Source: an optimization exercise on an open RTL-to-GDS flow (aim: small area). Production flows keep margins and buffers that such runs may drop.
The RTL was checked by simulation tests, not by an equivalence proof against the original design.
Not every run is shown, and edits may drop behaviour that the tests do not exercise.
No activity file was given, so power comes from the tool's default toggle rates.

--- flow/design.v ---
`timescale 1ns / 1ps
module buzzer(
input clk,
input rst,
input up,
input down,
output buzzer_out
    );
    reg [1:0]  song;
    reg [11:0] tune;       
    reg        fin;        
    reg [8:0]  slot;       
    reg        match;      
    reg [8:0]  cnt;        
    reg        wave;
    function [8:0] pre_match;
        input [3:0] n;
        begin
            case (n)
            4'd0: pre_match = 9'h001;   
            4'd1: pre_match = 9'h1c4;   
            4'd3: pre_match = 9'h064;   
            4'd5: pre_match = 9'h01d;   
            4'd6: pre_match = 9'h138;   
            4'd7: pre_match = 9'h1d7;   
            4'd8: pre_match = 9'h1d2;   
            4'd9: pre_match = 9'h0bb;   
            4'd10: pre_match = 9'h014;   
            4'd11: pre_match = 9'h154;   
            4'd12: pre_match = 9'h05a;   
            4'd13: pre_match = 9'h16e;   
            4'd14: pre_match = 9'h083;   
            4'd15: pre_match = 9'h174;   
            default: pre_match = 9'h001;
            endcase
        end
    endfunction
    wire [4:0] raw;
    song_table table0(.a({song, tune[8:0]}), .q(raw));
    wire       in_song   = (tune[11:9] == 3'd0) & ~fin;
    wire       next_cont = in_song & raw[4];
    wire       slot_end  = (slot == 9'h0c4);
    wire       fin_flip  = fin & (tune[8:0] == 9'd399) & (slot == 9'h0df);
    wire       flip      = match | (slot_end & ~fin & ~next_cont) | fin_flip;
    always @(posedge clk)
    begin
        if (~rst) begin
            song <= 2'd0;
            tune <= 12'd0;
            fin  <= 1'b0;
            slot <= 9'h001;
        end
        else begin
            if (up | down) begin
                song <= up ? song - 2'd1 : song + 2'd1;
                tune <= 12'd0;
                fin  <= 1'b0;
                slot <= 9'h001;
            end
            else if (fin_flip) begin
                tune <= 12'd0;
                slot <= 9'h001;
            end
            else if (slot_end) begin
                slot <= 9'h001;
                if (tune[11]) begin
                    fin  <= 1'b1;
                    tune <= 12'd0;
                end
                else
                    tune <= tune + 12'd1;
            end
            else
                slot <= {slot[7:0], slot[8] ^ slot[4]};
        end
    end
    always @(posedge clk)
        match <= ~flip & in_song & (cnt == pre_match(raw[3:0]));
    always @(posedge clk)
    begin
        if (~rst) begin
            wave <= 1'b0;
            cnt  <= 9'h126;
        end
        else begin
            if (flip) begin
                wave <= ~wave;
                cnt  <= 9'h04d;
            end
            else
                cnt <= {cnt[7:0], cnt[8] ^ cnt[4] ^ ((cnt[7:0] == 8'd0) & cnt[8])};
        end
    end
    assign buzzer_out = wave;
endmodule
module song_table(a, q);
  input [10:0] a;
  wire [10:0] a;
  output [4:0] q;
  wire [4:0] q;
  wire _000_;
  wire _001_;
  wire _002_;
  wire _003_;
  wire _004_;
  wire _005_;
  wire _006_;
  wire _007_;
  wire _008_;
  wire _009_;
  wire _010_;
  wire _011_;
  wire _012_;
  wire _013_;
  wire _014_;
  wire _015_;
  wire _016_;
  wire _017_;
  wire _018_;
  wire _019_;
  wire _020_;
  wire _021_;
  wire _022_;
  wire _023_;
  wire _024_;
  wire _025_;
  wire _026_;
  wire _027_;
  wire _028_;
  wire _029_;
  wire _030_;
  wire _031_;
  wire _032_;
  wire _033_;
  wire _034_;
  wire _035_;
  wire _036_;
  wire _037_;
  wire _038_;
  wire _039_;
  wire _040_;
  wire _041_;
  wire _042_;
  wire _043_;
  wire _044_;
  wire _045_;
  wire _046_;
  wire _047_;
  wire _048_;
  wire _049_;
  wire _050_;
  wire _051_;
  wire _052_;
  wire _053_;
  wire _054_;
  wire _055_;
  wire _056_;
  wire _057_;
  wire _058_;
  wire _059_;
  wire _060_;
  wire _061_;
  wire _062_;
  wire _063_;
  wire _064_;
  wire _065_;
  wire _066_;
  wire _067_;
  wire _068_;
  wire _069_;
  wire _070_;
  wire _071_;
  wire _072_;
  wire _073_;
  wire _074_;
  wire _075_;
  wire _076_;
  wire _077_;
  wire _078_;
  wire _079_;
  wire _080_;
  wire _081_;
  wire _082_;
  wire _083_;
  wire _084_;
  wire _085_;
  wire _086_;
  wire _087_;
  wire _088_;
  wire _089_;
  wire _090_;
  wire _091_;
  wire _092_;
  wire _093_;
  wire _094_;
  wire _095_;
  wire _096_;
  wire _097_;
  wire _098_;
  wire _099_;
  wire _100_;
  wire _101_;
  wire _102_;
  wire _103_;
  wire _104_;
  wire _105_;
  wire _106_;
  wire _107_;
  wire _108_;
  wire _109_;
  wire _110_;
  wire _111_;
  wire _112_;
  wire _113_;
  wire _114_;
  wire _115_;
  wire _116_;
  wire _117_;
  wire _118_;
  wire _119_;
  wire _120_;
  wire _121_;
  wire _122_;
  wire _123_;
  wire _124_;
  wire _125_;
  wire _126_;
  wire _127_;
  wire _128_;
  wire _129_;
  wire _130_;
  wire _131_;
  wire _132_;
  wire _133_;
  wire _134_;
  wire _135_;
  wire _136_;
  wire _137_;
  wire _138_;
  wire _139_;
  wire _140_;
  wire _141_;
  wire _142_;
  wire _143_;
  wire _144_;
  wire _145_;
  wire _146_;
  wire _147_;
  wire _148_;
  wire _149_;
  wire _150_;
  wire _151_;
  wire _152_;
  wire _153_;
  wire _154_;
  wire _155_;
  wire _156_;
  wire _157_;
  wire _158_;
  wire _159_;
  wire _160_;
  wire _161_;
  wire _162_;
  wire _163_;
  wire _164_;
  wire _165_;
  wire _166_;
  wire _167_;
  wire _168_;
  wire _169_;
  wire _170_;
  wire _171_;
  wire _172_;
  wire _173_;
  wire _174_;
  wire _175_;
  wire _176_;
  wire _177_;
  wire _178_;
  wire _179_;
  wire _180_;
  wire _181_;
  wire _182_;
  wire _183_;
  wire _184_;
  wire _185_;
  wire _186_;
  wire _187_;
  wire _188_;
  wire _189_;
  wire _190_;
  wire _191_;
  wire _192_;
  wire _193_;
  wire _194_;
  wire _195_;
  wire _196_;
  wire _197_;
  wire _198_;
  wire _199_;
  wire _200_;
  wire _201_;
  wire _202_;
  wire _203_;
  wire _204_;
  wire _205_;
  wire _206_;
  wire _207_;
  wire _208_;
  wire _209_;
  wire _210_;
  wire _211_;
  wire _212_;
  wire _213_;
  wire _214_;
  wire _215_;
  wire _216_;
  wire _217_;
  wire _218_;
  wire _219_;
  wire _220_;
  wire _221_;
  wire _222_;
  wire _223_;
  wire _224_;
  wire _225_;
  wire _226_;
  wire _227_;
  wire _228_;
  wire _229_;
  wire _230_;
  wire _231_;
  wire _232_;
  wire _233_;
  wire _234_;
  wire _235_;
  wire _236_;
  wire _237_;
  wire _238_;
  wire _239_;
  wire _240_;
  wire _241_;
  wire _242_;
  wire _243_;
  wire _244_;
  wire _245_;
  wire _246_;
  wire _247_;
  wire _248_;
  wire _249_;
  wire _250_;
  wire _251_;
  wire _252_;
  wire _253_;
  wire _254_;
  wire _255_;
  wire _256_;
  wire _257_;
  wire _258_;
  wire _259_;
  wire _260_;
  wire _261_;
  wire _262_;
  wire _263_;
  wire _264_;
  wire _265_;
  wire _266_;
  wire _267_;
  wire _268_;
  wire _269_;
  wire _270_;
  wire _271_;
  wire _272_;
  wire _273_;
  wire _274_;
  wire _275_;
  wire _276_;
  wire _277_;
  wire _278_;
  wire _279_;
  wire _280_;
  wire _281_;
  wire _282_;
  wire _283_;
  wire _284_;
  wire _285_;
  wire _286_;
  wire _287_;
  wire _288_;
  wire _289_;
  wire _290_;
  wire _291_;
  wire _292_;
  wire _293_;
  wire _294_;
  wire _295_;
  wire _296_;
  wire _297_;
  wire _298_;
  wire _299_;
  wire _300_;
  wire _301_;
  wire _302_;
  wire _303_;
  wire _304_;
  wire _305_;
  wire _306_;
  wire _307_;
  wire _308_;
  wire _309_;
  wire _310_;
  wire _311_;
  wire _312_;
  wire _313_;
  wire _314_;
  wire _315_;
  wire _316_;
  wire _317_;
  wire _318_;
  wire _319_;
  wire _320_;
  wire _321_;
  wire _322_;
  wire _323_;
  wire _324_;
  wire _325_;
  wire _326_;
  wire _327_;
  wire _328_;
  wire _329_;
  wire _330_;
  wire _331_;
  wire _332_;
  wire _333_;
  wire _334_;
  wire _335_;
  wire _336_;
  wire _337_;
  wire _338_;
  wire _339_;
  wire _340_;
  wire _341_;
  wire _342_;
  wire _343_;
  wire _344_;
  wire _345_;
  wire _346_;
  wire _347_;
  wire _348_;
  wire _349_;
  wire _350_;
  wire _351_;
  wire _352_;
  wire _353_;
  wire _354_;
  wire _355_;
  wire _356_;
  wire _357_;
  wire _358_;
  wire _359_;
  wire _360_;
  wire _361_;
  wire _362_;
  wire _363_;
  wire _364_;
  wire _365_;
  wire _366_;
  wire _367_;
  wire _368_;
  wire _369_;
  wire _370_;
  wire _371_;
  wire _372_;
  wire _373_;
  wire _374_;
  wire _375_;
  wire _376_;
  wire _377_;
  wire _378_;
  wire _379_;
  wire _380_;
  wire _381_;
  wire _382_;
  wire _383_;
  wire _384_;
  wire _385_;
  wire _386_;
  wire _387_;
  wire _388_;
  wire _389_;
  wire _390_;
  wire _391_;
  wire _392_;
  wire _393_;
  wire _394_;
  wire _395_;
  wire _396_;
  wire _397_;
  wire _398_;
  wire _399_;
  wire _400_;
  wire _401_;
  wire _402_;
  wire _403_;
  wire _404_;
  wire _405_;
  wire _406_;
  wire _407_;
  wire _408_;
  wire _409_;
  wire _410_;
  wire _411_;
  wire _412_;
  wire _413_;
  wire _414_;
  wire _415_;
  wire _416_;
  wire _417_;
  wire _418_;
  wire _419_;
  wire _420_;
  wire _421_;
  wire _422_;
  wire _423_;
  wire _424_;
  wire _425_;
  wire _426_;
  wire _427_;
  wire _428_;
  wire _429_;
  assign _070_ = ~(a[3] | a[4]);
  assign _081_ = ~_070_;
  assign _092_ = ~a[5];
  assign _102_ = a[4] | ~(a[1]);
  assign _113_ = ~a[0];
  assign _124_ = a[3] | ~(a[2]);
  assign _135_ = _113_ & ~(_124_);
  assign _146_ = _102_ & ~(_135_);
  assign _157_ = _146_ | _092_;
  assign _167_ = a[5] | ~(a[6]);
  assign _178_ = ~a[1];
  assign _189_ = a[1] | a[3];
  assign _200_ = a[2] ? _178_ : _189_;
  assign _210_ = ~(a[0] & a[2]);
  assign _221_ = a[3] & ~(_210_);
  assign _232_ = a[0] | ~(a[1]);
  assign _243_ = a[4] & ~(_232_);
  assign _254_ = _243_ | _221_;
  assign _265_ = _200_ & ~(_254_);
  assign _276_ = _265_ | _167_;
  assign _287_ = ~a[6];
  assign _297_ = a[5] | a[2];
  assign _308_ = _297_ & ~(_232_);
  assign _319_ = ~a[2];
  assign _330_ = a[3] | ~(a[4]);
  assign _341_ = _319_ & ~(_330_);
  assign _352_ = _341_ | _308_;
  assign _363_ = _287_ & ~(_352_);
  assign _374_ = _276_ & ~(_363_);
  assign _376_ = _374_ | ~(_157_);
  assign _377_ = _376_ | _081_;
  assign _378_ = ~a[10];
  assign _379_ = ~_210_;
  assign _380_ = a[6] & a[3];
  assign _381_ = ~_380_;
  assign _382_ = a[5] | ~(a[4]);
  assign _383_ = a[2] & ~(a[1]);
  assign _384_ = ~(_383_ & _382_);
  assign _385_ = ~(a[5] | a[4]);
  assign _386_ = a[2] & a[4];
  assign _387_ = ~(_386_ | _385_);
  assign _388_ = _384_ & ~(_387_);
  assign _389_ = ~(_388_ | _381_);
  assign _390_ = _389_ & ~(_379_);
  assign _391_ = _390_ | _378_;
  assign _392_ = _377_ & ~(_391_);
  assign _393_ = a[3] & ~(a[4]);
  assign _394_ = a[6] & a[5];
  assign _395_ = _393_ | ~(_394_);
  assign _396_ = _319_ & ~(_189_);
  assign _397_ = _287_ & ~(_385_);
  assign _398_ = _396_ & ~(_397_);
  assign _399_ = _395_ & ~(_398_);
  assign _400_ = _113_ & ~(_399_);
  assign _401_ = a[5] & a[2];
  assign _402_ = _401_ & ~(a[0]);
  assign _403_ = _297_ & ~(_402_);
  assign _404_ = ~(_403_ | _400_);
  assign _405_ = a[3] & ~(a[6]);
  assign _406_ = _167_ & ~(a[1]);
  assign _407_ = _406_ & ~(_405_);
  assign _408_ = a[3] & a[4];
  assign _409_ = _408_ | _178_;
  assign _410_ = _409_ | ~(_081_);
  assign _411_ = _092_ & ~(_410_);
  assign _412_ = a[6] & ~(a[2]);
  assign _413_ = _330_ & ~(_092_);
  assign _414_ = _412_ & ~(_413_);
  assign _415_ = _377_ & ~(_414_);
  assign _416_ = _415_ | _411_;
  assign _417_ = _382_ | _319_;
  assign _418_ = ~(a[2] | a[4]);
  assign _419_ = _418_ | _386_;
  assign _420_ = a[6] & ~(_419_);
  assign _421_ = _417_ & ~(_420_);
  assign _422_ = ~(_167_ & a[1]);
  assign _423_ = _422_ | _421_;
  assign _424_ = a[3] & ~(_423_);
  assign _425_ = a[2] & ~(a[6]);
  assign _426_ = ~(_425_ & _178_);
  assign _427_ = _157_ & ~(_426_);
  assign _428_ = _427_ | a[0];
  assign _429_ = _428_ | _424_;
  assign _000_ = _429_ | ~(_416_);
  assign _001_ = a[1] & ~(a[6]);
  assign _002_ = _001_ ^ _000_;
  assign _003_ = _393_ & ~(_002_);
  assign _004_ = _003_ | _407_;
  assign _005_ = ~(_004_ & _404_);
  assign _006_ = ~(_001_ | _000_);
  assign _007_ = _407_ | _393_;
  assign _008_ = _007_ | _404_;
  assign _009_ = _006_ & ~(_008_);
  assign _010_ = a[0] & a[5];
  assign _011_ = _010_ | ~(_418_);
  assign _012_ = a[2] | ~(a[4]);
  assign _013_ = a[0] & a[1];
  assign _014_ = _013_ & _012_;
  assign _015_ = ~a[4];
  assign _016_ = _015_ & ~(_124_);
  assign _017_ = _016_ | _014_;
  assign _018_ = _011_ & ~(_017_);
  assign _019_ = _018_ | _009_;
  assign _020_ = _019_ | ~(_005_);
  assign _021_ = _178_ & ~(_012_);
  assign _022_ = _021_ & ~(a[3]);
  assign _023_ = ~(_022_ & _167_);
  assign _024_ = _023_ | _000_;
  assign _025_ = ~(a[1] | a[4]);
  assign _026_ = a[2] & ~(_408_);
  assign _027_ = _026_ | _025_;
  assign _028_ = _027_ & ~(_167_);
  assign _029_ = _024_ & ~(_028_);
  assign _030_ = _015_ & ~(_167_);
  assign _031_ = ~a[3];
  assign _032_ = _167_ & ~(_015_);
  assign _033_ = _032_ | _031_;
  assign _034_ = ~(_033_ | _030_);
  assign _035_ = a[6] & ~(a[3]);
  assign _036_ = _035_ | _210_;
  assign _037_ = ~(_036_ | _034_);
  assign _038_ = _020_ ? _029_ : _037_;
  assign _039_ = _038_ & _392_;
  assign _040_ = ~(a[8] | a[7]);
  assign _041_ = ~(_040_ & a[9]);
  assign _042_ = ~(_041_ | _039_);
  assign _043_ = ~(a[6] | a[5]);
  assign _044_ = ~_043_;
  assign _045_ = a[7] & ~(a[8]);
  assign _046_ = ~(_045_ & a[9]);
  assign _047_ = _046_ | _044_;
  assign _048_ = _232_ | _408_;
  assign _049_ = _025_ & ~(_113_);
  assign _050_ = _048_ & ~(_049_);
  assign _051_ = _050_ | a[2];
  assign _052_ = _408_ & ~(_113_);
  assign _053_ = _052_ | _025_;
  assign _054_ = a[0] & ~(a[1]);
  assign _055_ = _054_ | _319_;
  assign _056_ = _053_ & ~(_055_);
  assign _057_ = _051_ & ~(_056_);
  assign _058_ = _057_ | _047_;
  assign _059_ = a[8] & ~(a[9]);
  assign _060_ = _059_ & ~(a[7]);
  assign _061_ = _060_ | ~(_058_);
  assign _062_ = _408_ | a[5];
  assign _063_ = _062_ | _021_;
  assign _064_ = _070_ & ~(_287_);
  assign _065_ = _167_ & ~(_064_);
  assign _066_ = _063_ & ~(_065_);
  assign _067_ = _066_ | ~(_061_);
  assign _068_ = a[10] & ~(_067_);
  assign _069_ = _399_ | a[7];
  assign _071_ = _043_ & ~(a[4]);
  assign _072_ = ~a[7];
  assign _073_ = a[2] & a[3];
  assign _074_ = _073_ | _072_;
  assign _075_ = _071_ & ~(_074_);
  assign _076_ = ~a[8];
  assign _077_ = a[10] & ~(a[9]);
  assign _078_ = ~(_077_ & _076_);
  assign _079_ = _078_ | _075_;
  assign _080_ = _069_ & ~(_079_);
  assign _082_ = a[10] & ~(_047_);
  assign _083_ = ~(_383_ & _393_);
  assign _084_ = _082_ & ~(_083_);
  assign _085_ = a[2] & a[1];
  assign _086_ = a[8] | ~(a[9]);
  assign _087_ = _085_ & ~(_086_);
  assign _088_ = _087_ | _059_;
  assign _089_ = ~(_075_ & a[10]);
  assign _090_ = _088_ & ~(_089_);
  assign _091_ = _090_ | _084_;
  assign _093_ = _091_ | _080_;
  assign _094_ = _093_ | _068_;
  assign q[3] = _094_ | _042_;
  assign _095_ = _039_ | _276_;
  assign _096_ = _394_ & ~(a[2]);
  assign _097_ = a[0] ? _380_ : _096_;
  assign _098_ = _102_ | ~(_097_);
  assign _099_ = ~_385_;
  assign _100_ = _383_ | _113_;
  assign _101_ = _419_ & ~(_100_);
  assign _103_ = _099_ & ~(_101_);
  assign _104_ = a[3] & ~(_103_);
  assign _105_ = ~(_104_ | _376_);
  assign _106_ = _098_ & ~(_105_);
  assign _107_ = ~(_035_ | _405_);
  assign _108_ = _107_ ^ _379_;
  assign _109_ = _108_ | _092_;
  assign _110_ = _106_ & ~(_109_);
  assign _111_ = ~(a[0] ^ a[2]);
  assign _112_ = ~(_111_ | _410_);
  assign _114_ = _041_ | _378_;
  assign _115_ = _043_ & _070_;
  assign _116_ = _115_ | _114_;
  assign _117_ = _116_ | _389_;
  assign _118_ = _117_ | _112_;
  assign _119_ = _118_ | _110_;
  assign _120_ = _119_ | _004_;
  assign _121_ = _095_ & ~(_120_);
  assign _122_ = _167_ & ~(a[2]);
  assign _123_ = a[2] & ~(_167_);
  assign _125_ = _123_ | _178_;
  assign _126_ = _125_ | _122_;
  assign _127_ = ~(_425_ | _412_);
  assign _128_ = _418_ | a[1];
  assign _129_ = _127_ & ~(_128_);
  assign _130_ = _126_ & ~(_129_);
  assign _131_ = _031_ & ~(_130_);
  assign _132_ = _405_ & ~(a[4]);
  assign _133_ = a[5] & a[4];
  assign _134_ = ~(a[8] ^ a[7]);
  assign _136_ = _133_ | ~(_134_);
  assign _137_ = _136_ | _132_;
  assign _138_ = ~(_137_ | _131_);
  assign _139_ = a[6] & ~(a[8]);
  assign _140_ = _067_ & ~(_139_);
  assign _141_ = a[5] ? _015_ : _386_;
  assign _142_ = _141_ & ~(_381_);
  assign _143_ = _189_ & ~(_015_);
  assign _144_ = _096_ & ~(_143_);
  assign _145_ = _144_ | _072_;
  assign _147_ = ~(_145_ | _142_);
  assign _148_ = _133_ | _408_;
  assign _149_ = _148_ | _386_;
  assign _150_ = ~(_149_ & _147_);
  assign _151_ = _150_ | _140_;
  assign _152_ = ~(_115_ & _058_);
  assign _153_ = _319_ & ~(_152_);
  assign _154_ = _067_ & ~(a[7]);
  assign _155_ = _154_ | _153_;
  assign _156_ = _151_ & ~(_155_);
  assign _158_ = ~(_156_ | _138_);
  assign _159_ = ~_077_;
  assign _160_ = _159_ & ~(_082_);
  assign _161_ = _158_ & ~(_160_);
  assign _162_ = _378_ & ~(_041_);
  assign _163_ = _070_ ? _287_ : _044_;
  assign _164_ = _162_ & ~(_163_);
  assign _165_ = _164_ | _161_;
  assign q[2] = _165_ | _121_;
  assign _166_ = a[6] ? a[3] : a[5];
  assign _168_ = _166_ & ~(a[4]);
  assign _169_ = a[6] & a[4];
  assign _170_ = _169_ & ~(a[3]);
  assign _171_ = _170_ | a[10];
  assign _172_ = _171_ | _168_;
  assign _173_ = _106_ & ~(_391_);
  assign _174_ = _173_ | _041_;
  assign _175_ = _396_ & ~(_099_);
  assign _176_ = _133_ & _405_;
  assign _177_ = _176_ | _175_;
  assign _179_ = _147_ & ~(_177_);
  assign _180_ = _077_ & ~(_179_);
  assign _181_ = _180_ | _153_;
  assign _182_ = _069_ | _167_;
  assign _183_ = ~(_043_ | _394_);
  assign _184_ = _016_ & ~(_183_);
  assign _185_ = _184_ | _076_;
  assign _186_ = _182_ & ~(_185_);
  assign _187_ = ~(a[5] | a[1]);
  assign _188_ = _187_ | ~(_127_);
  assign _190_ = ~(_426_ & _076_);
  assign _191_ = _188_ & ~(_190_);
  assign _192_ = _386_ | a[3];
  assign _193_ = _192_ | _191_;
  assign _194_ = _148_ & ~(_183_);
  assign _195_ = _194_ | a[7];
  assign _196_ = _193_ & ~(_195_);
  assign _197_ = _196_ | _186_;
  assign _198_ = _181_ & ~(_197_);
  assign _199_ = ~(_133_ & _287_);
  assign _201_ = a[6] ^ a[4];
  assign _202_ = ~(_201_ | _297_);
  assign _203_ = _199_ & ~(_202_);
  assign _204_ = _203_ | _031_;
  assign _205_ = _061_ & ~(_204_);
  assign _206_ = _205_ | _198_;
  assign _207_ = _174_ & ~(_206_);
  assign q[1] = _172_ & ~(_207_);
  assign _208_ = ~(_412_ & _330_);
  assign _209_ = a[1] & ~(_167_);
  assign _211_ = ~(_209_ & a[3]);
  assign _212_ = _380_ & ~(_113_);
  assign _213_ = _035_ & _383_;
  assign _214_ = _213_ | _212_;
  assign _215_ = _211_ & ~(_214_);
  assign _216_ = a[4] & ~(_215_);
  assign _217_ = _208_ & ~(_216_);
  assign _218_ = _217_ | _004_;
  assign _219_ = _003_ & ~(_167_);
  assign _220_ = ~(_383_ | _330_);
  assign _222_ = a[0] & ~(a[2]);
  assign _223_ = a[3] & ~(a[1]);
  assign _224_ = _223_ & ~(_222_);
  assign _225_ = _382_ & ~(_010_);
  assign _226_ = _225_ | _224_;
  assign _227_ = _226_ | _220_;
  assign _228_ = _341_ & ~(_232_);
  assign _229_ = _393_ & ~(a[1]);
  assign _230_ = _229_ | a[6];
  assign _231_ = _230_ | _228_;
  assign _233_ = _227_ & ~(_231_);
  assign _234_ = _223_ & ~(_287_);
  assign _235_ = _409_ & ~(_234_);
  assign _236_ = _401_ & ~(_235_);
  assign _237_ = _380_ | a[2];
  assign _238_ = _025_ & ~(_237_);
  assign _239_ = _209_ & _222_;
  assign _240_ = _239_ | _114_;
  assign _241_ = _240_ | _238_;
  assign _242_ = _241_ | _236_;
  assign _244_ = _242_ | _233_;
  assign _245_ = _244_ | _219_;
  assign _246_ = _218_ & ~(_245_);
  assign _247_ = _092_ & ~(_139_);
  assign _248_ = _247_ & ~(_201_);
  assign _249_ = _033_ & ~(_248_);
  assign _250_ = _249_ | a[2];
  assign _251_ = _073_ & ~(_199_);
  assign _252_ = _251_ | _134_;
  assign _253_ = _250_ & ~(_252_);
  assign _255_ = a[2] & ~(_025_);
  assign _256_ = _255_ & ~(_143_);
  assign _257_ = _382_ & ~(_394_);
  assign _258_ = a[4] | ~(a[5]);
  assign _259_ = ~(a[6] & a[1]);
  assign _260_ = _259_ | _401_;
  assign _261_ = a[5] & ~(a[1]);
  assign _262_ = _260_ & ~(_261_);
  assign _263_ = _258_ & ~(_262_);
  assign _264_ = a[3] ? _257_ : _263_;
  assign _266_ = _264_ | _256_;
  assign _267_ = _425_ & _393_;
  assign _268_ = _035_ & ~(_297_);
  assign _269_ = ~(_268_ | _267_);
  assign _270_ = _269_ | _232_;
  assign _271_ = ~(_270_ & _040_);
  assign _272_ = _266_ & ~(_271_);
  assign _273_ = _272_ | _253_;
  assign _274_ = _297_ & ~(_072_);
  assign _275_ = _274_ & ~(_016_);
  assign _277_ = _275_ | _187_;
  assign _278_ = ~_035_;
  assign _279_ = _278_ | _021_;
  assign _280_ = _277_ & ~(_279_);
  assign _281_ = _076_ ? _394_ : _043_;
  assign _282_ = _016_ & ~(_281_);
  assign _283_ = _282_ | _159_;
  assign _284_ = _283_ | _280_;
  assign _285_ = _273_ & ~(_284_);
  assign _286_ = ~(_070_ & _092_);
  assign _288_ = ~(_286_ & _107_);
  assign _289_ = _162_ & ~(_288_);
  assign _290_ = _289_ | _091_;
  assign _291_ = _290_ | _285_;
  assign q[0] = _291_ | _246_;
  assign _292_ = _213_ | _000_;
  assign _293_ = _276_ | ~(_022_);
  assign _294_ = _167_ & ~(_383_);
  assign _295_ = _294_ & ~(_127_);
  assign _296_ = _260_ & ~(_295_);
  assign _298_ = _393_ & ~(_296_);
  assign _299_ = _001_ & ~(_330_);
  assign _300_ = _299_ & ~(_352_);
  assign _301_ = ~(_187_ & _405_);
  assign _302_ = _319_ & ~(_301_);
  assign _303_ = _123_ & _408_;
  assign _304_ = _303_ | _113_;
  assign _305_ = _304_ | _302_;
  assign _306_ = _305_ | _300_;
  assign _307_ = _306_ | _298_;
  assign _309_ = _293_ & ~(_307_);
  assign _310_ = _309_ | _114_;
  assign _311_ = _292_ & ~(_310_);
  assign _312_ = ~(a[8] & a[7]);
  assign _313_ = a[3] | ~(a[0]);
  assign _314_ = _313_ | ~(_394_);
  assign _315_ = _314_ | _146_;
  assign _316_ = _401_ ^ a[4];
  assign _317_ = _278_ & ~(_316_);
  assign _318_ = _315_ & ~(_317_);
  assign _320_ = a[1] & ~(_318_);
  assign _321_ = _319_ ? a[1] : _382_;
  assign _322_ = _035_ & ~(_321_);
  assign _323_ = _322_ | _040_;
  assign _324_ = _323_ | _320_;
  assign _325_ = _269_ & ~(_379_);
  assign _326_ = _325_ | a[7];
  assign _327_ = _258_ | a[1];
  assign _328_ = _313_ | _169_;
  assign _329_ = _327_ & ~(_328_);
  assign _331_ = _326_ & ~(_329_);
  assign _332_ = a[4] & ~(_001_);
  assign _333_ = _167_ & ~(a[8]);
  assign _334_ = ~(_333_ & _382_);
  assign _335_ = _334_ | _332_;
  assign _336_ = _209_ | _031_;
  assign _337_ = _335_ & ~(_336_);
  assign _338_ = ~(a[0] | a[1]);
  assign _339_ = _338_ | _337_;
  assign _340_ = _339_ | _331_;
  assign _342_ = _324_ & ~(_340_);
  assign _343_ = _312_ & ~(_342_);
  assign _344_ = _343_ | _075_;
  assign _345_ = _012_ & ~(_148_);
  assign _346_ = _139_ & ~(_345_);
  assign _347_ = a[3] & ~(a[2]);
  assign _348_ = _115_ & ~(a[8]);
  assign _349_ = _348_ | _347_;
  assign _350_ = _349_ | _346_;
  assign _351_ = _187_ | _040_;
  assign _353_ = _351_ | _223_;
  assign _354_ = ~(_353_ | _100_);
  assign _355_ = ~(_354_ & _423_);
  assign _356_ = _350_ & ~(_355_);
  assign _357_ = _356_ | _159_;
  assign _358_ = _344_ & ~(_357_);
  assign _359_ = _347_ & ~(_015_);
  assign _360_ = _013_ & ~(_359_);
  assign _361_ = _162_ & ~(_360_);
  assign _362_ = _361_ | _358_;
  assign _364_ = ~_054_;
  assign _365_ = a[2] ? _232_ : _364_;
  assign _366_ = _073_ | a[4];
  assign _367_ = _366_ & ~(_049_);
  assign _368_ = _365_ & ~(_367_);
  assign _369_ = _341_ & ~(_364_);
  assign _370_ = ~(_369_ | _243_);
  assign _371_ = ~(_370_ & _082_);
  assign _372_ = ~(_371_ | _368_);
  assign _373_ = _372_ & ~(_158_);
  assign _375_ = _373_ | _362_;
  assign q[4] = _375_ | _311_;
endmodule
`timescale 1ns / 1ps
module toPosedge(
    input clk,
    input rst_n,
    input  sig_in,
    output sig_out
    );
    reg        prev;      
    reg        armed;     
    reg [10:0] cnt;
    wire       low_zero = (cnt[9:0] == 10'd0);
    wire       sat      = low_zero & ~cnt[10];
    wire       fb       = cnt[10] ^ cnt[8] ^ (low_zero & cnt[10]);
    always @(posedge clk) begin
        if (rst_n) begin
            prev  <= 1'b0;
            armed <= 1'b0;
            cnt   <= 11'h7f0;
        end
        else begin
            prev  <= sig_in;
            armed <= sat & prev;
            if (sig_in != prev)
                cnt <= 11'h7f0;
            else
                cnt <= {cnt[9:0], fb};
        end
    end
    assign sig_out = armed & ~prev;
endmodule
`timescale 1 ns / 1 ns
module vga_640x480(pclk, reset, hsync, vsync, h_cnt, line_base, line_odd);
   input             pclk;
   input             reset;
   output            hsync;
   output            vsync;
   output reg [9:0]  h_cnt;
   output reg [10:0] line_base;
   output reg        line_odd;
   wire line_end  = (h_cnt == 10'd909);
   wire frame_end = (line_base == 11'd1218) & ~line_odd;
   always @(posedge pclk)
      if (reset) begin
         h_cnt     <= 10'd110;
         line_base <= 11'd1956;
         line_odd  <= 1'b0;
      end
      else if (line_end) begin
         h_cnt <= 10'd110;
         if (frame_end) begin
            line_base <= 11'd1956;
            line_odd  <= 1'b0;
         end
         else begin
            if (line_odd)
               line_base <= line_base + 11'd5;
            line_odd <= ~line_odd;
         end
      end
      else
         h_cnt <= h_cnt + 10'd1;
   assign hsync = (h_cnt >= 10'd205);
   assign vsync = (line_base != 11'd1956);
endmodule
`timescale 1 ns / 1 ns
module logo_rom(h_cnt, line_base, rom_addr);
   input  [9:0]  h_cnt;
   input  [10:0] line_base;
   output [16:0] rom_addr;
   wire [10:0] hi      = line_base + {8'd0, h_cnt[9:7]};
   wire        at_edge = ~h_cnt[9] & ~h_cnt[8];
   assign rom_addr = {hi[10] ^ at_edge, hi[9:0], h_cnt[6:1]};
endmodule
`timescale 1 ns / 1 ns
module top_flyinglogo(clk, rst, hsync, vsync, vga_r, vga_g, vga_b, buzzer_out, button, rom_addr, rom_data);
   input           clk;
   input           rst;
   input [1:0]     button;
   output          hsync;
   output          vsync;
   output [3:0]    vga_r;
   output [3:0]    vga_g;
   output [3:0]    vga_b;
   output [16:0]   rom_addr;
   input  [11:0]   rom_data;
   output          buzzer_out;
   reg             rst_n;      
   wire            go_up, go_down;
   wire [9:0]      h_cnt;
   wire [10:0]     line_base;
   wire            line_odd;
   always @(posedge clk)
      rst_n <= ~rst;
   toPosedge btnUp(clk, rst_n, button[1], go_up);
   toPosedge btnDown(clk, rst_n, button[0], go_down);
   buzzer Buzzer(clk, rst, go_up, go_down, buzzer_out);
   vga_640x480 u2(.pclk(clk), .reset(rst_n), .hsync(hsync), .vsync(vsync),
                  .h_cnt(h_cnt), .line_base(line_base), .line_odd(line_odd));
   logo_rom u1(.h_cnt(h_cnt), .line_base(line_base), .rom_addr(rom_addr));
   reg             up_d, down_d;
   reg  [1:0]      focus_d;    
   reg  [6:0]      tick_cnt;   
   reg  [3:0]      grey;       
   reg             darking;
   wire            tick     = (h_cnt == 10'd110) || (h_cnt == 10'd310) ||
                              (h_cnt == 10'd510) || (h_cnt == 10'd710);
   wire            fade_end = tick && (tick_cnt == 7'h01);
   always @(posedge clk) begin
      up_d   <= go_up & ~rst_n;
      down_d <= go_down & ~rst_n;
      if (rst_n)
         focus_d <= 2'd0;
      else if (up_d)
         focus_d <= focus_d - 2'd1;
      else if (down_d)
         focus_d <= focus_d + 2'd1;
      if (rst_n || (tick && tick_cnt == 7'h70))
         tick_cnt <= 7'h01;
      else if (tick)
         tick_cnt <= {tick_cnt[5:0], tick_cnt[6] ^ tick_cnt[5]};
      if (rst_n) begin
         grey    <= 4'd14;
         darking <= 1'b0;
      end
      else if (fade_end) begin
         grey    <= darking ? grey - 4'd1 : grey + 4'd1;
         if ((darking && grey == 4'd1) || (!darking && grey == 4'd14))
            darking <= ~darking;
      end
   end
   wire row_vis = (line_base == 11'd2041 && line_odd) || (line_base == 11'd2046) ||
                  (line_base < 11'd1192) || (line_base == 11'd1193 && !line_odd);
   wire visible = (h_cnt >= 10'd254) && (h_cnt < 10'd894) && row_vis;
   wire band1   = (line_base == 11'd2046) || (line_base < 11'd396);
   wire band2   = (line_base >= 11'd396) && (line_base < 11'd796);
   wire band3   = (line_base >= 11'd796) && (line_base < 11'd1956);
   wire in_band = (band1 && focus_d == 2'd1) || (band2 && focus_d == 2'd2) ||
                  (band3 && focus_d == 2'd3);
   wire grey_on = in_band && (rom_data != 12'd0);
   wire [11:0] pix = grey_on ? {grey, grey, grey} : rom_data;
   wire [11:0] vga_data = visible ? pix : 12'd0;
   assign vga_r = vga_data[11:8];
   assign vga_g = vga_data[7:4];
   assign vga_b = vga_data[3:0];
endmodule
--- flow/flow/run.sh ---
#!/bin/bash
# Own layout flow: the standard ORFS flow (standard.sh), with these changes:
#  * synthesis maps logic with an area-oriented ABC script (flow/area.abc) in
#    place of ORFS's speed script, and leaves adders to ABC instead of mapping
#    them to half/full-adder cells (ADDER_MAP_FILE empty). Everything else in
#    synthesis is the standard flow's own: synth_recipe.tcl is sourced unchanged and only
#    the abc call's -script argument is redirected;
#  * ports are buffered with sky130_fd_sc_hd__buf_1;
#  * clock tree synthesis uses clkbuf_8 and inserts no dummy loads.
# The make output (all tools) goes to flow_make.log in the work folder; ORFS
# keeps each step's log under orfs/logs/.
set -euo pipefail
W=$(pwd)
export AREA_ABC_SCRIPT="$W/flow/area.abc"
{
  echo 'proc abc {args} {'
  echo '  set i [lsearch -exact $args -script]'
  echo '  if {$i >= 0} { lset args [expr {$i + 1}] $::env(AREA_ABC_SCRIPT) }'
  echo '  yosys abc {*}$args'
  echo '}'
  cat "$W/synth_recipe.tcl"
} > "$W/area_synth.tcl"
EXTRA="SYNTH_SCRIPT=$W/area_synth.tcl ADDER_MAP_FILE= BUFFER_PORTS_ARGS='-buffer_cell sky130_fd_sc_hd__buf_1'"
EXTRA="$EXTRA CTS_ARGS='-sink_clustering_enable -repair_clock_nets -buf_list sky130_fd_sc_hd__clkbuf_8 -dont_use_dummy_load'"
sed -e "s#SYNTH_SCRIPT=[^ ]*#$EXTRA#" "$W/standard.sh" > "$W/area_standard.sh"
bash "$W/area_standard.sh" > "$W/flow_make.log" 2>&1
test -f "$W/out/final.def"
--- flow/flow/area.abc ---
strash
dc2
dch -f
if -K 4 -a
mfs2
strash
dc2
dch -f
amap
mfs2
strash
dch -f
amap
topo
--- flow/standard.sh ---
#!/bin/bash
# synth_recipe.tcl (not shown) runs the flow's synth.tcl, then flattens the netlist and writes it again
# the make line also repeats each setting of config.mk as NAME=value (left out here)
make -C /OpenROAD-flow-scripts/flow DESIGN_CONFIG=/design/flow/config.mk WORK_HOME=/design/flow/orfs CLKGATE_MAP_FILE= SYNTH_SCRIPT=/design/flow/synth_recipe.tcl "${@:-finish}"
--- flow/config.mk ---
export PLATFORM = sky130hd
export DESIGN_NAME = top_flyinglogo
export DESIGN_NICKNAME = top_flyinglogo
export VERILOG_FILES = /design/flow/design.v
export SDC_FILE = /design/flow/constraint.sdc
export NUM_CORES = 4
export LEC_CHECK = 0
export CAP_MARGIN = 20
export CORE_MARGIN = 2
export CORE_UTILIZATION = 65
export CTS_BUF_LIST = sky130_fd_sc_hd__clkbuf_8
export SLEW_MARGIN = 20
export SYNTH_MEMORY_MAX_BITS = 65536
--- flow/constraint.sdc ---
create_clock -name core_clock -period 10.0 [get_ports {clk}]
set_input_delay 2.0000 -clock core_clock [delete_from_list [all_inputs] [get_ports {clk}]]
set_output_delay 2.0000 -clock core_clock [all_outputs]
set_load 0.01 [all_outputs]
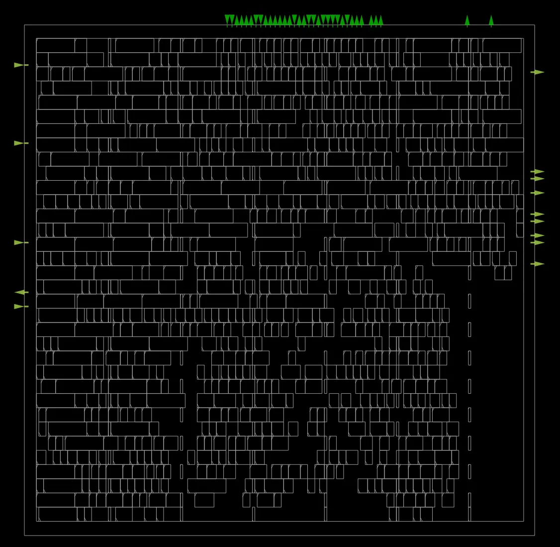
(run_1/placement.png)
Seq cells: 100
sequential cell area share: 0.327

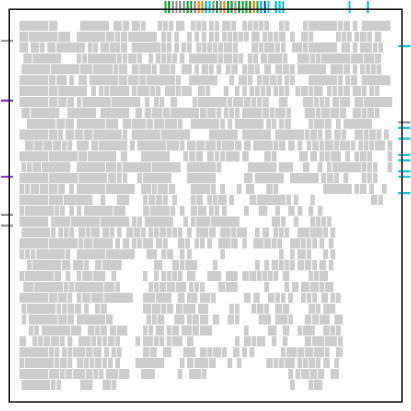
(run_1/io_placement.png)
(4 px per um) Pins as bars across the die edge, other pins in grey.
- cyan: `rom_addr` (pins 17; direction output; edge 9 top, 8 right)
- green: `rom_data` (pins 12; direction input; edge top)
- purple: `button` (pins 2; direction input; edge left)
- orange: `vga_b` (pins 4; direction output; edge top)
- blue: `hsync` (pins 1; direction output; edge top)

==> reports/results.ini, run 1 <==
[outcome]
status = finished clean

[global_route]
met3_usage = 0.0787
overflow = 0
grt_pass1_vias = 6221
grt_max_degree = 22
track_usage = 0.366
grt_util_met2 = 0.586
grt.busiest_layer = met2
grt_pass1_wl_um = 29000
met1_usage = 0.470

[worst_hold_path]
min_path_type = flop to flop
hp-start = Buzzer.slot[5]
min_to = Buzzer.slot[6]
min_path_cells = 2

[worst_setup_path]
end_kind = flop
setup.worst_path.start = Buzzer.tune[6]
cp.arrival_ns = 7.12
worstPathMaxFanout = 14
r2r_slack_ns = 3.15
path_cells = clkinv_1 > nor2_1 > clkinv_1 > a31oi_1 > nor2b_1 > nor3_1 > o22a_1 > nor3_1 > a211oi_1 > nor2_1 > o21ai_0 > o21a_1 > nor4_1 > nor2_1 > nor4_1 > nor3_1 > clkinv_1 > nor2_1 > a21oi_1 > o32ai_1 > nor2_1 > a221oi_1 > o2111ai_1 > nor3b_1
criticalPathCategory = flop to flop
worst_r2r_endpoint = Buzzer.match
cpPeakStageDelay_ns = 0.72
endpoint = Buzzer.match
worst-path-buf-inv = 3
start_kind = flop
cpMostUsedCell = nor2_1
reg2reg_depth = 24
cp.depth = 24

[synthesis]
synth-main-ff-cell = dfxtp_1
syn_avg_cell_area_um2 = 6.70
synthCells = 853
synth-edff-count = 0
synth_nets = 869
ys_types = 43
netlist_area_um2 = 5720
yosysSeqAreaShare = 0.350
ys_warn_count = 4
async_flop_share = 0

[timing]
fin_ws_ns = 3.15
setup_viol = 0
tightest_slew_ns = 1.01
rsz0062_at_grt = no
clock-skew-final_ns = 0.0463
fin_tns_setup_ns = 0
fmax_mhz = 146
slew-limit-headroom = 0.326
fin_crit_sh = 0.685

[floorplanning]
start_util = 0.662
die-area_um2 = 9560
io_pins = 48

[clock_tree]
path_clk_slew_ns = 0.08
cts_setup_buffers = 0
cts_sinks = 100
clockBufferDepth = 2
h-tree-depth = 3
cts-resized-gates = 0
cts_tree = yes
clkLatencyLatePin_ns = 0.38
hold_buffers = 0

[drt]
wl_per_cell_um = 17.4
route.detailed.drc = 0
vias = 6696
drt_iter0_drc = 841
vias_per_cell = 6.61
wl_um = 17600

[placement]
place.port_buffers = 47
dp_hpwl_um = 13200
place_ws_ns = 3.25

[pwr]
p_leak_uw = 0.00208
power.switching_uw = 177
finalPower_uw = 692
p_int_uw = 514
pwr-share-seq = 0.617
pwr-share-clk = 0.300
powerDensity_nw_per_um2 = 113

[cells_and_area]
nNetsFinal = 923
antenna_cells = 0
mostFrequentLayoutCells = nor2_1, clkinv_1, dfxtp_1
final_common_cell = nor2_1

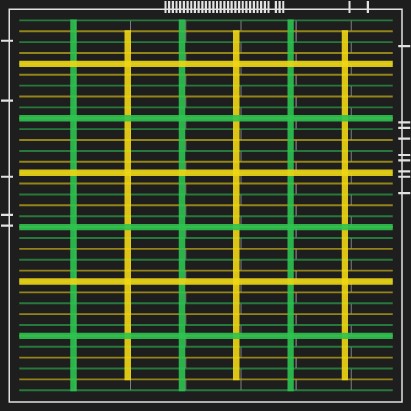
(run_1/power_grid.png)
(4 px per um) Pins as bars on the die edge. Tap cells in grey.
- green: VSS
- yellow: VDD
- met5 straps: 6
- rows: 34
- tap cells: 108
- met1 rails: 35
- met4 straps: 6
die span in x: 97.8 um
Chip Height: 97.8 um
VDD IR-drop max: 0.000122 V
Core Footprint: 8640 um2

==> run 1: state kept, by name, indices dropped and copies added (netlist names), 2 cells and up <==
signal,flops
Buzzer.song,2
Buzzer.slot,9
btnDown.cnt,11
Buzzer.tune,12
tick_cnt,7
u2.line_base,11
u2.h_cnt,10
focus_d,2
btnUp.cnt,11
grey,4
Buzzer.cnt,9
==> run 1: through the flow <==
step / std cells / util / cell area (um2) / hold slack [ns]
detailed placement: 1004 / 0.695 / 6000 / 0.423
floorplan: 853 / - / 5720 / 0.403
finish: 1013 / 0.710 / 6130 / 0.430
CTS: 1013 / 0.709 / 6130 / 0.431
global route: 1013 / 0.710 / 6130 / 0.441
global placement: 1004 / 0.695 / 6000 / 0.411
==> run 1: per-layer routing <==
metal,wire (um),vias up
li1,-,3129
met1,6890,2988
met2,7900,472
met3,2010,107
met4,835,0
met5,0,-
==> run 1: power groups by stage <==
stage                     registers (uW)  clock network, uW  logic (uW)
after floorplan                      431                  0        42.6
after global placement               434                  0        51.9
after detailed placement             435                  0        56.4
after CTS                            426                205        56.9
after global routing                 428                219        64.6
final                                427                207        57.9
==> run 1: cells in the mapped netlist, types with 5 or more instances <==
cell type / count / share of area
o21a_1: 7 / 0.0092
a31oi_1: 15 / 0.016
o32ai_1: 5 / 0.0077
clkinv_1: 105 / 0.069
dfxtp_1: 100 / 0.35
o21ai_0: 55 / 0.048
nor4_1: 24 / 0.026
nor2_1: 223 / 0.15
a211oi_1: 22 / 0.029
a221oi_1: 8 / 0.012
nand3_1: 15 / 0.013
or3_1: 5 / 0.0055
nand4_1: 6 / 0.0066
or2_0: 17 / 0.019
o22ai_1: 13 / 0.014
nand2_1: 74 / 0.049
a21oi_1: 44 / 0.039
nor2b_1: 11 / 0.012
a2111oi_0: 5 / 0.0077
nor3_1: 40 / 0.035
o221ai_1: 7 / 0.011
o31ai_1: 6 / 0.0079
buf_4: 6 / 0.0079
==> run 1: area by class of cell <==
cell class | count | area [um2]
clock buffers | 9 | 124
fillers | 680 | 2510
inverters | 105 | 394
multi-input cells | 642 | 3280
flip-flops and latches | 100 | 2000
well taps | 108 | 135
repair buffers | 49 | 191
==> run 1: cell families after synthesis <==
family | synth area share
and+or+nand+nor | 0.323
AOI/OAI and AO/OA | 0.250
buffers and inverters | 0.0768
DFF | 0.350
==> run_1/layer_met3.png <==
(6 px per um)
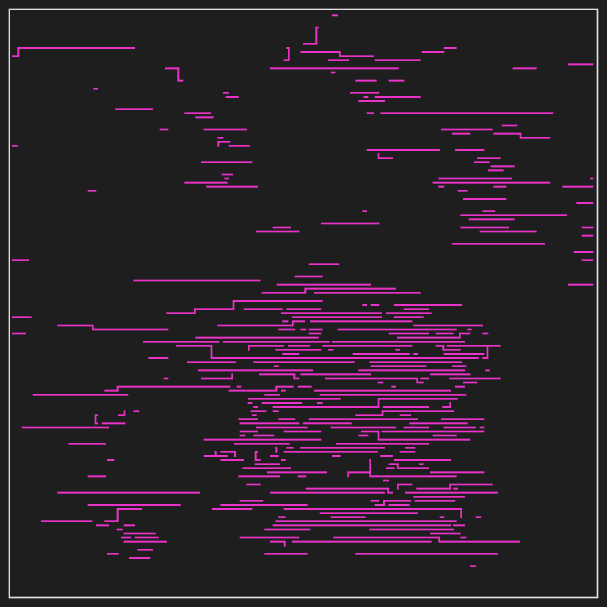

==> inputs of run 2 (changes only) <==
--- a/flow/config.mk
+++ b/flow/config.mk
@@ -7,7 +7,7 @@
 export LEC_CHECK = 0
 export CAP_MARGIN = 20
 export CORE_MARGIN = 2
-export CORE_UTILIZATION = 65
+export CORE_UTILIZATION = 40
 export CTS_BUF_LIST = sky130_fd_sc_hd__clkbuf_8
 export SLEW_MARGIN = 20
 export SYNTH_MEMORY_MAX_BITS = 65536
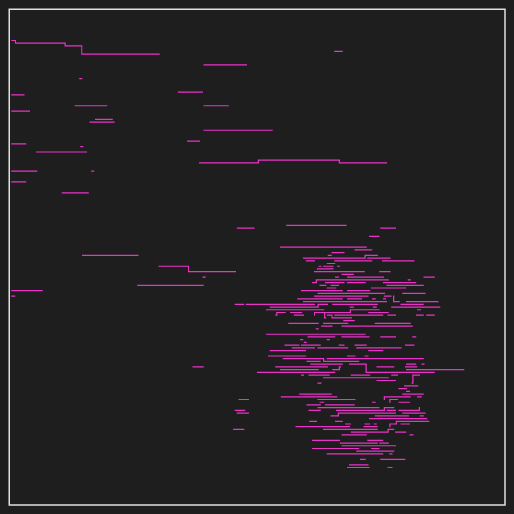
(run_2/layer_met3.png)
(4 px per um)
- wire length on this layer: 1,330 um
- main direction: horizontal
- nets with wire on the layer: 124
- longest straight run: 24.6 um
- share of all routed wire: 7.7%
via count: 6,352
met3 GRT Util: 0.0466
final WL: 17,300 um

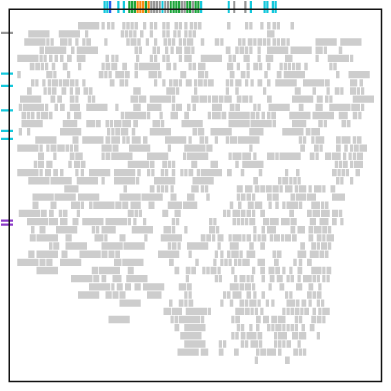
(run_2/io_placement.png)
(3 px per um) Pins as bars across the die edge, other pins in grey.
- purple: `button` (pins 2; direction input; edge left)
- green: `rom_data` (pins 12; direction input; edge top)
- cyan: `rom_addr` (pins 17; direction output; edge 12 top, 5 left)
- orange: `vga_b` (pins 4; direction output; edge top)
- blue: `hsync` (pins 1; direction output; edge top)
- all pins by edge: 40 top, 8 left
port buffer count: 47
die span in x: 124 um
Chip Height: 124 um

==> reports/results.ini, run 2 <==
[drt]
drt_iter0_drc = 761  ; was 841
route.detailed.drc = 0  ; unchanged
vias_per_cell = 5.83  ; was 6.61
wl_per_cell_um = 15.9  ; was 17.4 um

[timing]
clock-skew-final_ns = 0.0288  ; was 0.0463 ns
slew-limit-headroom = 0.536  ; was 0.326
setup_viol = 0  ; unchanged
fin_tns_setup_ns = 0  ; unchanged
rsz0062_at_grt = no  ; unchanged
fin_crit_sh = 0.647  ; was 0.685
hold_ws_ns = 0.423  ; was 0.430 ns

[clock_tree]
hold_buffers = 0  ; unchanged
cts_buffers = 9  ; unchanged
clkLatencyLatePin_ns = 0.37  ; was 0.38 ns
cts_setup_buffers = 0  ; unchanged
cts_sinks = 100  ; unchanged
path_clk_slew_ns = 0.09  ; was 0.08 ns
cts-resized-gates = 0  ; unchanged
cts_tree = yes  ; unchanged
h-tree-depth = 3  ; unchanged
clockBufferDepth = 2  ; unchanged

[synthesis]
async_flop_share = 0  ; unchanged
synth-edff-count = 0  ; unchanged
ys_types = 43  ; unchanged
synth_top_area_share = 0.350  ; unchanged
synthMostInstantiatedCell = nor2_1  ; unchanged
syn_avg_cell_area_um2 = 6.70  ; unchanged
synth_nets = 869  ; unchanged
yosysSeqAreaShare = 0.350  ; unchanged
netlist_area_um2 = 5720  ; unchanged
yosysTopAreaCell = dfxtp_1  ; unchanged
netlist_top_cells_count = nor2_1, clkinv_1, dfxtp_1  ; unchanged
yosys-top-cells-area = dfxtp_1, nor2_1, clkinv_1  ; unchanged
ys_warn_count = 4  ; unchanged

[floorplanning]
start_util = 0.410  ; was 0.662
die-area_um2 = 15300  ; was 9560 um2
io_pins = 48  ; unchanged

[worst_setup_path]
criticalPathCategory = flop to flop  ; unchanged
cp.arrival_ns = 6.76  ; was 7.12 ns
worst_r2r_endpoint = Buzzer.match  ; unchanged
end_kind = flop  ; unchanged
worstPathMaxFanout = 19  ; was 14
r2r_slack_ns = 3.53  ; was 3.15 ns
cpPeakStageDelay_ns = 0.59  ; was 0.72 ns
cpMostUsedCell = nor2_1  ; unchanged
start_kind = flop  ; unchanged

[cells_and_area]
largest_reg_flops = 12  ; unchanged
antenna_cells = 0  ; unchanged
final_common_cell = nor2_1  ; unchanged
regMostFlops = Buzzer.tune  ; unchanged
final_cell_area_um2 = 6250  ; was 6130 um2

[pwr]
finalPower_uw = 681  ; was 692 uW
powerDensity_nw_per_um2 = 109  ; was 113 nW/um2
p_leak_uw = 0.00210  ; was 0.00208 uW

[global_route]
grt_pass1_vias = 5573  ; was 6,221
grt_max_degree = 22  ; unchanged
grt_pass1_wl_um = 28100  ; was 29,000 um
track_usage = 0.234  ; was 0.366

[worst_hold_path]
min_path_cells = 2  ; unchanged
hp-start = Buzzer.slot[2]  ; was Buzzer.slot[5]
min_to = Buzzer.slot[3]  ; was Buzzer.slot[6]

[placement]
dp_hpwl_um = 12900  ; was 13,200 um
placed_cell_area_um2 = 6110  ; was 6000 um2

[outcome]
status = finished clean  ; unchanged

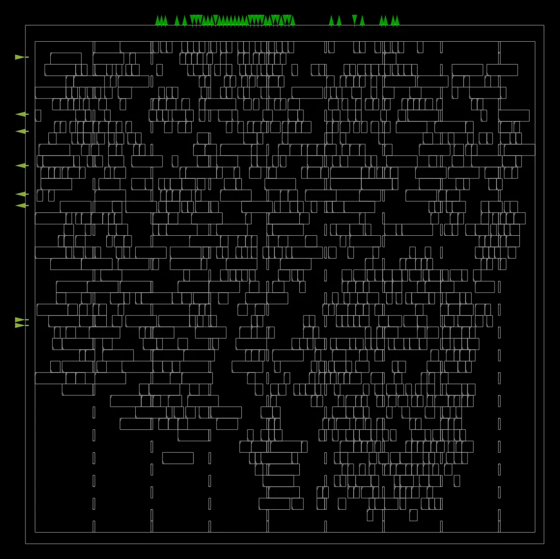
(run_2/placement.png)
fin util: 0.449
fin cells: 1,089
Core Footprint: 13,900 um2
sequential cell area share: 0.320
FILL cells: 1,460

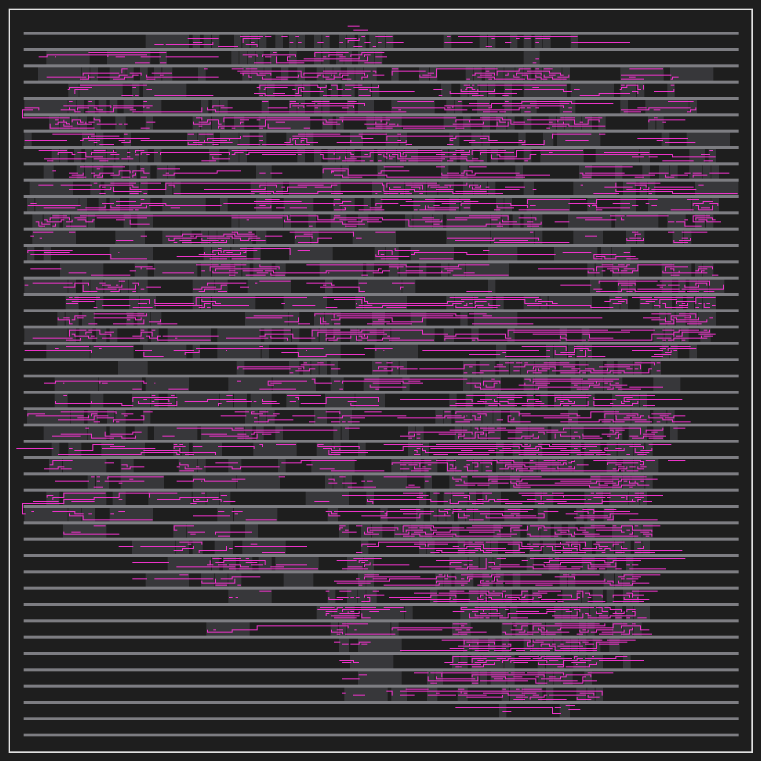
(run_2/layer_met1.png)
(6 px per um) Supply wires on this layer in grey. Cells faint in the background.
- main direction: horizontal
- longest straight run: 36.1 um
- wire length on this layer: 7,800 um

-- run 2: layout make-up --
| type | count | area (um2) |
|---|---|---|
| Fill cell | 1460 | 7680 |
| Multi-Input combinational cell | 642 | 3280 |
| Sequential cell | 100 | 2000 |
| Inverter | 105 | 394 |
| Timing Repair Buffer | 53 | 226 |
| Tap cell | 180 | 225 |
| Clock buffer | 9 | 124 |
-- run 2: worst max path at each step --
stage	end	slack, ns	depth (start not counted)	startpoint
after floorplan	Buzzer.match	4.41	24	Buzzer.tune[4]
after global placement	Buzzer.match	3.89	25	Buzzer.tune[4]
after detailed placement	Buzzer.match	3.76	25	Buzzer.tune[4]
after CTS	Buzzer.match	3.72	25	Buzzer.tune[4]
after global routing	Buzzer.match	2.87	25	Buzzer.tune[4]
final	Buzzer.match	3.53	25	Buzzer.tune[4]
-- run 2: through the flow --
| step | cells | setup WS [ns] | util |
|---|---|---|---|
| after detailed placement | 1079 | 3.76 | 0.439 |
| after global routing | 1089 | 2.87 | 0.449 |
| after floorplan | 853 | 4.41 | - |
| final | 1089 | 3.53 | 0.449 |
| after CTS | 1088 | 3.72 | 0.448 |
| after global placement | 1079 | 3.89 | 0.439 |
-- run 2: per-layer routing --
metal	global-route usage	vias up	wire, um
li1	-	3135	-
met1	0.326	2784	7800
met2	0.336	349	7270
met3	0.0466	84	1330
met4	0.126	0	931
met5	0	-	0
-- run 2: report_power, final --
group	switching, uW	internal [uW]	leakage [uW]	total [uW]
Combinational	33.5	21.0	0.00122	54.5
Sequential	13.6	412	0.000815	426
Clock	120	80.9	0.0000647	201
-- run 2: logic make-up after synthesis --
group	count (synthesis)	synth area share
AO/OA/AOI/OAI	219	0.250
buffers and inverters	111	0.0768
flip-flops	100	0.350
AND/OR/NAND/NOR	423	0.323
-- run 2: worst register-to-register path: cells and delay by family (launching register included) --
kind	cells	cell delay (ns)
DFF	1	0.53
buffers and inverters	3	1.09
and+or+nand+nor	13	2.71
AOI/OAI and AO/OA	9	2.07
==> run_2/power_grid.png <==
(4 px per um) Pins as bars on the die edge. Tap cells in grey.
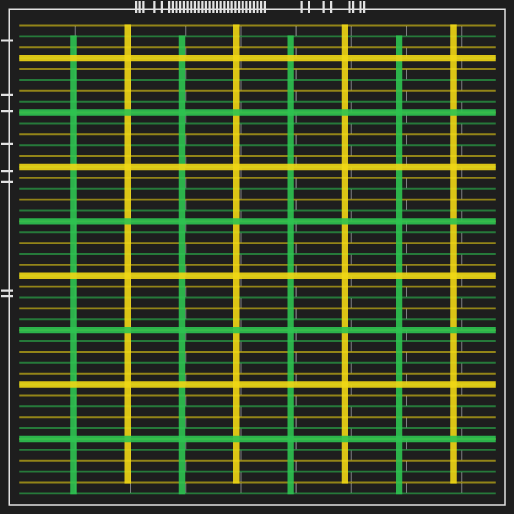

==> inputs of run 3 (changes only) <==
--- a/flow/design.v
+++ b/flow/design.v
@@ -75,7 +75,7 @@
         end
     end
     always @(posedge clk)
-        match <= ~flip & in_song & (cnt == pre_match(raw[3:0]));
+        match <= rst & ~flip & in_song & (cnt == pre_match(raw[3:0]));
     always @(posedge clk)
     begin
         if (~rst) begin
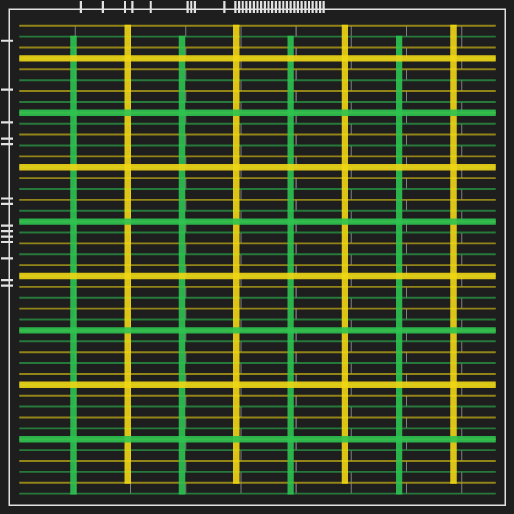
(run_3/power_grid.png)
(4 px per um) Pins as bars on the die edge. Tap cells in grey.
- green: VSS
- yellow: VDD
- met4 straps: 8
- met5 straps: 8

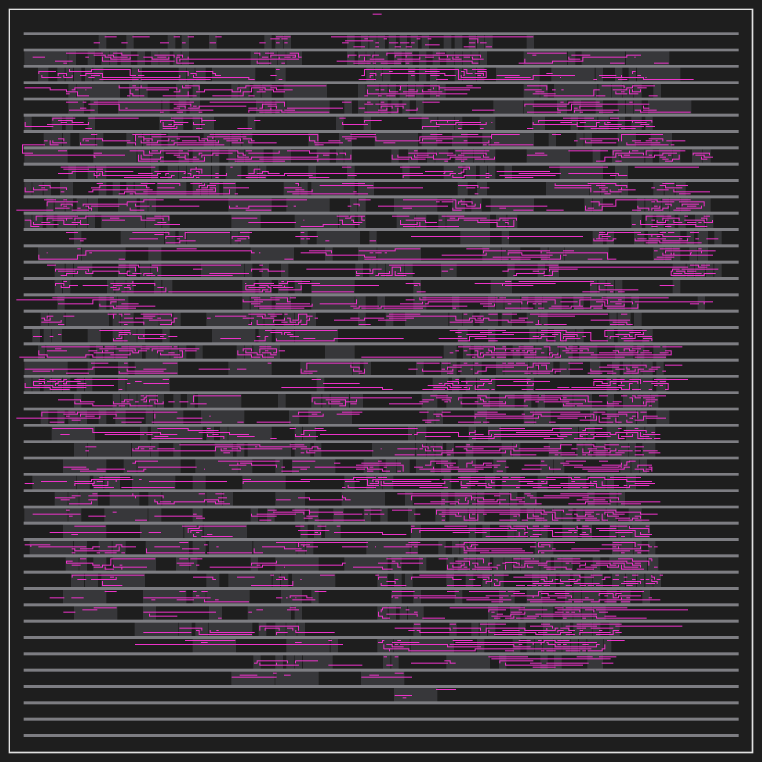
(run_3/layer_met1.png)
(6 px per um) Supply wires on this layer in grey. Cells faint in the background.
- main direction: horizontal
- nets with wire on the layer: 876

==> reports/results.ini, run 3 <==
[outcome]
status = finished clean  ; unchanged

[drt]
wl_um = 17400  ; was 17,300 um
route.detailed.drc = 0  ; unchanged
vias_per_cell = 5.93  ; was 5.83
drt_iter0_drc = 707  ; was 761
vias = 6395  ; was 6,352
wl_per_cell_um = 16.1  ; was 15.9 um

[worst_setup_path]
end_kind = flop  ; unchanged
cp.arrival_ns = 7.18  ; was 6.76 ns
start_kind = flop  ; unchanged
worstPathMaxFanout = 24  ; was 19
r2r_slack_ns = 3.12  ; was 3.53 ns
criticalPathCategory = flop to flop  ; unchanged

[synthesis]
netlist_area_um2 = 5720  ; about the same
ys_types = 48  ; was 43
yosys-top-cells-area = dfxtp_1, nor2_1, clkinv_1  ; unchanged
yosysSeqAreaShare = 0.350  ; about the same
async_flop_share = 0  ; unchanged
synthCells = 848  ; was 853
yosysTopAreaCell = dfxtp_1  ; unchanged
synth-edff-count = 0  ; unchanged
synthMostInstantiatedCell = nor2_1  ; unchanged
synth_top_area_share = 0.350  ; about the same
synth_nets = 864  ; was 869
netlist_top_cells_count = nor2_1, clkinv_1, dfxtp_1  ; unchanged
synth-main-ff-cell = dfxtp_1  ; unchanged
ys_warn_count = 4  ; unchanged

[clock_tree]
clockBufferDepth = 2  ; unchanged
cts_buffers = 9  ; unchanged
cts_sinks = 100  ; unchanged
h-tree-depth = 3  ; unchanged
clkLatencyLatePin_ns = 0.38  ; was 0.37 ns
hold_buffers = 0  ; unchanged
cts_setup_buffers = 0  ; unchanged
cts_tree = yes  ; unchanged
path_clk_slew_ns = 0.08  ; was 0.09 ns
cts-resized-gates = 0  ; unchanged

[floorplanning]
io_pins = 48  ; unchanged
die-area_um2 = 15300  ; about the same
core_area_um2 = 13900  ; unchanged
die_h_um = 124  ; about the same
die-width_um = 124  ; about the same
start_util = 0.411  ; was 0.410

[pwr]
p_leak_uw = 0.00198  ; was 0.00210 uW
finalPower_uw = 684  ; was 681 uW
powerDensity_nw_per_um2 = 110  ; was 109 nW/um2

[global_route]
track_usage = 0.231  ; was 0.234
grt_pass1_wl_um = 27700  ; was 28,100 um
grt_pass1_vias = 5592  ; was 5,573
grt_max_degree = 25  ; was 22
overflow = 0  ; unchanged

[timing]
fin_tns_setup_ns = 0  ; unchanged
slew-limit-headroom = 0.335  ; was 0.536
fin_crit_sh = 0.688  ; was 0.647
rsz0062_at_grt = no  ; unchanged
fmax_mhz = 145  ; was 155 MHz
setup_viol = 0  ; unchanged
clock-skew-final_ns = 0.0306  ; was 0.0288 ns
tightest_slew_ns = 0.994  ; was 0.691 ns

[placement]
dp_hpwl_um = 13100  ; was 12,900 um
dp_cells = 1070  ; was 1,079
place_ws_ns = 3.46  ; was 3.76 ns
place.port_buffers = 47  ; unchanged

[cells_and_area]
nNetsFinal = 917  ; was 927
largest_reg_flops = 12  ; unchanged
stdcell_count = 1079  ; was 1,089
regMostFlops = Buzzer.tune  ; unchanged
antenna_cells = 0  ; unchanged
syn_to_final_growth_pct = 8.52  ; was 9.32%
mostFrequentLayoutCells = nor2_1, clkinv_1, dfxtp_1  ; unchanged
final_common_cell = nor2_1  ; unchanged

[worst_hold_path]
min_path_type = flop to flop  ; unchanged

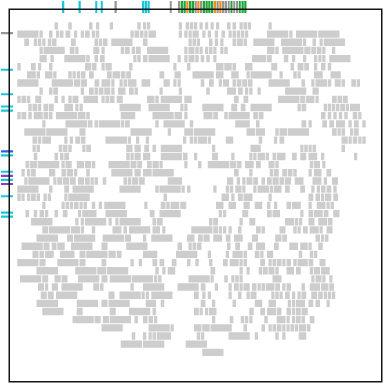
(run_3/io_placement.png)
(3 px per um) Pins as bars across the die edge, other pins in grey.
- purple: `button` (pins 2; direction input; edge left)
- cyan: `rom_addr` (pins 17; direction output; edge 10 left, 7 top)
- orange: `vga_b` (pins 4; direction output; edge top)
- green: `rom_data` (pins 12; direction input; edge top)
- blue: `hsync` (pins 1; direction output; edge left)
- all pins by edge: 34 top, 14 left

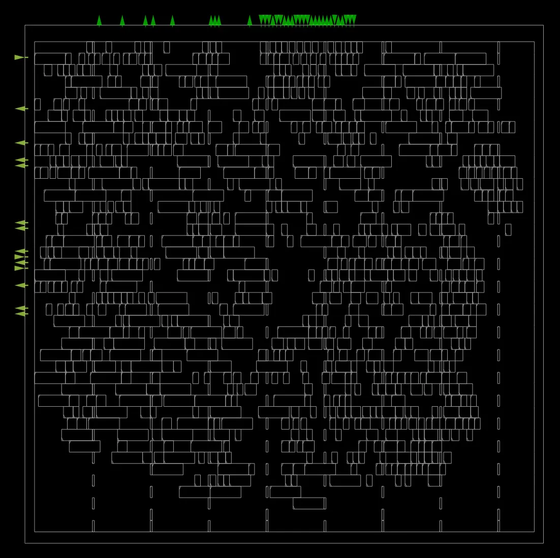
(run_3/placement.png)
fin util: 0.446
FILL cells: 1,465

-- run 3: cell types whose count changed after synthesis, moves of 5 or more --
cell and delta:
a21oi_1 +7, clkinv_1 +8, a311oi_1 +5, nor2_1 -10
nor3_1 +5, nand2_1 -18
-- run 3: path summary, 6_finish.rpt --
path | from | end | cells past startpoint
min reg2reg | Buzzer.slot[5] | Buzzer.slot[6] | 2
max reg2reg | Buzzer.tune[4] | Buzzer.match | 24
max | Buzzer.tune[4] | Buzzer.match | 24
min | Buzzer.slot[5] | Buzzer.slot[6] | 2
-- run 3: area by class of cell --
type,count,area [um2]
timing repair buffer,48,184
multi-input combinational,629,3250
inverter,113,424
clock buffer,9,124
fill,1465,7720
sequential,100,2000
tap,180,225
-- run 3: stage by stage --
stage	instance area [um2]	util	hold slack (ns)
finish	6210	0.446	0.425
global route	6210	0.446	0.445
detailed placement	6090	0.437	0.417
global placement	6090	0.437	0.413
CTS	6210	0.446	0.427
floorplan	5720	-	0.403
-- run 3: routing by layer --
metal  share of wire  GRT usage  wire [um]
met1            0.44      0.310       7560
met5               0          0          0
met4           0.067      0.145       1170
met2            0.42      0.342       7300
met3           0.077     0.0430       1350
-- run 3: kinds of logic after synthesis --
group	synth area share
buffers and inverters	0.0820
AND/OR/NAND/NOR	0.314
flip-flops	0.350
AO/OA/AOI/OAI	0.254
-- run 3: power breakdown --
group	switching, uW	internal [uW]	total, uW
Combinational	35.0	20.6	55.6
Clock	122	80.9	203
Sequential	12.5	412	425
-- run 3: critical path: stages, from the launching register on --
cell       delay, ns
dfxtp_1         0.75
clkinv_1        0.79
nor2_1          0.52
nand2_1         0.13
o211ai_1        0.14
a21oi_1         0.12
and3_1          0.26
o22a_1          0.21
nor4_1          0.45
clkinv_1        0.23
o221ai_1        0.26
o31a_1          0.21
o21ai_0         0.13
a2111oi_0       0.65
o221ai_1        0.19
nor2_1          0.35
clkinv_1        0.18
nor2_1          0.25
nor2_1          0.09
nor2_1          0.10
nor2_1          0.04
a21oi_1         0.17
nor2_1          0.05
a2111oi_0       0.35
nor2b_1         0.18
==> inputs of run 4 (changes only) <==
--- a/flow/design.v
+++ b/flow/design.v
@@ -75,7 +75,7 @@
         end
     end
     always @(posedge clk)
-        match <= rst & ~flip & in_song & (cnt == pre_match(raw[3:0]));
+        match <= ~flip & in_song & (cnt == pre_match(raw[3:0]));
     always @(posedge clk)
     begin
         if (~rst) begin
--- a/flow/flow/run.sh
+++ b/flow/flow/run.sh
@@ -21,7 +21,7 @@
   cat "$W/synth_recipe.tcl"
 } > "$W/area_synth.tcl"
 EXTRA="SYNTH_SCRIPT=$W/area_synth.tcl ADDER_MAP_FILE= BUFFER_PORTS_ARGS='-buffer_cell sky130_fd_sc_hd__buf_1'"
-EXTRA="$EXTRA CTS_ARGS='-sink_clustering_enable -repair_clock_nets -buf_list sky130_fd_sc_hd__clkbuf_8 -dont_use_dummy_load'"
+EXTRA="$EXTRA CTS_ARGS='-sink_clustering_enable -repair_clock_nets -buf_list sky130_fd_sc_hd__clkbuf_8 -sink_clustering_size 16 -dont_use_dummy_load'"
 sed -e "s#SYNTH_SCRIPT=[^ ]*#$EXTRA#" "$W/standard.sh" > "$W/area_standard.sh"
 bash "$W/area_standard.sh" > "$W/flow_make.log" 2>&1
 test -f "$W/out/final.def"
==> reports/results.ini, run 4 <==
[synthesis]
syn_avg_cell_area_um2 = 6.70  ; was 6.75 um2
async_flop_share = 0  ; unchanged
netlist_top_cells_count = nor2_1, clkinv_1, dfxtp_1  ; unchanged
yosysSeqAreaShare = 0.350  ; about the same
synth_nets = 869  ; was 864
yosysTopAreaCell = dfxtp_1  ; unchanged
synthMostInstantiatedCell = nor2_1  ; unchanged
synthCells = 853  ; was 848
netlist_area_um2 = 5720  ; about the same
ys_warn_count = 4  ; unchanged
synth-main-ff-cell = dfxtp_1  ; unchanged
ys_types = 43  ; was 48
yosys_register_bits = 100  ; unchanged
synth_top_area_share = 0.350  ; about the same
yosys-top-cells-area = dfxtp_1, nor2_1, clkinv_1  ; unchanged
synth-edff-count = 0  ; unchanged

[global_route]
grt_pass1_vias = 5573  ; was 5,592
grt_antenna_before_repair = 0  ; unchanged
track_usage = 0.234  ; was 0.231
grt_max_degree = 22  ; was 25
overflow = 0  ; unchanged
grt_pass1_wl_um = 28100  ; was 27,700 um

[run]
drv_cap = 0  ; unchanged

[floorplanning]
core_area_um2 = 13900  ; unchanged
die_h_um = 124  ; about the same
num_rows = 43  ; unchanged
die-area_um2 = 15300  ; about the same
start_util = 0.410  ; was 0.411
die-width_um = 124  ; about the same
io_pins = 48  ; unchanged

[timing]
rsz0062_at_grt = no  ; unchanged
slew-limit-headroom = 0.536  ; was 0.335
finalCriticalPeriod_ns = 6.47  ; was 6.88 ns
setup_viol = 0  ; unchanged
clock-skew-final_ns = 0.0288  ; was 0.0306 ns
fin_tns_setup_ns = 0  ; unchanged
tightest_slew_ns = 0.691  ; was 0.994 ns
hold_viol = 0  ; unchanged
slew_viol_final = 0  ; unchanged
fmax_mhz = 155  ; was 145 MHz
fin_crit_sh = 0.647  ; was 0.688

[pwr]
p_leak_uw = 0.00210  ; was 0.00198 uW
irDropWorstVdd_v = 0.0000997  ; was 0.0000896 V
powerDensity_nw_per_um2 = 109  ; was 110 nW/um2

[cells_and_area]
final_common_cell = nor2_1  ; unchanged
largest_reg_flops = 12  ; unchanged
antenna_cells = 0  ; unchanged
syn_to_final_growth_pct = 9.32  ; was 8.52%
drive_above_1_share = 0.0154  ; was 0.0111
regMostFlops = Buzzer.tune  ; unchanged
nNetsFinal = 927  ; was 917
stdcell_count = 1089  ; was 1,079
mostFrequentLayoutCells = nor2_1, clkinv_1, dfxtp_1  ; unchanged

[placement]
dp_hpwl_um = 12900  ; was 13,100 um
place.port_buffers = 47  ; unchanged
gp_congestion = 1.03  ; was 1.05
dp_cells = 1079  ; was 1,070

[worst_setup_path]
cp.arrival_ns = 6.76  ; was 7.18 ns
required_ns = 10.29  ; was 10.30 ns
cpMostUsedCell = nor2_1  ; unchanged
criticalPathCategory = flop to flop  ; unchanged
slowest_stage = nor3_1  ; was clkinv_1
start_kind = flop  ; unchanged
worstPathMaxFanout = 19  ; was 24
end_kind = flop  ; unchanged
cpPeakStageDelay_ns = 0.59  ; was 0.79 ns

[clock_tree]
cts_buffers = 9  ; unchanged
cts-resized-gates = 0  ; unchanged
cts_sinks = 100  ; unchanged
hold_buffers = 0  ; unchanged
cts_tree = yes  ; unchanged
cts_setup_buffers = 0  ; unchanged
clkLatencyLatePin_ns = 0.37  ; was 0.38 ns
h-tree-depth = 3  ; unchanged
clockBufferDepth = 2  ; unchanged
cts_root_buf = clkbuf_8  ; unchanged
path_clk_slew_ns = 0.09  ; was 0.08 ns

[drt]
drtPass1Iterations = 8  ; was 7
wl_um = 17300  ; was 17,400 um
drt_iter0_drc = 761  ; was 707
vias_per_cell = 5.83  ; was 5.93
route.detailed.drc = 0  ; unchanged
vias = 6352  ; was 6,395
wl_per_cell_um = 15.9  ; was 16.1 um
ant_nets = 0  ; unchanged

[outcome]
status = finished clean  ; unchanged

[worst_hold_path]
min_path_type = flop to flop  ; unchanged

==> run 4: worst max-delay path, delay by kind of cell (launching register included) <==
family          cells  cell delay, ns
compound gates      9            2.07
buf+inv             3            1.09
flops               1            0.53
simple gates       13            2.71
==> run 4: routing by layer <==
layer  GRT usage  part of all wire  up-vias
li1            -                 -     3135
met1       0.326              0.45     2784
met2       0.336              0.42      349
met3      0.0466             0.077       84
met4       0.126             0.054        0
met5           0                 0        -
==> run 4: cell type report <==
class	instances	area, um2
fill	1460	7680
multi-input combinational	642	3280
sequential	100	2000
inverter	105	394
timing repair buffer	53	226
tap	180	225
clock buffer	9	124
==> run 4: worst paths after layout <==
check | slack, ns | depth (start not counted) | end | start
max | 3.53 | 25 | Buzzer.match | Buzzer.tune[4]
min | 0.42 | 2 | Buzzer.slot[3] | Buzzer.slot[2]
max reg2reg | 3.53 | 25 | Buzzer.match | Buzzer.tune[4]
min reg2reg | 0.42 | 2 | Buzzer.slot[3] | Buzzer.slot[2]
==> run 4: cells by family (layout without fill, tap and decap cells) <==
| family | count (synthesis) | count (layout) | synth area share |
|---|---|---|---|
| flops | 100 | 100 | 0.350 |
| simple gates | 423 | 423 | 0.323 |
| compound gates | 219 | 219 | 0.250 |
| buf+inv | 111 | 167 | 0.0768 |
==> run 4: per-stage QoR <==
step / worst slack [ns] / instance area [um2] / hold WS, ns / utilization / total power [uW]
after detailed placement: 3.76 / 6110 / 0.421 / 0.439 / 489
after CTS: 3.72 / 6240 / 0.426 / 0.448 / 692
after global routing: 2.87 / 6250 / 0.437 / 0.449 / 716
after global placement: 3.89 / 6110 / 0.424 / 0.439 / 489
final: 3.53 / 6250 / 0.423 / 0.449 / 681
after floorplan: 4.41 / 5720 / 0.403 / - / 474
==> run 4: power breakdown <==
part           internal (uW)  total, uW  switching (uW)
combinational           21.0       54.5            33.5
clock                   80.9        201             120
sequential               412        426            13.6
total                    514        681             167

-- static timing again, ports no longer ideal --
Ports are ideal in the flow. The routed layouts listed here were re-timed in OpenROAD. Step 1 sets driving cells, clkbuf_16 on the clock port and buf_2 on the other inputs (assumed; they add their load-dependent delay and slew). Step 2, shift: input delay + t, output delay - t, t = (earliest + latest rising clock arrival at the registers) / 2. This alone moves slack from input paths to output paths. Slacks: ideal ports / drivers / drivers and shift; pairs: ideal ports / drivers.
run | t (ns) | slack for setup (ns) | worst data-port slew with drivers (ns)
run 1 | 0.389 | 3.152 / 3.152 / 3.152 | 0.04
run 2 | 0.389 | 3.531 / 3.531 / 3.531 | 0.03
run 3 | 0.399 | 3.120 / 3.120 / 3.120 | 0.05
run 4 | 0.389 | 3.531 / 3.531 / 3.531 | 0.03
After both steps every run listed still meets setup and hold.
